Source: an optimization exercise on an open RTL-to-GDS flow (aim: small area). Production flows keep margins and buffers that such runs may drop.
At most, simulation tests tie the RTL to the original design; equivalence was not proved.
The series may have gaps, and a smaller design here may also do less where the tests do not look.
The RTL of run 2 was laid out without a check of its function.
Power figures rest on the tool's default switching activity, not on a simulated workload.

File: config.mk
export PLATFORM = sky130hd
export DESIGN_NAME = RISC
export DESIGN_NICKNAME = RISC
export VERILOG_FILES = /design/flow/design.v
export SDC_FILE = /design/flow/constraint.sdc
export NUM_CORES = 4
export LEC_CHECK = 0
export CAP_MARGIN = 20
export CORE_MARGIN = 2
export CORE_UTILIZATION = 45
export PLACE_DENSITY = 0.6
export SLEW_MARGIN = 20
File: design.v
`timescale 1ns / 1ps
module NegEdgeBuffer32(
    input clk,
    input rst,
    input [31:0] In,
    output reg [31:0] Out
    );
	always @(posedge clk) begin
		if (rst) Out <= 0;
		else Out <= In;
	end
endmodule
`timescale 1ns / 1ps
module NegEdgeBuffer1(
    input clk,
    input rst,
    input In,
    output reg Out
    );
	always @(posedge clk) begin
		if (rst) Out <= 0;
		else Out <= In;
	end
endmodule
`timescale 1ns / 1ps
module NegEdgeBuffer2(
    input clk,
    input rst,
    input [1:0] In,
    output reg [1:0] Out
    );
	always @(posedge clk) begin
		if (rst) Out <= 0;
		else Out <= In;
	end
endmodule
`timescale 1ns / 1ps
module NegEdgeBuffer5(
    input clk,
    input rst,
    input [4:0] In,
    output reg [4:0] Out
    );
	always @(posedge clk) begin
		if (rst) Out <= 0;
		else Out <= In;
	end
endmodule
`timescale 1ns / 1ps
module MUX4(
    input [1:0] select,
    input [BITS-1:0] in1,
    input [BITS-1:0] in2,
    input [BITS-1:0] in3,
    input [BITS-1:0] in4,
    output wire [BITS-1:0] out
    );
	 parameter BITS = 32;
	 assign out = (select == 0) ? in1 :  
					  (select == 1) ? in2 :  
					  (select == 2) ? in3 :  
					  in4;
endmodule
`timescale 1ns / 1ps
module MUX2(
    input select,
    input [BITS-1:0] in1,
    input [BITS-1:0] in2,
    output wire [BITS-1:0] out
    );
	 parameter BITS = 32;
	 assign out = (select == 0) ? in1 :  
					  in2;  
endmodule
`timescale 1ns / 1ps
module Adder(
    input [31:0] A,
    input [31:0] B,
    output [31:0] C
    );
	 assign C = A+B;
endmodule
`timescale 1ns / 1ps
module BarrelShifter32(
    input [4:0] SH,
    input LR,
    input [31:0] Input,
    output wire [31:0] Output
    );
	assign Output = LR ? (Input << SH) : (Input >> SH);
endmodule
`timescale 1ns / 1ps
module ALU(
    input [4:0] Select,
    input [BITS-1:0] A,
    input [BITS-1:0] B,
    output wire [BITS-1:0] Out,
	 output wire statV,
    output wire Cout,
	 output reg shift,  
	 output reg LR
    );
	 parameter BITS = 32;
	 reg Cout_;
	 reg [BITS-1:0] Out_;
	 reg statV_;
	 assign Out = Out_;
	 assign Cout= Cout_;
	 assign statV=statV_;
	 always @(*) begin
		shift=0;
		LR=0;
		{Cout_, Out_} = 0;
		statV_ = 0;
		case(Select)
			5'b00000: 	{Cout_, Out_} = {1'b0, A};		 
			5'b00010: 	{Cout_, Out_} = A+B;			 
			5'b00101: 	{Cout_, Out_} = A+{1'b0,~B}+1;	 
			5'b00111: 	{Cout_, Out_} = A+{1'b0,~B}+1;	 
			5'b01000: 	{Cout_, Out_} = {1'b0, A&B};	 
			5'b01010: 	{Cout_, Out_} = {1'b0, A|B};	 
			5'b01100: 	{Cout_, Out_} = {1'b0, A^B};	 
			5'b01110: 	{Cout_, Out_} = {1'b0, ~A};		 
			5'b10100:	begin shift=1; LR=1; end			 
			5'b11000:	begin shift=1; LR=0; end			 
			default: ;
		endcase
		if(Select == 5'b00010)
			statV_ = (A[BITS-1] == B[BITS-1]) && (Out_[BITS-1] != A[BITS-1]);
		else if(Select == 5'b00101 || Select == 5'b00111)
			statV_ = (A[BITS-1] != B[BITS-1]) && (Out_[BITS-1] != A[BITS-1]);
	 end
endmodule
`timescale 1ns / 1ps
module FunctionUnit(
    input [BITS-1:0] A,
    input [BITS-1:0] B,
    input [4:0] FS,  
	 input [4:0] SH,  
    output wire statC,
    output wire statN,
    output wire statV,
    output wire statZ,
	 output wire [BITS-1:0] Out
    );
	parameter BITS = 32;
	assign statZ = (Out == 0);
	assign statN = Out[BITS-1];  
	wire [BITS-1:0] aluOut, ShiftOut;
	wire LR, shift;
	defparam alu1.BITS = BITS;
	ALU alu1(FS, A, B, aluOut, statV, statC, shift, LR);
	BarrelShifter32 bs1(SH, LR, A, ShiftOut);
	MUX2 muxF(shift, aluOut, ShiftOut, Out);
endmodule
`timescale 1ns / 1ps
module RegisterFile_32Bit(
	 input clk,
	 input rst,
    input Write,
    input [4:0] AddrA,
    input [4:0] AddrB,
    input [4:0] DestAddr,
    input [BITS-1:0] DestData,
    output wire [BITS-1:0] DataA,
    output wire [BITS-1:0] DataB
    );
	 parameter BITS = 32;
	 reg [BITS-1:0] Registers [31:0];
	 integer i;
	 assign DataA = (Write && DestAddr == AddrA) ? DestData : Registers[AddrA];
	 assign DataB = (Write && DestAddr == AddrB) ? DestData : Registers[AddrB];
	 always @(posedge clk) begin
		if(rst) begin
			for(i=0;i<32;i=i+1) Registers[i] <= 0;
		end else if(Write) begin
			Registers[DestAddr] <= DestData;
		end
	 end
endmodule
`timescale 1ns / 1ps
module InstructionDecoder(
    input [31:0] InputIR,
    output reg RW,	 
    output reg [1:0] MD,  
    output reg [1:0] BS,  
    output reg PS, 
    output reg MW,  
    output reg [4:0] FS,  
    output reg MA,  
    output reg MB,  
    output reg CS); 
	 wire [6:0] Select;
	 assign Select = InputIR[31:25];
	 always @(*) begin
		RW=0;
		MD=0;
		BS=0;
		PS=0;
		MW=0;
		FS=0;
		MA=0;
		MB=0;
		CS=0;
		case(InputIR[31:25])
			7'b0000000: begin		 
							RW=0;
							BS=0;
							MW=0;
						end
			7'b0000010: begin		 
							RW=1;
							MD=0;
							BS=0;
							MW=0;
							FS=2;
							MB=0;
							MA=0;
						end
			7'b0000101: begin		 
							RW=1;
							MD=0;
							BS=0;
							MW=0;
							FS=5;
							MB=0;
							MA=0;
						end
			7'b1100101: begin		 
							RW=1;
							MD=2;
							BS=0;
							MW=0;
							FS=5;
							MB=0;
							MA=0;
						end
			7'b0010000: begin		 
							RW=1;
							MD=0;
							BS=0;
							MW=0;
							FS=8;
							MB=0;
							MA=0;
						end
			7'b0001010: begin		 
							RW=1;
							MD=0;
							BS=0;
							MW=0;
							FS=10;
							MB=0;
							MA=0;
						end
			7'b0001100: begin		 
							RW=1;
							MD=0;
							BS=0;
							MW=0;
							FS=12;
							MB=0;
							MA=0;
						end
			7'b0000001: begin		 
							RW=0;
							MD=0;
							BS=0;
							MW=1;
							MB=0;
							MA=0;
						end
			7'b0100001: begin		 
							RW=1;
							MD=1;
							BS=0;
							MW=0;
							MA=0;
						end
			7'b0100010: begin		 
							RW=1;
							MD=0;
							BS=0;
							MW=0;
							FS=2;
							MB=1;
							MA=0;
							CS=1;
						end
			7'b0100101: begin		 
							RW=1;
							MD=0;
							BS=0;
							MW=0;
							FS=5;
							MB=1;
							MA=0;
							CS=1;
						end
			7'b0101110: begin		 
							RW=1;
							MD=0;
							BS=0;
							MW=0;
							FS=14;
							MB=0;
							MA=0;
						end
			7'b0101000: begin		 
							RW=1;
							MD=0;
							BS=0;
							MW=0;
							FS=8;
							MB=1;
							MA=0;
							CS=0;
						end
			7'b0101010: begin		 
							RW=1;
							MD=0;
							BS=0;
							MW=0;
							FS=10;
							MB=1;
							MA=0;
							CS=0;
						end
			7'b0101100: begin		 
							RW=1;
							MD=0;
							BS=0;
							MW=0;
							FS=12;
							MB=1;
							MA=0;
							CS=0;
						end
			7'b1100010: begin		 
							RW=1;
							MD=0;
							BS=0;
							MW=0;
							FS=2;
							MB=1;
							MA=0;
							CS=0;
						end
			7'b1000101: begin		 
							RW=1;
							MD=0;
							BS=0;
							MW=0;
							FS=5;
							MB=1;
							MA=0;
							CS=0;
						end
			7'b1000000: begin		 
							RW=1;
							MD=0;
							BS=0;
							MW=0;
							FS=0;
							MA=0;
						end
			7'b0110000: begin		 
							RW=1;
							MD=0;
							BS=0;
							MW=0;
							FS=20;
							MA=0;
						end
			7'b0110001: begin		 
							RW=1;
							MD=0;
							BS=0;
							MW=0;
							FS=24;
							MA=0;
						end
			7'b1100001: begin		 
							RW=0;
							BS=2;
							MW=0;
							FS=0;
						end
			7'b0100000: begin		 
							RW=0;
							BS=1;
							PS=0;
							MW=0;
							FS=0;
							MB=1;
							MA=0;
							CS=1;
						end
			7'b1100000: begin		 
							RW=0;
							BS=1;
							PS=1;
							MW=0;
							FS=0;
							MB=1;
							MA=0;
							CS=1;
						end
			7'b0000111: begin		 
							RW=0;
							BS=3;
							MW=0;
							MB=1;
							CS=1;
						end
			7'b1100000: begin		 
							RW=1;
							MD=0;
							BS=3;
							MW=0;
							FS=7;
							MB=1;
							MA=1;
							CS=1;
						end
		endcase
	 end
endmodule
`timescale 1ns / 1ps
module RISC(
	input clk,
	input rst,
	output [31:0] imem_addr,
	input  [31:0] imem_rdata,
	output        dmem_we,
	output [31:0] dmem_addr,
	output [31:0] dmem_wdata,
	input  [31:0] dmem_rdata
	);
	wire [31:0] PC;
	wire [1:0] PCSelect;
	wire [31:0] PC_IF, IR;
	wire [31:0] IR_DOF, PC_DOF, DecBusA, DecBusB, RAA, MBd, MbConstIM;
	wire [4:0] RegA, RegB, RegD;
	wire RW, PS, MW, MA, MB, CS;
	wire [1:0] BS, MD;
	wire [4:0] FS, SH;
	wire [31:0] PC_EX, RAA_EX, MBd_EX, BrA;
	wire [4:0] FS_EX, SH_EX, DA_EX;
	wire [1:0] MD_EX, BS_EX;
	wire RW_EX, MW_EX, PS_EX, Z, C, N, V;
	wire [31:0] MemDataOut, FuncOut;
	wire CompBA_EX, CompAA_EX, HA, HB;
	wire [31:0] MDOut2;
	wire [31:0] FO_WB, MEM_WB;
	wire [4:0] DA_WB;
	wire [1:0] MD_WB;
	wire RW_WB, NV_WB;
	wire [31:0] MDOut;
	assign PCSelect = {{BS_EX[1]}, {BS_EX[0] & (BS_EX[1] | (PS_EX^Z))}};
	MUX4 mC(PCSelect, PC_IF+32'd1, BrA, RAA_EX, BrA, PC);  
	 NegEdgeBuffer32 pcif(clk, rst, PC, PC_IF);
	 assign imem_addr = PC_IF;
	 assign IR = imem_rdata;
	 NegEdgeBuffer32 pcdof(clk, rst, PC_IF+32'd1, PC_DOF);
	 NegEdgeBuffer32 irdof(clk, rst, IR, IR_DOF);
	 assign RegA = IR_DOF[19:15];
	 assign RegB = IR_DOF[14:10];
	 assign RegD = IR_DOF[24:20];
	 assign SH = IR_DOF[4:0];
	 assign MbConstIM = CS ? {{17{IR_DOF[14]}}, IR_DOF[14:0]} : {17'b0, IR_DOF[14:0]};
	 InstructionDecoder id1(IR_DOF, RW, MD, BS, PS, MW, FS, MA, MB, CS);
	 RegisterFile_32Bit RegFile(clk, rst, RW_WB, RegA, RegB, DA_WB, MDOut, DecBusA, DecBusB);
	 MUX4 mA({{HA},{MA}}, DecBusA, PC_DOF, MDOut2, 32'd0, RAA);  
	 MUX4 mB({{HB},{MB}}, DecBusB, MbConstIM, MDOut2, 32'd0, MBd);  
	 assign CompAA_EX = (RegA == DA_EX);
	 assign CompBA_EX = (RegB == DA_EX);
	 assign HA = CompAA_EX && ~MA && RW_EX;
	 assign HB = CompBA_EX && ~MB && RW_EX;
	 MUX4 mD2(MD_EX, FuncOut, MemDataOut, {{31'b0000000000000000000000000000000},{N^V}}, 32'd0, MDOut2);  
	 NegEdgeBuffer32 pcex(clk, rst, PC_DOF, PC_EX);
	 NegEdgeBuffer1  rwex(clk, rst, RW, RW_EX);
	 NegEdgeBuffer5  daex(clk, rst, RegD, DA_EX);
	 NegEdgeBuffer2  mdex(clk, rst, MD, MD_EX);
	 NegEdgeBuffer2  bsex(clk, rst, BS, BS_EX);
	 NegEdgeBuffer1  psex(clk, rst, PS, PS_EX);
	 NegEdgeBuffer1  mwex(clk, rst, MW, MW_EX);
	 NegEdgeBuffer5  fsex(clk, rst, FS, FS_EX);
	 NegEdgeBuffer5  shex(clk, rst, SH, SH_EX);
	 NegEdgeBuffer32 busaex(clk, rst, RAA, RAA_EX);
	 NegEdgeBuffer32 busbex(clk, rst, MBd, MBd_EX);
	 assign dmem_we = MW_EX;
	 assign dmem_addr = RAA_EX;
	 assign dmem_wdata = MBd_EX;
	 assign MemDataOut = dmem_rdata;
	 FunctionUnit fu1(RAA_EX, MBd_EX, FS_EX, SH_EX, C, N, V, Z, FuncOut);
	 Adder add1(PC_EX, MBd_EX, BrA);
	 NegEdgeBuffer1  rwWB(clk, rst, RW_EX, RW_WB);
	 NegEdgeBuffer5  daWB(clk, rst, DA_EX, DA_WB);  
	 NegEdgeBuffer1  NVWB(clk, rst, (N^V), NV_WB);
	 NegEdgeBuffer32 FOWB(clk, rst, FuncOut, FO_WB);
	 NegEdgeBuffer32 memWB(clk, rst, MemDataOut, MEM_WB);
	 NegEdgeBuffer2  mdwb(clk, rst, MD_EX, MD_WB);
	 MUX4 mD(MD_WB, FO_WB, MEM_WB, {{31'b0000000000000000000000000000000},{NV_WB}}, 32'd0, MDOut);  
endmodule
File: constraint.sdc
create_clock -name core_clock -period 7.5 [get_ports {clk}]
set_input_delay 1.5000 -clock core_clock [delete_from_list [all_inputs] [get_ports {clk}]]
set_output_delay 1.5000 -clock core_clock [all_outputs]
set_load 0.01 [all_outputs]
File: run.sh
#!/bin/bash
# synth_recipe.tcl (not shown) runs the flow's synth.tcl, then flattens the netlist and writes it again
# the make line also repeats each setting of config.mk as NAME=value (left out here)
make -C /OpenROAD-flow-scripts/flow DESIGN_CONFIG=/design/flow/config.mk WORK_HOME=/design/flow/orfs CLKGATE_MAP_FILE= SYNTH_SCRIPT=/design/flow/synth_recipe.tcl finish
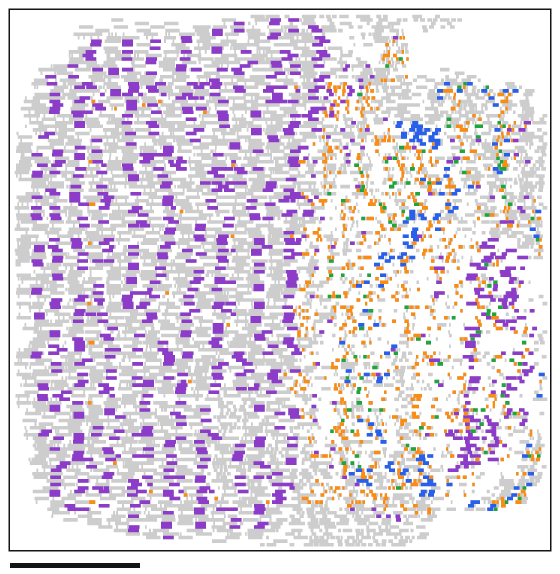
Run 1: gate-type map
The bar under the picture is 100 um long.
inverting AOI/OAI gates: in orange, cells 770, most used a21oi_1. adder and majority cells: in blue, cells 139, most used ha_1. AND-OR and OR-AND gates: in green, cells 120, most used a21o_1. multiplexers: in purple, cells 902, most used mux4_2, where spread over the die.
post-layout instance count excluding filler cells: 8,550
most frequent standard cell in the layout excluding fill and tap cells: nor2_1
multi-input gate share of the layout cell area: 43.22%

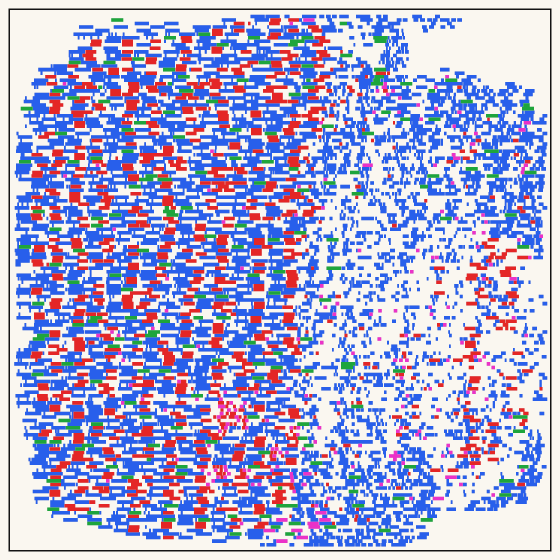
Run 1: drive-strength map
drive 3 to 4: in magenta, cells 213. drive 6 and up: in green, cells 198. drive 1 or less: in blue, cells 4,979. drive 2: in red, cells 947.

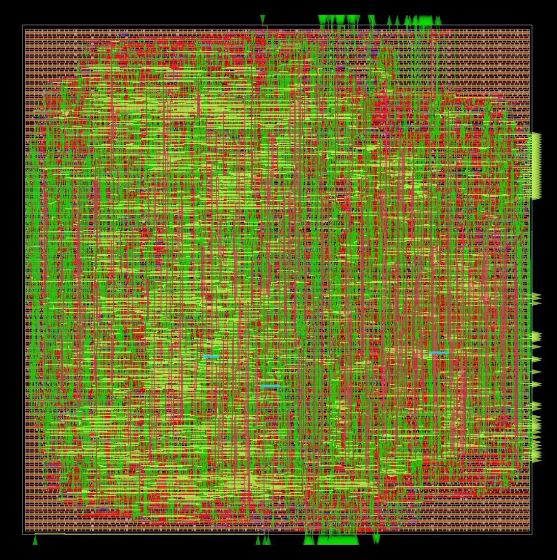
Run 1: the routed nets
wirelength, routed: 322,700 um
M1 wire length: 110,700 um
total routing resource utilization after global routing: 37.18%

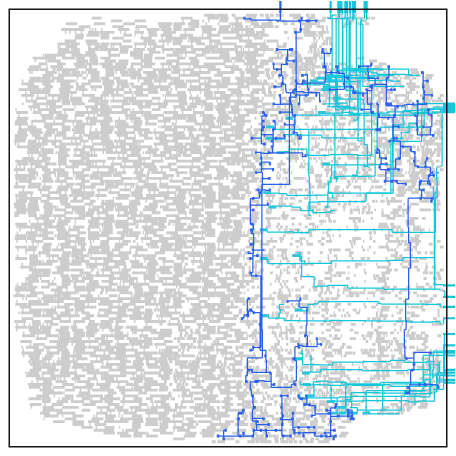
Run 1: I/O nets highlighted
`rst`: in blue, bits 1, direction input, end cells 270, buffers 4, wire 3,250 um. `dmem_wdata`: in cyan, bits 32, direction output, end cells 32, buffers 32, wire 6,470 um.

==> flow_summary.html, run 1 <==
<table>
<tr><th>Metric</th><th>Value</th></tr>
<tr><th colspan="2">Placement</th></tr>
<tr><td>Number of input and output port buffers inserted</td><td>162</td></tr>
<tr><td>Global placer's final weighted congestion</td><td>1.037</td></tr>
<tr><th colspan="2">STA</th></tr>
<tr><td>Setup clock skew after layout</td><td>0.02766 ns</td></tr>
<tr><td>Setup repair after global routing missed its margin</td><td>false</td></tr>
<tr><td>Number of endpoints failing setup at the final stage</td><td>0</td></tr>
<tr><td>Slew headroom</td><td>16.92%</td></tr>
<tr><td>Actual transition at the worst max-transition pin</td><td>1.239 ns</td></tr>
<tr><td>Summed negative setup slack over all endpoints</td><td>0 ns</td></tr>
<tr><th colspan="2">GRT</th></tr>
<tr><td>Wire length of the first global-routing pass</td><td>447,800 um</td></tr>
<tr><td>Remaining global-route overflow</td><td>0</td></tr>
<tr><th colspan="2">Setup path</th></tr>
<tr><td>Crit-path most repeated cell</td><td>buf_4</td></tr>
<tr><td>RR Endpoint</td><td>pcif.Out[21]</td></tr>
<tr><td>Required time of the critical path</td><td>8.21 ns</td></tr>
<tr><td>Number of logic stages on the critical path including buffering</td><td>17</td></tr>
<tr><td>Worst setup path endpoint</td><td>pcif.Out[21]</td></tr>
<tr><td>Arrival time worst endpoint</td><td>7.85 ns</td></tr>
<tr><td>Slowest Stage Delay on Critical Path</td><td>0.80 ns</td></tr>
<tr><td>Kind of cell with the highest combined delay on the critical path</td><td>simple AND/OR/NAND/NOR gates</td></tr>
<tr><td>Critical path class</td><td>register to register</td></tr>
<tr><td>Highest net fanout along the worst path</td><td>17</td></tr>
<tr><td>Startpoint of the worst setup timing path</td><td>busaex.Out[14]</td></tr>
<tr><th colspan="2">Layout</th></tr>
<tr><td>Nets</td><td>6,421</td></tr>
<tr><td>Register bank with the most flops</td><td>RegFile.Registers</td></tr>
<tr><td>Utilization after layout</td><td>50.49%</td></tr>
<tr><td>Most used cells in the layout excluding fill and tap cells</td><td>nor2_1 (1,398), edfxtp_1 (1,024), mux4_2 (683), dfxtp_1 (271), a21oi_1 (250)</td></tr>
<tr><td>P&amp;R area growth vs syn</td><td>11.46%</td></tr>
<tr><td>Fraction of layout instances using a drive strength above 1</td><td>21.43%</td></tr>
<tr><th colspan="2">Die</th></tr>
<tr><td>Starting utilization of the core area</td><td>45.30%</td></tr>
<tr><td>Number of I/O pins</td><td>163</td></tr>
<tr><td>Placement row count</td><td>150</td></tr>
<tr><td>Die boundary height</td><td>414.3 um</td></tr>
<tr><th colspan="2">Route</th></tr>
<tr><td>DRT antenna net count</td><td>0</td></tr>
<tr><td>DRC Markers</td><td>0</td></tr>
<tr><td>Average routed wire per standard cell</td><td>37.74 um</td></tr>
<tr><th colspan="2">Clocking</th></tr>
<tr><td>Clock buffer depth</td><td>3</td></tr>
<tr><td>Resized Gates After CTS</td><td>0</td></tr>
<tr><td>CTS root buf</td><td>clkbuf_16</td></tr>
<tr><td>Number of sinks driven by the clock tree</td><td>1,311</td></tr>
<tr><td>Setup Buffers After CTS</td><td>0</td></tr>
<tr><td>Hold bufs inserted after CTS</td><td>0</td></tr>
<tr><th colspan="2">Yosys</th></tr>
<tr><td>Count of flip-flops with a built-in enable after synthesis</td><td>1,024</td></tr>
<tr><td>Largest cells by area after synthesis</td><td>edfxtp_1 (41%), mux4_2 (20%), dfxtp_1 (7.6%), nor2_1 (6.9%), clkbuf_1 (2.4%)</td></tr>
<tr><td>Number of warning messages in the yosys log</td><td>7</td></tr>
<tr><td>Area share of the largest cell type after synthesis</td><td>40.59%</td></tr>
<tr><td>Share of synthesized flip-flops with an asynchronous set or reset</td><td>0%</td></tr>
<tr><td>Number of different library cells in the post-synthesis netlist</td><td>100</td></tr>
<tr><td>Primary flip-flop cell chosen by synthesis mapping</td><td>edfxtp_1</td></tr>
<tr><td>Flip-flop and latch count after synthesis</td><td>1,311</td></tr>
<tr><th colspan="2">Pwr</th></tr>
<tr><td>Leakage power</td><td>28.27 nW</td></tr>
<tr><th colspan="2">Run status</th></tr>
<tr><td>Result of the run</td><td>timing/DRC/antenna clean</td></tr>
<tr><th colspan="2">Worst hold path</th></tr>
<tr><td>Type of the most critical hold path</td><td>register to register</td></tr>
<tr><th colspan="2">Run</th></tr>
<tr><td>Maxcap violations</td><td>0</td></tr>
</table>
run 1: through the flow:
stage,hold slack (ns),instance area [um^2],instances,setup slack (ns),total power (W)
final,0.4344,84440,8550,0.3672,0.01936
after global routing,0.4519,84430,8545,0.4276,0.01982
after CTS,0.4324,84390,8540,0.6798,0.01932
after detailed placement,0.4231,79510,8267,0.6773,0.01193
after global placement,0.4165,79510,8267,0.6669,0.01193
after floorplan,0.4138,75760,6342,2.584,0.01051
run 1: routing by layer:
layer / global-route usage, % / share of wire [%] / up-vias / routed length, um
met1: 45.14 / 34 / 29670 / 110700
met5: 0 / 0.012 / - / 38
met4: 25.60 / 8.2 / 6 / 26310
met2: 59.33 / 47 / 4050 / 151200
met3: 8.222 / 11 / 1061 / 34490
li1: - / - / 23610 / -
run 1: how the worst min path moves through the flow:
stage	endpoint	depth (start not counted)	start	slack (ns)
finish	pcex.Out[25]	1	pcdof.Out[25]	0.43
global route	daex.Out[1]	1	irdof.Out[21]	0.45
CTS	pcex.Out[25]	1	pcdof.Out[25]	0.43
detailed placement	pcex.Out[17]	1	pcdof.Out[17]	0.42
global placement	pcex.Out[13]	1	pcdof.Out[13]	0.42
floorplan	daex.Out[0]	1	irdof.Out[20]	0.41
run 1: cell type report:
cell class                      count  area (um^2)
Tap cell                         2204         2758
Fill cell                       14550        82780
Clock buffer                      190         3976
Inverter                          123        461.7
Sequential cell                  1311        36550
Timing Repair Buffer              357         3278
Clock inverter                     83        902.1
Multi-Input combinational cell   4273        36500
Antenna cell                        9        22.52
run 1: cell families after synthesis:
family / count (synthesis) / share of synthesized area [%]
AOI/OAI and AO/OA: 890 / 8.010
xor gates and xnor gates: 87 / 1.006
adders and majority gates: 139 / 2.325
buffers and inverters: 758 / 3.997
DFF: 1311 / 48.17
muxes: 902 / 23.36
and+or+nand+nor: 2255 / 13.13
run 1: cells in the mapped netlist (76+ instances only):
cell      instances
a211oi_1        115
a21oi_1         250
edfxtp_1       1024
dfxtp_1         287
o21ai_0         104
nand2_1         256
buf_1            85
mux2_2           76
inv_1           121
clkbuf_1        490
mux2i_1         138
nor2b_1         167
nor3_1           87
mux4_2          683
ha_1            136
nor2_1         1402
run 1: where the power goes:
part	internal [W]	leakage, nW	total (W)	switching, W
registers	0.00809	12.9	0.00839	0.000297
logic	0.00126	13.0	0.00352	0.00225
clock network	0.00427	2.37	0.00746	0.00320
total	0.0136	28.3	0.0194	0.00575
Run 1, ports around the boundary:
The bar under the picture is 100 um long. Pins as bars across the die edge, other pins in grey.
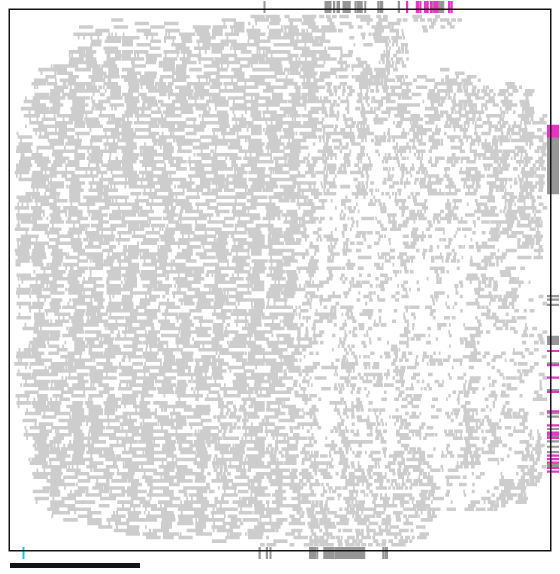

==> run 2: a larger rewrite; changed files in full <==
==> design.v <==
`timescale 1ns / 1ps
module RF_AOI222(input a0, input b0, input a1, input b1, input a2, input b2, output y);
	assign y = ~((a0 & b0) | (a1 & b1) | (a2 & b2));
endmodule
module RF_AOI22(input a0, input b0, input a1, input b1, output y);
	assign y = ~((a0 & b0) | (a1 & b1));
endmodule
module RF_Nand11(input [10:0] x, output y);
	assign y = ~&x;
endmodule
module RF_ReadBit(input [31:0] q, input [31:0] sel, output y);
	wire [10:0] t;
	genvar i;
	generate for (i = 0; i < 10; i = i + 1) begin : g
		RF_AOI222 u(q[3*i], sel[3*i], q[3*i+1], sel[3*i+1], q[3*i+2], sel[3*i+2], t[i]);
	end endgenerate
	RF_AOI22 u10(q[30], sel[30], q[31], sel[31], t[10]);
	RF_Nand11 n(t, y);
endmodule
module RegisterFile_32Bit(
	input         clk,
	input         rst,
	input         Write,
	input  [4:0]  AddrA,
	input  [4:0]  AddrB,
	input  [4:0]  DestAddr,
	input  [31:0] DestData,
	output [31:0] DataA,
	output [31:0] DataB
	);
	wire [31:0] wsel = 32'd1 << DestAddr;
	wire [31:0] asel = 32'd1 << AddrA;
	wire [31:0] bsel = 32'd1 << AddrB;
	wire [31:0] wdata = DestData & {32{~rst}};
	genvar g, j;
	generate
		for (g = 0; g < 32; g = g + 1) begin : r
			wire wen = rst | (Write & wsel[g]);
			reg [31:0] q;
			always @(posedge clk)
				if (wen) q <= wdata;
		end
		for (j = 0; j < 32; j = j + 1) begin : c
			wire [31:0] col;
			for (g = 0; g < 32; g = g + 1) begin : e
				assign col[g] = r[g].q[j];
			end
			RF_ReadBit ra(col, asel, DataA[j]);
			RF_ReadBit rb(col, bsel, DataB[j]);
		end
	endgenerate
endmodule
`timescale 1ns / 1ps
module RISC(
	input clk,
	input rst,
	output [31:0] imem_addr,
	input  [31:0] imem_rdata,
	output        dmem_we,
	output [31:0] dmem_addr,
	output [31:0] dmem_wdata,
	input  [31:0] dmem_rdata
	);
	localparam [6:0] OP_ADD = 7'b0000010, OP_SUB = 7'b0000101, OP_SLT = 7'b1100101,
	                 OP_AND = 7'b0010000, OP_OR  = 7'b0001010, OP_XOR = 7'b0001100,
	                 OP_ST  = 7'b0000001, OP_LD  = 7'b0100001, OP_ADI = 7'b0100010,
	                 OP_SBI = 7'b0100101, OP_NOT = 7'b0101110, OP_ANI = 7'b0101000,
	                 OP_ORI = 7'b0101010, OP_XRI = 7'b0101100, OP_AIU = 7'b1100010,
	                 OP_SIU = 7'b1000101, OP_MOV = 7'b1000000, OP_LSL = 7'b0110000,
	                 OP_LSR = 7'b0110001, OP_JMR = 7'b1100001, OP_BZ  = 7'b0100000,
	                 OP_BNZ = 7'b1100000, OP_JMP = 7'b0000111;
	reg  [31:0] PC_IF;
	wire [31:0] PC_inc = PC_IF + 32'd1;
	wire [6:0]  op_IF = imem_rdata[31:25];
	wire        br_IF = (op_IF == OP_BZ) | (op_IF == OP_BNZ) | (op_IF == OP_JMP);
	wire [31:0] target_IF = PC_inc + {{17{imem_rdata[14]}}, imem_rdata[14:0]};
	wire [31:0] X_IF = br_IF ? target_IF : {target_IF[31:20], imem_rdata[24:20], imem_rdata[14:0]};
	assign imem_addr = PC_IF;
	reg [6:0]  op_DOF, op_EX;
	reg [4:0]  SA_DOF, SA_EX;
	reg [31:0] X_DOF, X_EX;
	wire [4:0]  SA = SA_EX;
	wire [4:0]  DA = X_EX[19:15];
	wire [4:0]  SB = X_EX[14:10];
	wire [14:0] K  = X_EX[14:0];
	wire [4:0]  SH = X_EX[4:0];
	reg rw, isld, isslt, mb, cs, sub, arith, shl, shr;
	reg [3:0] ltt;         
	reg isbz, isbnz, isjmp, isjmr, mw;
	always @(*) begin
		rw = 1'b0; isld = 1'b0; isslt = 1'b0; mb = 1'b0; cs = 1'b0; sub = 1'b0;
		arith = 1'b0; shl = 1'b0; shr = 1'b0; ltt = 4'b1100;
		isbz = 1'b0; isbnz = 1'b0; isjmp = 1'b0; isjmr = 1'b0; mw = 1'b0;
		case (op_EX)
			OP_ADD: begin rw = 1; arith = 1; end
			OP_SUB: begin rw = 1; arith = 1; sub = 1; end
			OP_SLT: begin rw = 1; isslt = 1; sub = 1; end
			OP_AND: begin rw = 1; ltt = 4'b1000; end
			OP_OR:  begin rw = 1; ltt = 4'b1110; end
			OP_XOR: begin rw = 1; ltt = 4'b0110; end
			OP_ST:  begin mw = 1; end
			OP_LD:  begin rw = 1; isld = 1; end
			OP_ADI: begin rw = 1; arith = 1; mb = 1; cs = 1; end
			OP_SBI: begin rw = 1; arith = 1; sub = 1; mb = 1; cs = 1; end
			OP_NOT: begin rw = 1; ltt = 4'b0011; end
			OP_ANI: begin rw = 1; ltt = 4'b1000; mb = 1; end
			OP_ORI: begin rw = 1; ltt = 4'b1110; mb = 1; end
			OP_XRI: begin rw = 1; ltt = 4'b0110; mb = 1; end
			OP_AIU: begin rw = 1; arith = 1; mb = 1; end
			OP_SIU: begin rw = 1; arith = 1; sub = 1; mb = 1; end
			OP_MOV: begin rw = 1; ltt = 4'b1100; end
			OP_LSL: begin rw = 1; shl = 1; end
			OP_LSR: begin rw = 1; shr = 1; end
			OP_JMR: begin isjmr = 1; end
			OP_BZ:  begin isbz = 1; end
			OP_BNZ: begin isbnz = 1; end
			OP_JMP: begin isjmp = 1; end
			default: ;
		endcase
	end
	wire [31:0] A, B;
	wire [31:0] result;
	RegisterFile_32Bit RegFile(clk, rst, rw, SA, SB, DA, result, A, B);
	wire [31:0] bop = mb ? {{17{cs & K[14]}}, K} : B;
	wire [31:0] bx  = sub ? ~bop : bop;
	wire [31:0] sum = A + bx + {31'd0, sub};
	wire lt = (A[31] ^ B[31]) ? A[31] : sum[31];    
	reg [31:0] lout;
	integer i;
	always @(*)
		for (i = 0; i < 32; i = i + 1)
			lout[i] = ltt[{A[i], bop[i]}];
	reg [31:0] ain, srt, sout;
	always @(*) begin
		for (i = 0; i < 32; i = i + 1) ain[i] = shl ? A[31-i] : A[i];
		srt = ain >> SH;
		for (i = 0; i < 32; i = i + 1) sout[i] = shl ? srt[31-i] : srt[i];
	end
	assign result = isld  ? dmem_rdata :
	                isslt ? {31'd0, lt} :
	                (shl | shr) ? sout :
	                arith ? sum : lout;
	wire Z = (A == 32'd0);
	wire taken = isjmp | (isbz & Z) | (isbnz & ~Z);
	assign dmem_we    = mw;
	assign dmem_addr  = A;
	assign dmem_wdata = B;
	always @(posedge clk) begin
		if (rst) begin
			PC_IF <= 32'd0;
			op_DOF[4] <= 1'b1; op_DOF[1] <= 1'b1;
			op_EX[4]  <= 1'b1; op_EX[1]  <= 1'b1;
		end else begin
			PC_IF <= isjmr ? A : taken ? X_EX : PC_inc;
			op_DOF[4] <= op_IF[4];  op_DOF[1] <= op_IF[1];
			op_EX[4]  <= op_DOF[4]; op_EX[1]  <= op_DOF[1];
		end
		{op_DOF[6:5], op_DOF[3:2], op_DOF[0]} <= {op_IF[6:5], op_IF[3:2], op_IF[0]};
		{op_EX[6:5],  op_EX[3:2],  op_EX[0]}  <= {op_DOF[6:5], op_DOF[3:2], op_DOF[0]};
		SA_DOF <= imem_rdata[19:15];
		SA_EX  <= SA_DOF;
		X_DOF  <= X_IF;
		X_EX   <= X_DOF;
	end
endmodule
==> config.mk <==
export PLATFORM = sky130hd
export DESIGN_NAME = RISC
export DESIGN_NICKNAME = RISC
export VERILOG_FILES = /design/flow/design.v
export SDC_FILE = /design/flow/constraint.sdc
export NUM_CORES = 4
export LEC_CHECK = 0
export CAP_MARGIN = 20
export CORE_MARGIN = 2
export CORE_UTILIZATION = 45
export PLACE_DENSITY = 0.6
export SLEW_MARGIN = 20
export SYNTH_HIERARCHICAL = 1
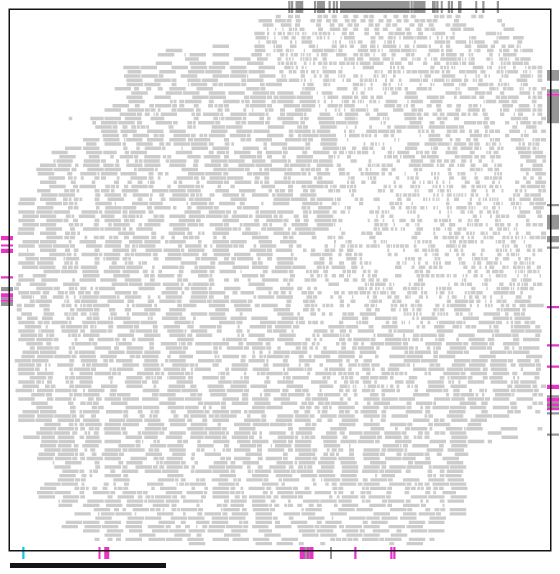
Run 2: ports around the boundary
The bar under the picture is 100 um long. Pins as bars across the die edge, other pins in grey.
`clk`: in cyan, pins 1, direction input, edge south. `dmem_wdata`: in magenta, pins 32, direction output, edge 13 south, 10 east, 9 west.
All pins by edge: 84 north, 47 east, 18 south, 14 west.
die boundary width: 345.5 um
die boundary height: 345.5 um
number of input and output port buffers inserted: 162

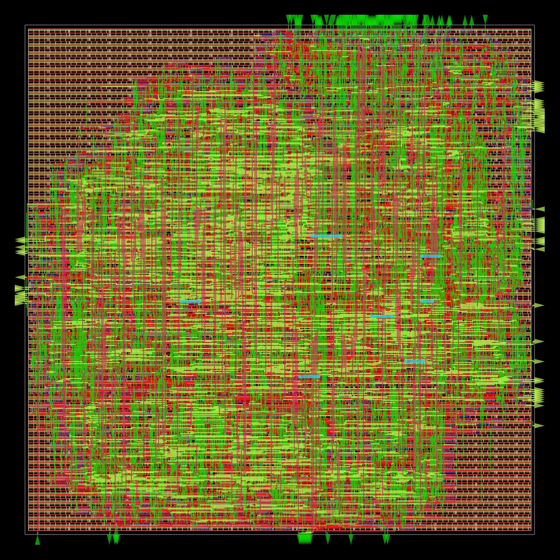
Run 2: the routed nets
Top Layer Used: met5
vias post-DR: 42,850
total routing resource utilization after global routing: 35.50%

==> run 2 against run 1 <==
Still clean on timing, DRC and antenna. Combinational power shrank 17%. Count of clock-buffer cells in the layout decreased by 50. Utilization rose by 3.2 points. Routed wire length decreased by 32%. Final area down 26%. Global-route usage fell by 1.7 points. Synthesized cell count shrank 42%.
==> flow_summary.html, run 2 <==
<table>
<tr><th>Metric</th><th>Value</th></tr>
<tr><th colspan="2">Setup path</th></tr>
<tr><td>Arrival time worst endpoint</td><td>7.76 ns</td></tr>
<tr><td>Required time of the critical path</td><td>8.00 ns</td></tr>
<tr><td>Slowest Stage Delay on Critical Path</td><td>0.61 ns</td></tr>
<tr><td>CP bufs+invs</td><td>3</td></tr>
<tr><td>Kind of cell with the highest combined delay on the critical path</td><td>compound AO/OA/AOI/OAI gates</td></tr>
<tr><td>Slowest stage cell, crit path</td><td>or3_1</td></tr>
<tr><td>FF-to-FF setup slack</td><td>0.24 ns</td></tr>
<tr><td>Worst path cell trace</td><td>nand3b_1, nor2_4, a222oi_1, nand4_1, or3_1, o221a_1, a2111oi_4, buf_4, mux2i_1, fa_1, o21ai_1, a31oi_1, o21ai_1, a221o_1, a41oi_1, buf_4, o21ai_1, o41ai_1, o21ai_0, xnor2_1, a21oi_1, nor2b_2, buf_4</td></tr>
<tr><td>Critical path class</td><td>register to register</td></tr>
<tr><td>Capturing element type of the critical path</td><td>register</td></tr>
<tr><td>Highest net fanout along the worst path</td><td>32</td></tr>
<tr><td>Critical path launch point type</td><td>register</td></tr>
<tr><th colspan="2">Die</th></tr>
<tr><td>Placeable Area</td><td>115,900 um^2</td></tr>
<tr><td>Die outline area</td><td>119,400 um^2</td></tr>
<tr><td>Placement row count</td><td>125</td></tr>
<tr><td>Number of I/O pins</td><td>163</td></tr>
<tr><td>Starting utilization of the core area</td><td>45.28%</td></tr>
<tr><th colspan="2">Yosys</th></tr>
<tr><td>Flip-flop and latch count after synthesis</td><td>1,144</td></tr>
<tr><td>Share of synthesized flip-flops with an asynchronous set or reset</td><td>0%</td></tr>
<tr><td>Synthesized area divided by synthesized cell count</td><td>14.34 um^2</td></tr>
<tr><td>Top cells by instance count after synthesis</td><td>edfxtp_1 (1,024), a222oi_1 (640), nor2_1 (224)</td></tr>
<tr><td>Most used standard cell by instance count after synthesis</td><td>edfxtp_1</td></tr>
<tr><td>Cell area after synthesis</td><td>52,480 um^2</td></tr>
<tr><td>Number of different library cells in the post-synthesis netlist</td><td>92</td></tr>
<tr><td>Largest cells by area after synthesis</td><td>edfxtp_1 (59%), a222oi_1 (12%), dfxtp_1 (4.6%), mux2i_1 (3.0%), ha_1 (1.7%)</td></tr>
<tr><td>Sequential share of the synthesized area</td><td>63.17%</td></tr>
<tr><td>Count of flip-flops with a built-in enable after synthesis</td><td>1,024</td></tr>
<tr><td>Number of warning messages in the yosys log</td><td>8</td></tr>
<tr><td>Area share of the largest cell type after synthesis</td><td>58.60%</td></tr>
<tr><td>Dominant cell type by area after synthesis</td><td>edfxtp_1</td></tr>
<tr><td>Primary flip-flop cell chosen by synthesis mapping</td><td>edfxtp_1</td></tr>
<tr><td>Gate Count Post-Synth</td><td>3,660</td></tr>
<tr><td>Total nets after synthesis</td><td>3,798</td></tr>
<tr><th colspan="2">Worst hold path</th></tr>
<tr><td>Type of the most critical hold path</td><td>register to register</td></tr>
<tr><th colspan="2">Clocking</th></tr>
<tr><td>Setup Buffers After CTS</td><td>0</td></tr>
<tr><td>CTS H-tree lvls</td><td>3</td></tr>
<tr><td>Resized Gates After CTS</td><td>0</td></tr>
<tr><td>Clk Latency, worst-skew pair</td><td>0.80 ns</td></tr>
<tr><td>CTS root buf</td><td>clkbuf_16</td></tr>
<tr><td>Number of sinks driven by the clock tree</td><td>1,144</td></tr>
<tr><td>Clock edge transition at the registers on the reported setup and hold paths</td><td>0.06 ns</td></tr>
<tr><td>TritonCTS clock tree</td><td>yes</td></tr>
<tr><td>Hold bufs inserted after CTS</td><td>0</td></tr>
<tr><td>Clock buffer depth</td><td>3</td></tr>
<tr><td>CTS buffer count</td><td>115</td></tr>
<tr><th colspan="2">Placement</th></tr>
<tr><td>Number of instances in the placed design</td><td>5,505</td></tr>
<tr><td>DP Worst Slack</td><td>0.5513 ns</td></tr>
<tr><td>Global placer's final weighted congestion</td><td>0.9878</td></tr>
<tr><td>HPWL reported at the end of detailed placement</td><td>150,100 um</td></tr>
<tr><td>Area of placed instances</td><td>58,380 um^2</td></tr>
<tr><th colspan="2">Layout</th></tr>
<tr><td>Area of all placed cells without fillers</td><td>62,240 um^2</td></tr>
<tr><td>Fraction of layout instances using a drive strength above 1</td><td>16.76%</td></tr>
<tr><td>Most frequent standard cell in the layout excluding fill and tap cells</td><td>edfxtp_1</td></tr>
<tr><td>Nets</td><td>4,236</td></tr>
<tr><td>Utilization after layout</td><td>53.71%</td></tr>
<tr><td>P&amp;R area growth vs syn</td><td>18.60%</td></tr>
<tr><td>Register bank with the most flops</td><td>RegFile.r.q</td></tr>
<tr><td>Post-layout instance count excluding filler cells</td><td>5,727</td></tr>
<tr><td>Number of flip-flops in the largest register</td><td>1,024</td></tr>
<tr><td>Most used cells in the layout excluding fill and tap cells</td><td>edfxtp_1 (1,024), a222oi_1 (640), buf_4 (253), clkdlybuf4s50_1 (161), mux2i_1 (158)</td></tr>
<tr><th colspan="2">Pwr</th></tr>
<tr><td>Leakage power</td><td>22.05 nW</td></tr>
<tr><td>Post-layout power</td><td>0.01690 W</td></tr>
<tr><td>Power density over the cells</td><td>271.6 nW/um^2</td></tr>
<tr><td>Worst IR drop on VDD</td><td>0.0002226 V</td></tr>
<tr><th colspan="2">STA</th></tr>
<tr><td>Summed negative setup slack over all endpoints</td><td>0 ns</td></tr>
<tr><td>Number of endpoints failing setup at the final stage</td><td>0</td></tr>
<tr><td>Number of max-slew violations in the final report</td><td>0</td></tr>
<tr><td>Fin worst setup slack</td><td>0.2427 ns</td></tr>
<tr><td>Setup repair after global routing missed its margin</td><td>false</td></tr>
<tr><td>Post-layout min period</td><td>7.257 ns</td></tr>
<tr><td>Slew headroom</td><td>21.59%</td></tr>
<tr><td>Final hold vios</td><td>0</td></tr>
<tr><td>Upper clock frequency limit</td><td>137.8 MHz</td></tr>
<tr><td>Actual transition at the worst max-transition pin</td><td>1.164 ns</td></tr>
<tr><td>Setup clock skew after layout</td><td>0.1057 ns</td></tr>
<tr><td>Hold Slack</td><td>0.3258 ns</td></tr>
<tr><td>Post-route clock period utilization</td><td>96.76%</td></tr>
<tr><th colspan="2">Route</th></tr>
<tr><td>DRT Pass-1 Iters</td><td>15</td></tr>
<tr><td>Detailed router's first-iteration violation count</td><td>10,230</td></tr>
<tr><td>DRC Markers</td><td>0</td></tr>
<tr><td>Average routed wire per standard cell</td><td>38.26 um</td></tr>
<tr><td>DRT antenna net count</td><td>0</td></tr>
<tr><td>Wirelength, routed</td><td>219,100 um</td></tr>
<tr><td>Number of vias per cell</td><td>7.481</td></tr>
<tr><th colspan="2">GRT</th></tr>
<tr><td>Remaining global-route overflow</td><td>0</td></tr>
<tr><td>Via count of the first global-routing pass</td><td>40,020</td></tr>
<tr><td>Initial antenna violation count</td><td>20</td></tr>
<tr><td>Wire length of the first global-routing pass</td><td>302,900 um</td></tr>
<tr><td>Largest net degree at the start of global routing</td><td>61</td></tr>
<tr><th colspan="2">Run</th></tr>
<tr><td>Maxcap violations</td><td>0</td></tr>
<tr><th colspan="2">Run status</th></tr>
<tr><td>Result of the run</td><td>timing/DRC/antenna clean</td></tr>
</table>
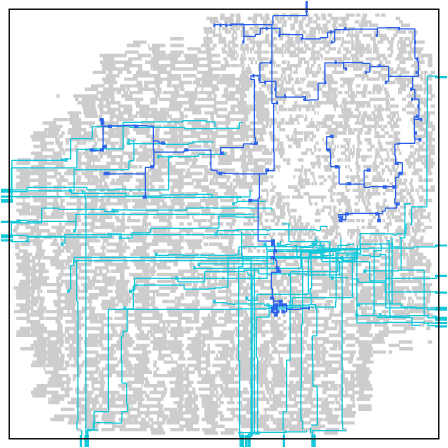
Run 2: I/O nets highlighted
`dmem_wdata`: in cyan, bits 32, direction output, end cells 32, buffers 35, wire 8,100 um. `rst`: in blue, bits 1, direction input, end cells 85, buffers 3, wire 1,670 um.

-- run 2: changes by cell type after synthesis, moves of 103 or more --
cell,previous run,this run
a21oi_1,250,147
a222oi_1,1,640
nor2b_1,167,47
clkbuf_1,490,73
dfxtp_1,287,120
mux4_2,683,29
nand2_1,256,123
nor2_1,1402,224
nand4_1,29,140
-- run 2: cell type report --
type                            instances  area, um^2
Clock buffer                          140        2982
Multi-Input combinational cell       2382       19520
Antenna cell                            9       22.52
Tap cell                             1524        1907
Inverter                               32       120.1
Timing Repair Buffer                  423        3691
Clock inverter                         73       848.3
Sequential cell                      1144       33160
Fill cell                            9546       53650
-- run 2: where the power goes --
part / internal [W] / switching (W) / leakage (nW) / total, W
sequential: 0.00773 / 0.000348 / 11.5 / 0.00808
clock: 0.00333 / 0.00257 / 1.87 / 0.00590
combinational: 0.000935 / 0.00199 / 8.68 / 0.00293
total: 0.0120 / 0.00491 / 22.1 / 0.0169
-- run 2: per-module statistics from Yosys (local to each module, per instance), a selection --
module,cells inside,area [um^2]
RF_AOI22,1,12.51
RF_AOI222,1,10.01
RF_Nand11,4,23.77
RISC,1487,11940
RegisterFile_32Bit,1213,31810
-- run 2: cells by family (layout without fill, tap and decap cells) --
| logic type | Yosys count | count (layout) | share of synthesized area, % |
|---|---|---|---|
| buffers and inverters | 134 | 668 | 1.044 |
| and+or+nand+nor | 832 | 832 | 8.204 |
| other | 0 | 9 | 0 |
| DFF | 1144 | 1144 | 63.17 |
| AOI/OAI and AO/OA | 1163 | 1163 | 19.39 |
| xor gates and xnor gates | 118 | 118 | 1.969 |
| muxes | 197 | 197 | 4.473 |
| adders and majority gates | 72 | 72 | 1.745 |
-- run 2: worst paths after layout --
| kind | start | endpoint | cells past startpoint |
|---|---|---|---|
| worst max-delay path | X_EX[13] | RegFile.r[22].q[30] | 23 |
| worst min-delay path | X_DOF[26] | X_EX[26] | 0 |
| worst max register to register | X_EX[13] | RegFile.r[22].q[30] | 23 |
| worst min register to register | X_DOF[26] | X_EX[26] | 0 |
-- run 2: per-layer routing --
layer | vias to the layer above | GRT usage (%) | wire, um
met5 | - | 0.2001 | 89
met2 | 3729 | 51.88 | 93930
met4 | 14 | 23.40 | 16780
li1 | 17220 | - | -
met3 | 675 | 9.579 | 30110
met1 | 21210 | 46.47 | 78210
## Run 3: files that changed since run 2, shown whole
==> design.v <==
`timescale 1ns / 1ps
module G_MUX2I(input s, input a, input b, output y);    
	assign y = ~(s ? b : a);
endmodule
module G_NOR2(input a, input b, output y);
	assign y = ~(a | b);
endmodule
module G_NAND2(input a, input b, output y);
	assign y = ~(a & b);
endmodule
module G_NAND3(input a, input b, input c, output y);
	assign y = ~(a & b & c);
endmodule
module G_XNOR2(input a, input b, output y);
	assign y = ~(a ^ b);
endmodule
module G_XOR2(input a, input b, output y);
	assign y = a ^ b;
endmodule
module G_HA(input a, input b, output s, output c);
	assign s = a ^ b;
	assign c = a & b;
endmodule
module G_AOI22(input a0, input b0, input a1, input b1, output y);
	assign y = ~((a0 & b0) | (a1 & b1));
endmodule
module G_AOI222(input a0, input b0, input a1, input b1, input a2, input b2, output y);
	assign y = ~((a0 & b0) | (a1 & b1) | (a2 & b2));
endmodule
module G_AO22(input a0, input b0, input a1, input b1, output y);
	assign y = (a0 & b0) | (a1 & b1);
endmodule
module G_AO21(input a0, input a1, input b, output y);
	assign y = (a0 & a1) | b;
endmodule
`timescale 1ns / 1ps
module Adder(
	input  [30:0] g,
	input  [30:0] p,
	input         cin,
	output [31:0] c
	);
	reg [30:0] G, P;
	integer i, d;
	always @(*) begin
		G = g; P = p;
		G[0] = g[0] | (p[0] & cin);
		for (d = 1; d < 31; d = d * 2)
			for (i = 2*d-1; i < 31; i = i + 2*d) begin
				G[i] = G[i] | (P[i] & G[i-d]);
				P[i] = P[i] & P[i-d];
			end
		for (d = 8; d >= 1; d = d / 2)
			for (i = 3*d-1; i < 31; i = i + 2*d) begin
				G[i] = G[i] | (P[i] & G[i-d]);
				P[i] = P[i] & P[i-d];
			end
	end
	assign c = {G, cin};
endmodule
`timescale 1ns / 1ps
module BarrelShifter32(
	input  [4:0]  SH,
	input         rev,
	input  [31:0] A,
	output [31:0] Out
	);
	wire [31:0] n0, l0, n1, l2, n3;
	wire ns1, ns3;
	assign ns1 = ~SH[1];
	assign ns3 = ~SH[3];
	genvar i;
	generate
		for (i = 0; i < 32; i = i + 1) begin : lv
			G_MUX2I ui(rev, A[i], A[31-i], n0[i]);
			if (i + 1 < 32) begin : a
				G_MUX2I m(SH[0], n0[i], n0[i+1], l0[i]);
			end else begin : b
				G_NOR2 m(SH[0], n0[i], l0[i]);
			end
			if (i + 2 < 32) begin : c
				G_MUX2I m(SH[1], l0[i], l0[i+2], n1[i]);
			end else begin : d
				G_NAND2 m(ns1, l0[i], n1[i]);
			end
			if (i + 4 < 32) begin : e
				G_MUX2I m(SH[2], n1[i], n1[i+4], l2[i]);
			end else begin : f
				G_NOR2 m(SH[2], n1[i], l2[i]);
			end
			if (i + 8 < 32) begin : g
				G_MUX2I m(SH[3], l2[i], l2[i+8], n3[i]);
			end else begin : h
				G_NAND2 m(ns3, l2[i], n3[i]);
			end
			if (i + 16 < 32) begin : k
				G_MUX2I m(SH[4], n3[i], n3[i+16], Out[i]);
			end else begin : l
				G_NOR2 m(SH[4], n3[i], Out[i]);
			end
		end
	endgenerate
endmodule
`timescale 1ns / 1ps
module FunctionUnit(
	input  [31:0] A,
	input  [31:0] B,
	input  [31:0] Kx,         
	input  [31:0] MemIn,
	input  [4:0]  SH,
	input  useb, mb, inv, arith,
	input  selx, selg, selld, selshr, selshl, selslt,
	output [31:0] Out,
	output        lt
	);
	wire [31:0] bop, bx, p, g, nt, s, sr, ra, rb, rc;
	wire [31:0] c;
	genvar i;
	generate
		for (i = 0; i < 32; i = i + 1) begin : b
			G_AO22  ub(useb, B[i], mb, Kx[i], bop[i]);
			G_XOR2  ux(bop[i], inv, bx[i]);
			G_HA    uh(A[i], bx[i], p[i], g[i]);
			G_NAND2 un(c[i], arith, nt[i]);
			G_XNOR2 us(p[i], nt[i], s[i]);
			G_AOI222 ua(selx, s[i], selg, g[i], selld, MemIn[i], ra[i]);
			if (i == 0) begin : z
				G_AOI222 ub2(selshr, sr[i], selshl, sr[31-i], selslt, lt, rb[i]);
				G_NAND2 uo(ra[i], rb[i], Out[i]);
			end else begin : nz
				G_NAND2  ub2(selshr, sr[i], rb[i]);
				G_NAND2  uc2(selshl, sr[31-i], rc[i]);
				G_NAND3  uo(ra[i], rb[i], rc[i], Out[i]);
			end
		end
	endgenerate
	Adder cn(g[30:0], p[30:0], inv, c);
	assign lt = (A[31] ^ B[31]) ? A[31] : (p[31] ^ c[31]);
	BarrelShifter32 sh(SH, selshl, A, sr);
endmodule
`timescale 1ns / 1ps
module RF_AOI222(input a0, input b0, input a1, input b1, input a2, input b2, output y);
	assign y = ~((a0 & b0) | (a1 & b1) | (a2 & b2));
endmodule
module RF_NAND2(input a, input b, output y);
	assign y = ~(a & b);
endmodule
module RF_Nand12(input [11:0] x, output y);
	assign y = ~&x;
endmodule
module RF_ReadBit(input [31:0] q, input [31:0] sel, output y);
	wire [11:0] t;
	genvar i;
	generate for (i = 0; i < 10; i = i + 1) begin : g
		RF_AOI222 u(q[3*i], sel[3*i], q[3*i+1], sel[3*i+1], q[3*i+2], sel[3*i+2], t[i]);
	end endgenerate
	RF_NAND2 u10(q[30], sel[30], t[10]);
	RF_NAND2 u11(q[31], sel[31], t[11]);
	RF_Nand12 n(t, y);
endmodule
module RegisterFile_32Bit(
	input         clk,
	input         rst,
	input         Write,
	input  [4:0]  AddrA,
	input  [4:0]  AddrB,
	input  [4:0]  DestAddr,
	input  [31:0] DestData,
	output [31:0] DataA,
	output [31:0] DataB
	);
	wire [31:0] wsel = 32'd1 << DestAddr;
	wire [31:0] asel = 32'd1 << AddrA;
	wire [31:0] bsel = 32'd1 << AddrB;
	genvar g, j;
	generate
		for (g = 0; g < 32; g = g + 1) begin : r
			wire wen = rst | (Write & wsel[g]);
			reg [31:0] q;
			always @(posedge clk)
				if (wen) q <= DestData;
		end
		for (j = 0; j < 32; j = j + 1) begin : c
			wire [31:0] col;
			for (g = 0; g < 32; g = g + 1) begin : e
				assign col[g] = r[g].q[j];
			end
			RF_ReadBit ra(col, asel, DataA[j]);
			RF_ReadBit rb(col, bsel, DataB[j]);
		end
	endgenerate
endmodule
`timescale 1ns / 1ps
module RISC(
	input clk,
	input rst,
	output [31:0] imem_addr,
	input  [31:0] imem_rdata,
	output        dmem_we,
	output [31:0] dmem_addr,
	output [31:0] dmem_wdata,
	input  [31:0] dmem_rdata
	);
	localparam [6:0] OP_ADD = 7'b0000010, OP_SUB = 7'b0000101, OP_SLT = 7'b1100101,
	                 OP_AND = 7'b0010000, OP_OR  = 7'b0001010, OP_XOR = 7'b0001100,
	                 OP_ST  = 7'b0000001, OP_LD  = 7'b0100001, OP_ADI = 7'b0100010,
	                 OP_SBI = 7'b0100101, OP_NOT = 7'b0101110, OP_ANI = 7'b0101000,
	                 OP_ORI = 7'b0101010, OP_XRI = 7'b0101100, OP_AIU = 7'b1100010,
	                 OP_SIU = 7'b1000101, OP_MOV = 7'b1000000, OP_LSL = 7'b0110000,
	                 OP_LSR = 7'b0110001, OP_JMR = 7'b1100001, OP_BZ  = 7'b0100000,
	                 OP_BNZ = 7'b1100000, OP_JMP = 7'b0000111;
	reg  [31:0] PC_IF;
	wire [31:0] PC_inc = PC_IF + 32'd1;
	wire [6:0]  op_IF = imem_rdata[31:25];
	wire        br_IF = (op_IF == OP_BZ) | (op_IF == OP_BNZ) | (op_IF == OP_JMP);
	assign imem_addr = PC_IF;
	wire [8:0] lo_c;
	wire [7:0] lo;
	assign lo_c[0] = 1'b0;
	genvar gi;
	generate for (gi = 0; gi < 8; gi = gi + 1) begin : tlo
		assign lo[gi] = PC_inc[gi] ^ imem_rdata[gi] ^ lo_c[gi];
		assign lo_c[gi+1] = (PC_inc[gi] & imem_rdata[gi]) | (lo_c[gi] & (PC_inc[gi] ^ imem_rdata[gi]));
	end endgenerate
	wire [39:0] X_IF;
	assign X_IF[39:20] = PC_inc[31:12];
	assign X_IF[19:15] = br_IF ? {PC_inc[11:8], lo_c[8]} : imem_rdata[24:20];
	assign X_IF[14:8]  = imem_rdata[14:8];
	assign X_IF[7:0]   = br_IF ? lo : imem_rdata[7:0];
	reg [6:0]  op_DOF, op_EX;
	reg [4:0]  SA_DOF, SA_EX;
	reg [39:0] X_DOF;
	reg [31:0] X_EX;
	wire br_DOF = (op_DOF == OP_BZ) | (op_DOF == OP_BNZ) | (op_DOF == OP_JMP);
	wire [7:0] hi_c;
	wire [6:0] hi;
	assign hi_c[0] = X_DOF[15];
	generate for (gi = 0; gi < 7; gi = gi + 1) begin : thi
		assign hi[gi] = X_DOF[16+gi] ^ X_DOF[8+gi] ^ hi_c[gi];
		assign hi_c[gi+1] = (X_DOF[16+gi] & X_DOF[8+gi]) | (hi_c[gi] & (X_DOF[16+gi] ^ X_DOF[8+gi]));
	end endgenerate
	wire [16:0] pcu = X_DOF[39:23];
	wire        ks  = X_DOF[14];
	wire [16:0] e   = pcu ^ {17{ks}};
	reg  [16:0] run;
	integer ri;
	always @(*) begin
		run[0] = hi_c[7] ^ ks;
		for (ri = 1; ri < 17; ri = ri + 1) run[ri] = run[ri-1] & e[ri-1];
	end
	wire [16:0] up = pcu ^ run;
	wire [31:0] T_DOF = {up, hi, X_DOF[7:0]};
	wire [31:0] X_DOF_EX = br_DOF ? T_DOF : {T_DOF[31:20], X_DOF[19:0]};
	wire [4:0]  SA = SA_EX;
	wire [4:0]  DA = X_EX[19:15];
	wire [4:0]  SB = X_EX[14:10];
	wire [14:0] K  = X_EX[14:0];
	wire [4:0]  SH = X_EX[4:0];
	reg rw, useb, mb, cs, inv, arith, selx, selg, selld, selshr, selshl, selslt;
	reg isbz, isbnz, isjmp, isjmr, mw;
	always @(*) begin
		rw = 1'b0; useb = 1'b0; mb = 1'b0; cs = 1'b0; inv = 1'b0; arith = 1'b0;
		selx = 1'b0; selg = 1'b0; selld = 1'b0; selshr = 1'b0; selshl = 1'b0; selslt = 1'b0;
		isbz = 1'b0; isbnz = 1'b0; isjmp = 1'b0; isjmr = 1'b0; mw = 1'b0;
		case (op_EX)
			OP_ADD: begin rw = 1; useb = 1; arith = 1; selx = 1; end
			OP_SUB: begin rw = 1; useb = 1; arith = 1; inv = 1; selx = 1; end
			OP_SLT: begin rw = 1; useb = 1; inv = 1; selslt = 1; end
			OP_AND: begin rw = 1; useb = 1; selg = 1; end
			OP_OR:  begin rw = 1; useb = 1; selx = 1; selg = 1; end
			OP_XOR: begin rw = 1; useb = 1; selx = 1; end
			OP_ST:  begin mw = 1; end
			OP_LD:  begin rw = 1; selld = 1; end
			OP_ADI: begin rw = 1; mb = 1; cs = 1; arith = 1; selx = 1; end
			OP_SBI: begin rw = 1; mb = 1; cs = 1; arith = 1; inv = 1; selx = 1; end
			OP_NOT: begin rw = 1; inv = 1; selx = 1; end
			OP_ANI: begin rw = 1; mb = 1; selg = 1; end
			OP_ORI: begin rw = 1; mb = 1; selx = 1; selg = 1; end
			OP_XRI: begin rw = 1; mb = 1; selx = 1; end
			OP_AIU: begin rw = 1; mb = 1; arith = 1; selx = 1; end
			OP_SIU: begin rw = 1; mb = 1; arith = 1; inv = 1; selx = 1; end
			OP_MOV: begin rw = 1; selx = 1; end
			OP_LSL: begin rw = 1; selshl = 1; end
			OP_LSR: begin rw = 1; selshr = 1; end
			OP_JMR: begin isjmr = 1; end
			OP_BZ:  begin isbz = 1; end
			OP_BNZ: begin isbnz = 1; end
			OP_JMP: begin isjmp = 1; end
			default: ;
		endcase
	end
	wire [31:0] A, B;
	wire [31:0] result;
	wire lt;
	RegisterFile_32Bit RegFile(clk, rst, rw, SA, SB, DA, result, A, B);
	wire [31:0] Kx = {{17{cs & K[14]}}, K};
	FunctionUnit fu(A, B, Kx, dmem_rdata, SH, useb, mb, inv, arith,
	                selx & ~rst, selg & ~rst, selld & ~rst, selshr & ~rst, selshl & ~rst, selslt & ~rst,
	                result, lt);
	wire Z = (A == 32'd0);
	wire taken = isjmp | (isbz & Z) | (isbnz & ~Z);
	assign dmem_we    = mw;
	assign dmem_addr  = A;
	assign dmem_wdata = B;
	always @(posedge clk) begin
		if (rst) begin
			PC_IF <= 32'd0;
			op_DOF[4] <= 1'b1; op_DOF[1] <= 1'b1;
			op_EX[4]  <= 1'b1; op_EX[1]  <= 1'b1;
		end else begin
			PC_IF <= isjmr ? A : taken ? X_EX : PC_inc;
			op_DOF[4] <= op_IF[4];  op_DOF[1] <= op_IF[1];
			op_EX[4]  <= op_DOF[4]; op_EX[1]  <= op_DOF[1];
		end
		{op_DOF[6:5], op_DOF[3:2], op_DOF[0]} <= {op_IF[6:5], op_IF[3:2], op_IF[0]};
		{op_EX[6:5],  op_EX[3:2],  op_EX[0]}  <= {op_DOF[6:5], op_DOF[3:2], op_DOF[0]};
		SA_DOF <= imem_rdata[19:15];
		SA_EX  <= SA_DOF;
		X_DOF  <= X_IF;
		X_EX   <= X_DOF_EX;
	end
endmodule
==> config.mk <==
export PLATFORM = sky130hd
export DESIGN_NAME = RISC
export DESIGN_NICKNAME = RISC
export VERILOG_FILES = /design/flow/design.v
export SDC_FILE = /design/flow/constraint.sdc
export NUM_CORES = 4
export LEC_CHECK = 0
export CAP_MARGIN = 20
export CORE_MARGIN = 2
export CORE_UTILIZATION = 45
export CTS_BUF_LIST = sky130_fd_sc_hd__clkbuf_4 sky130_fd_sc_hd__clkbuf_8
export PLACE_DENSITY = 0.6
export SLEW_MARGIN = 20
export SYNTH_HIERARCHICAL = 1
==> run 3 against run 2 <==
Sequential power fell by 8.8%. Synthesized area fell by 4.3%. Non-clock buffer count fell by 72. Utilization rose by 0.060 points. Fmax rose by 2.8%. Global-route usage fell by 0.99 points. Worst setup slack improved by 0.20 ns. Cell count fell by 3.8%. First-iteration DRC count fell by 2.6%. Sequential share of layout area rose by 2.7 points. Count of clock-buffer cells in the layout rose by 114. Largest cell class unchanged.
==> flow_summary.html, run 3 <==
<table>
<tr><th>Metric</th><th>Value</th></tr>
<tr><th colspan="2">Setup path</th></tr>
<tr><td>Worst R2R Start</td><td>SA_EX[3]</td></tr>
<tr><td>Required time of the critical path</td><td>8.26 ns</td></tr>
<tr><td>Worst path cell trace</td><td>nand2b_1, nor2_4, buf_4, a222oi_1, nand4_1, or3_1, nor4_2, nand4_1, o2111ai_1, buf_4, nand3_2, and4_1, a311o_1</td></tr>
<tr><td>Highest net fanout along the worst path</td><td>22</td></tr>
<tr><td>Critical path launch point type</td><td>register</td></tr>
<tr><td>FF-to-FF setup slack</td><td>0.44 ns</td></tr>
<tr><td>Slowest stage cell, crit path</td><td>nor4_2</td></tr>
<tr><td>Startpoint of the worst setup timing path</td><td>SA_EX[3]</td></tr>
<tr><td>Critical path class</td><td>register to register</td></tr>
<tr><td>Capturing element type of the critical path</td><td>register</td></tr>
<tr><td>Slowest Stage Delay on Critical Path</td><td>0.99 ns</td></tr>
<tr><th colspan="2">Pwr</th></tr>
<tr><td>Biggest consumer</td><td>sequential cells</td></tr>
<tr><td>Worst IR drop on VDD</td><td>0.0001491 V</td></tr>
<tr><td>Power density over the cells</td><td>243.2 nW/um^2</td></tr>
<tr><td>Power in sequential cells</td><td>0.00737 W</td></tr>
<tr><td>Reg power frac</td><td>51.0%</td></tr>
<tr><td>Post-layout power</td><td>0.01447 W</td></tr>
<tr><td>Part of the power in combinational logic</td><td>10.0%</td></tr>
<tr><td>Switching Power</td><td>0.003796 W</td></tr>
<tr><td>Clock group total power</td><td>0.00565 W</td></tr>
<tr><td>Switching power as a share of total power</td><td>26.23%</td></tr>
<tr><td>Part of the total power dissipated in the clock network</td><td>39.0%</td></tr>
<tr><th colspan="2">Route</th></tr>
<tr><td>Top Layer Used</td><td>met5</td></tr>
<tr><td>Average routed wire per standard cell</td><td>36.50 um</td></tr>
<tr><td>DRT antenna net count</td><td>0</td></tr>
<tr><td>DRC Markers</td><td>0</td></tr>
<tr><td>Vias post-DR</td><td>39,970</td></tr>
<tr><td>DRT Pass-1 Iters</td><td>15</td></tr>
<tr><td>Wirelength, routed</td><td>201,100 um</td></tr>
<tr><th colspan="2">STA</th></tr>
<tr><td>Number of max-slew violations in the final report</td><td>0</td></tr>
<tr><td>Actual transition at the worst max-transition pin</td><td>1.148 ns</td></tr>
<tr><td>Number of endpoints failing setup at the final stage</td><td>0</td></tr>
<tr><td>Slew headroom</td><td>23.28%</td></tr>
<tr><td>Setup repair after global routing missed its margin</td><td>false</td></tr>
<tr><td>Post-layout min period</td><td>7.059 ns</td></tr>
<tr><td>Post-route clock period utilization</td><td>94.11%</td></tr>
<tr><td>Final hold vios</td><td>0</td></tr>
<tr><th colspan="2">Placement</th></tr>
<tr><td>Number of input and output port buffers inserted</td><td>162</td></tr>
<tr><td>Global placer's final weighted congestion</td><td>1.031</td></tr>
<tr><td>HPWL reported at the end of detailed placement</td><td>130,700 um</td></tr>
<tr><td>DP Worst Slack</td><td>0.7164 ns</td></tr>
<tr><th colspan="2">Yosys</th></tr>
<tr><td>Gate Count Post-Synth</td><td>3,368</td></tr>
<tr><td>Synthesized area divided by synthesized cell count</td><td>14.91 um^2</td></tr>
<tr><td>Area share of the largest cell type after synthesis</td><td>61.25%</td></tr>
<tr><td>Total nets after synthesis</td><td>3,482</td></tr>
<tr><td>Number of different library cells in the post-synthesis netlist</td><td>78</td></tr>
<tr><td>Number of warning messages in the yosys log</td><td>9</td></tr>
<tr><td>Dominant cell type by area after synthesis</td><td>edfxtp_1</td></tr>
<tr><td>Count of flip-flops with a built-in enable after synthesis</td><td>1,024</td></tr>
<tr><td>Primary flip-flop cell chosen by synthesis mapping</td><td>edfxtp_1</td></tr>
<tr><td>Largest cells by area after synthesis</td><td>edfxtp_1 (61%), a222oi_1 (13%), dfxtp_1 (5.1%), mux2i_1 (3.3%), nand4_1 (2.7%)</td></tr>
<tr><td>Sequential share of the synthesized area</td><td>66.36%</td></tr>
<tr><td>Top cells by instance count after synthesis</td><td>edfxtp_1 (1,024), a222oi_1 (673), nand2_1 (308)</td></tr>
<tr><td>Flip-flop and latch count after synthesis</td><td>1,152</td></tr>
<tr><td>Share of synthesized flip-flops with an asynchronous set or reset</td><td>0%</td></tr>
<tr><td>Most used standard cell by instance count after synthesis</td><td>edfxtp_1</td></tr>
<tr><td>Cell area after synthesis</td><td>50,200 um^2</td></tr>
<tr><th colspan="2">Die</th></tr>
<tr><td>Die boundary width</td><td>338.0 um</td></tr>
<tr><td>Starting utilization of the core area</td><td>45.36%</td></tr>
<tr><td>Die boundary height</td><td>338.0 um</td></tr>
<tr><td>Placement row count</td><td>122</td></tr>
<tr><td>Number of I/O pins</td><td>163</td></tr>
<tr><td>Die outline area</td><td>114,200 um^2</td></tr>
<tr><th colspan="2">Worst hold path</th></tr>
<tr><td>Type of the most critical hold path</td><td>register to register</td></tr>
<tr><td>Hold path start</td><td>X_DOF[5]</td></tr>
<tr><th colspan="2">Layout</th></tr>
<tr><td>Number of flip-flops in the largest register</td><td>1,024</td></tr>
<tr><td>Register bank with the most flops</td><td>RegFile.r.q</td></tr>
<tr><td>Utilization after layout</td><td>53.77%</td></tr>
<tr><td>Register Area</td><td>33,320 um^2</td></tr>
<tr><td>Multi-input gate area in the final layout</td><td>17,280 um^2</td></tr>
<tr><td>Nets</td><td>3,975</td></tr>
<tr><td>Most used cells in the layout excluding fill and tap cells</td><td>edfxtp_1 (1,024), a222oi_1 (673), nand2_1 (308), nand4_1 (213), clkbuf_8 (195)</td></tr>
<tr><td>Fill count</td><td>9,110</td></tr>
<tr><th colspan="2">Clocking</th></tr>
<tr><td>Clock buffer depth</td><td>3</td></tr>
<tr><td>Clk Latency, worst-skew pair</td><td>0.92 ns</td></tr>
<tr><td>Hold bufs inserted after CTS</td><td>0</td></tr>
<tr><td>CTS H-tree lvls</td><td>4</td></tr>
<tr><td>TritonCTS clock tree</td><td>yes</td></tr>
<tr><td>Setup Buffers After CTS</td><td>0</td></tr>
<tr><td>CTS buffer count</td><td>184</td></tr>
<tr><td>Number of sinks driven by the clock tree</td><td>1,152</td></tr>
<tr><td>CTS root buf</td><td>clkbuf_8</td></tr>
<tr><th colspan="2">Run status</th></tr>
<tr><td>Result of the run</td><td>timing/DRC/antenna clean</td></tr>
<tr><th colspan="2">GRT</th></tr>
<tr><td>Initial antenna violation count</td><td>7</td></tr>
<tr><td>Largest net degree at the start of global routing</td><td>72</td></tr>
<tr><td>Remaining global-route overflow</td><td>0</td></tr>
<tr><td>Wire length of the first global-routing pass</td><td>278,800 um</td></tr>
<tr><th colspan="2">Run</th></tr>
<tr><td>Maxcap violations</td><td>0</td></tr>
</table>
## run 3: cell types whose count changed in the layout (fill, tap and decap cells not counted), sizes merged, moves of 30 or more
cell | before | now
nand3 | 95 | 57
nand4 | 140 | 213
o21ai | 104 | 41
a22oi | 69 | 0
nor2b | 47 | 6
a222oi | 640 | 673
a21oi | 148 | 29
buf | 262 | 190
nand2 | 123 | 311
a22o | 3 | 33
ha | 70 | 34
clkbuf | 140 | 254
nor2 | 224 | 123
## run 3: logic make-up after synthesis
group | share of synthesized area, %
compound gates | 16.73
xor+xnor | 2.076
fa+ha+maj | 1.428
buf+inv | 0.6006
flops | 66.36
mux | 3.629
simple gates | 9.177
## run 3: worst max-delay path, delay by kind of cell, from the launching register on
family | cells | cell delay (ns)
flip-flops | 1 | 0.35
buffers and inverters | 2 | 0.54
AND/OR/NAND/NOR | 8 | 4.77
AO/OA/AOI/OAI | 3 | 1.22
## run 3: routing by layer
metal / GRT usage, % / vias up
met5: 0 / -
met1: 46.38 / 19860
met4: 19.74 / 2
li1: - / 16240
met3: 10.50 / 519
met2: 49.65 / 3349
## run 3: per-module statistics from Yosys, one instance, submodules excluded, a selection
module	flops+latches	cell area, um^2	times used
G_NAND2	0	3.754	105
G_XOR2	0	8.758	32
G_HA	0	12.51	32
G_XNOR2	0	8.758	32
RF_AOI222	0	10.01	640
G_AOI222	0	10.01	33
G_MUX2I	0	10.01	161
## run 3: path summary, 6_finish.rpt
| kind | endpoint | depth (start not counted) |
|---|---|---|
| hold reg to reg | X_EX[5] | 0 |
| setup reg to reg | PC_IF[18] | 13 |
| setup / recovery | PC_IF[18] | 13 |
| hold / removal | X_EX[5] | 0 |
## run 3: cell type report
class / instances / area share (%)
well taps: 1488 / 3.129
clock inverters: 83 / 1.161
repair buffers: 351 / 5.211
inverters: 27 / 0.1703
clock buffers: 254 / 5.255
flip-flops and latches: 1152 / 55.99
multi-input cells: 2145 / 29.05
diodes: 9 / 0.03785
## run 3: metrics by stage
stage	instance area (um^2)	hold WS (ns)
floorplan	50200	0.3096
global placement	55590	0.3111
detailed placement	55630	0.3121
CTS	59450	0.3156
global route	59480	0.3180
finish	59500	0.3140
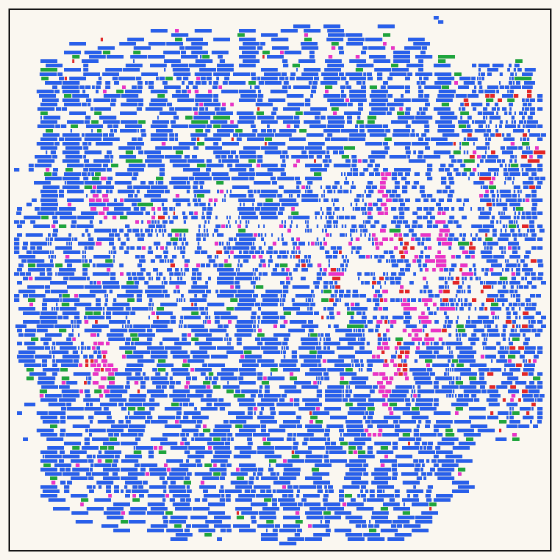
Run 3: drive-strength map
drive 6 and up: in green, cells 221. drive 2: in red, cells 115. drive 3 to 4: in magenta, cells 322. drive 1 or less: in blue, cells 3,354.
P&R area growth vs syn: 18.53%
area of all placed cells without fillers: 59,500 um^2
number of buffers outside the clock class in the layout: 351

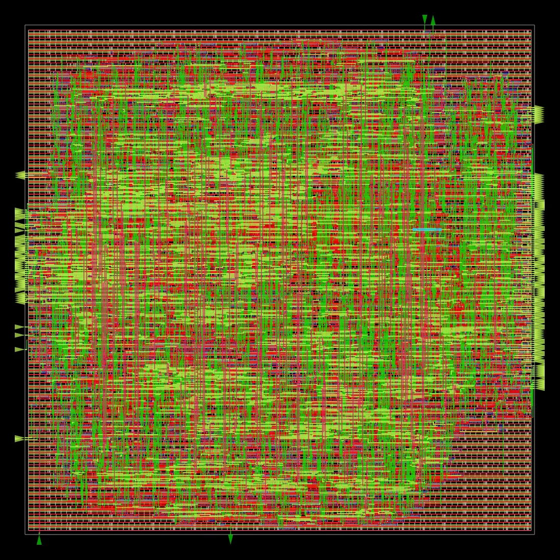
Run 3: the routed nets
routed wl met2: 84,800 um
routed wl met3: 29,280 um
total routing resource utilization after global routing: 34.51%
M1 wire length: 74,300 um

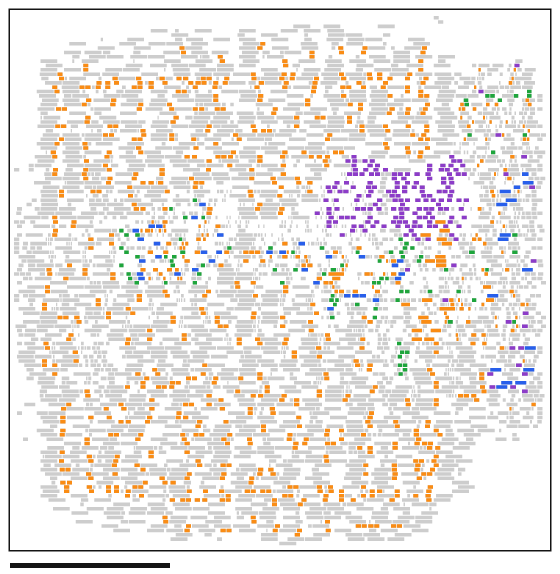
Run 3: gate-type map
The bar under the picture is 100 um long.
inverting AOI/OAI gates: in orange, cells 810, most used a222oi_1, where spread over the die. AND-OR and OR-AND gates: in green, cells 89, most used a22o_1. adder and majority cells: in blue, cells 49, most used ha_1. multiplexers: in purple, cells 180, most used mux2i_1.
multi-input gate share of the layout cell area: 29.05%
post-layout instance count excluding filler cells: 5,509
most frequent standard cell in the layout excluding fill and tap cells: edfxtp_1

-- separate check: timing with driven ports --
The results above use ideal ports. As a check the final layouts listed here were re-extracted and re-timed, cells and wires unchanged.
Step 1: set_driving_cell puts a clkbuf_16 on clk and a buf_2 on each other input, an assumption about the parent block.
Step 2 adds t to the input delays and takes it off the output delays; t is the mean of the earliest and latest rising clock arrival at the registers after step 1. Input paths then give back, and output paths get back, about the clock's delay inside the block.
a / b / c = ideal / step 1 / step 2; a / b = the first two.
run | t (ns) | setup slack, ns | clock arrival spread, ns
run 1 | 0.915 | 0.367 / 0.367 / 0.367 | 0.030 / 0.030
run 2 | 0.830 | 0.243 / 0.243 / 0.243 | 0.106 / 0.106
run 3 | 0.970 | 0.441 / 0.441 / 0.441 | 0.069 / 0.068
After both steps setup and hold are still met in every run listed.
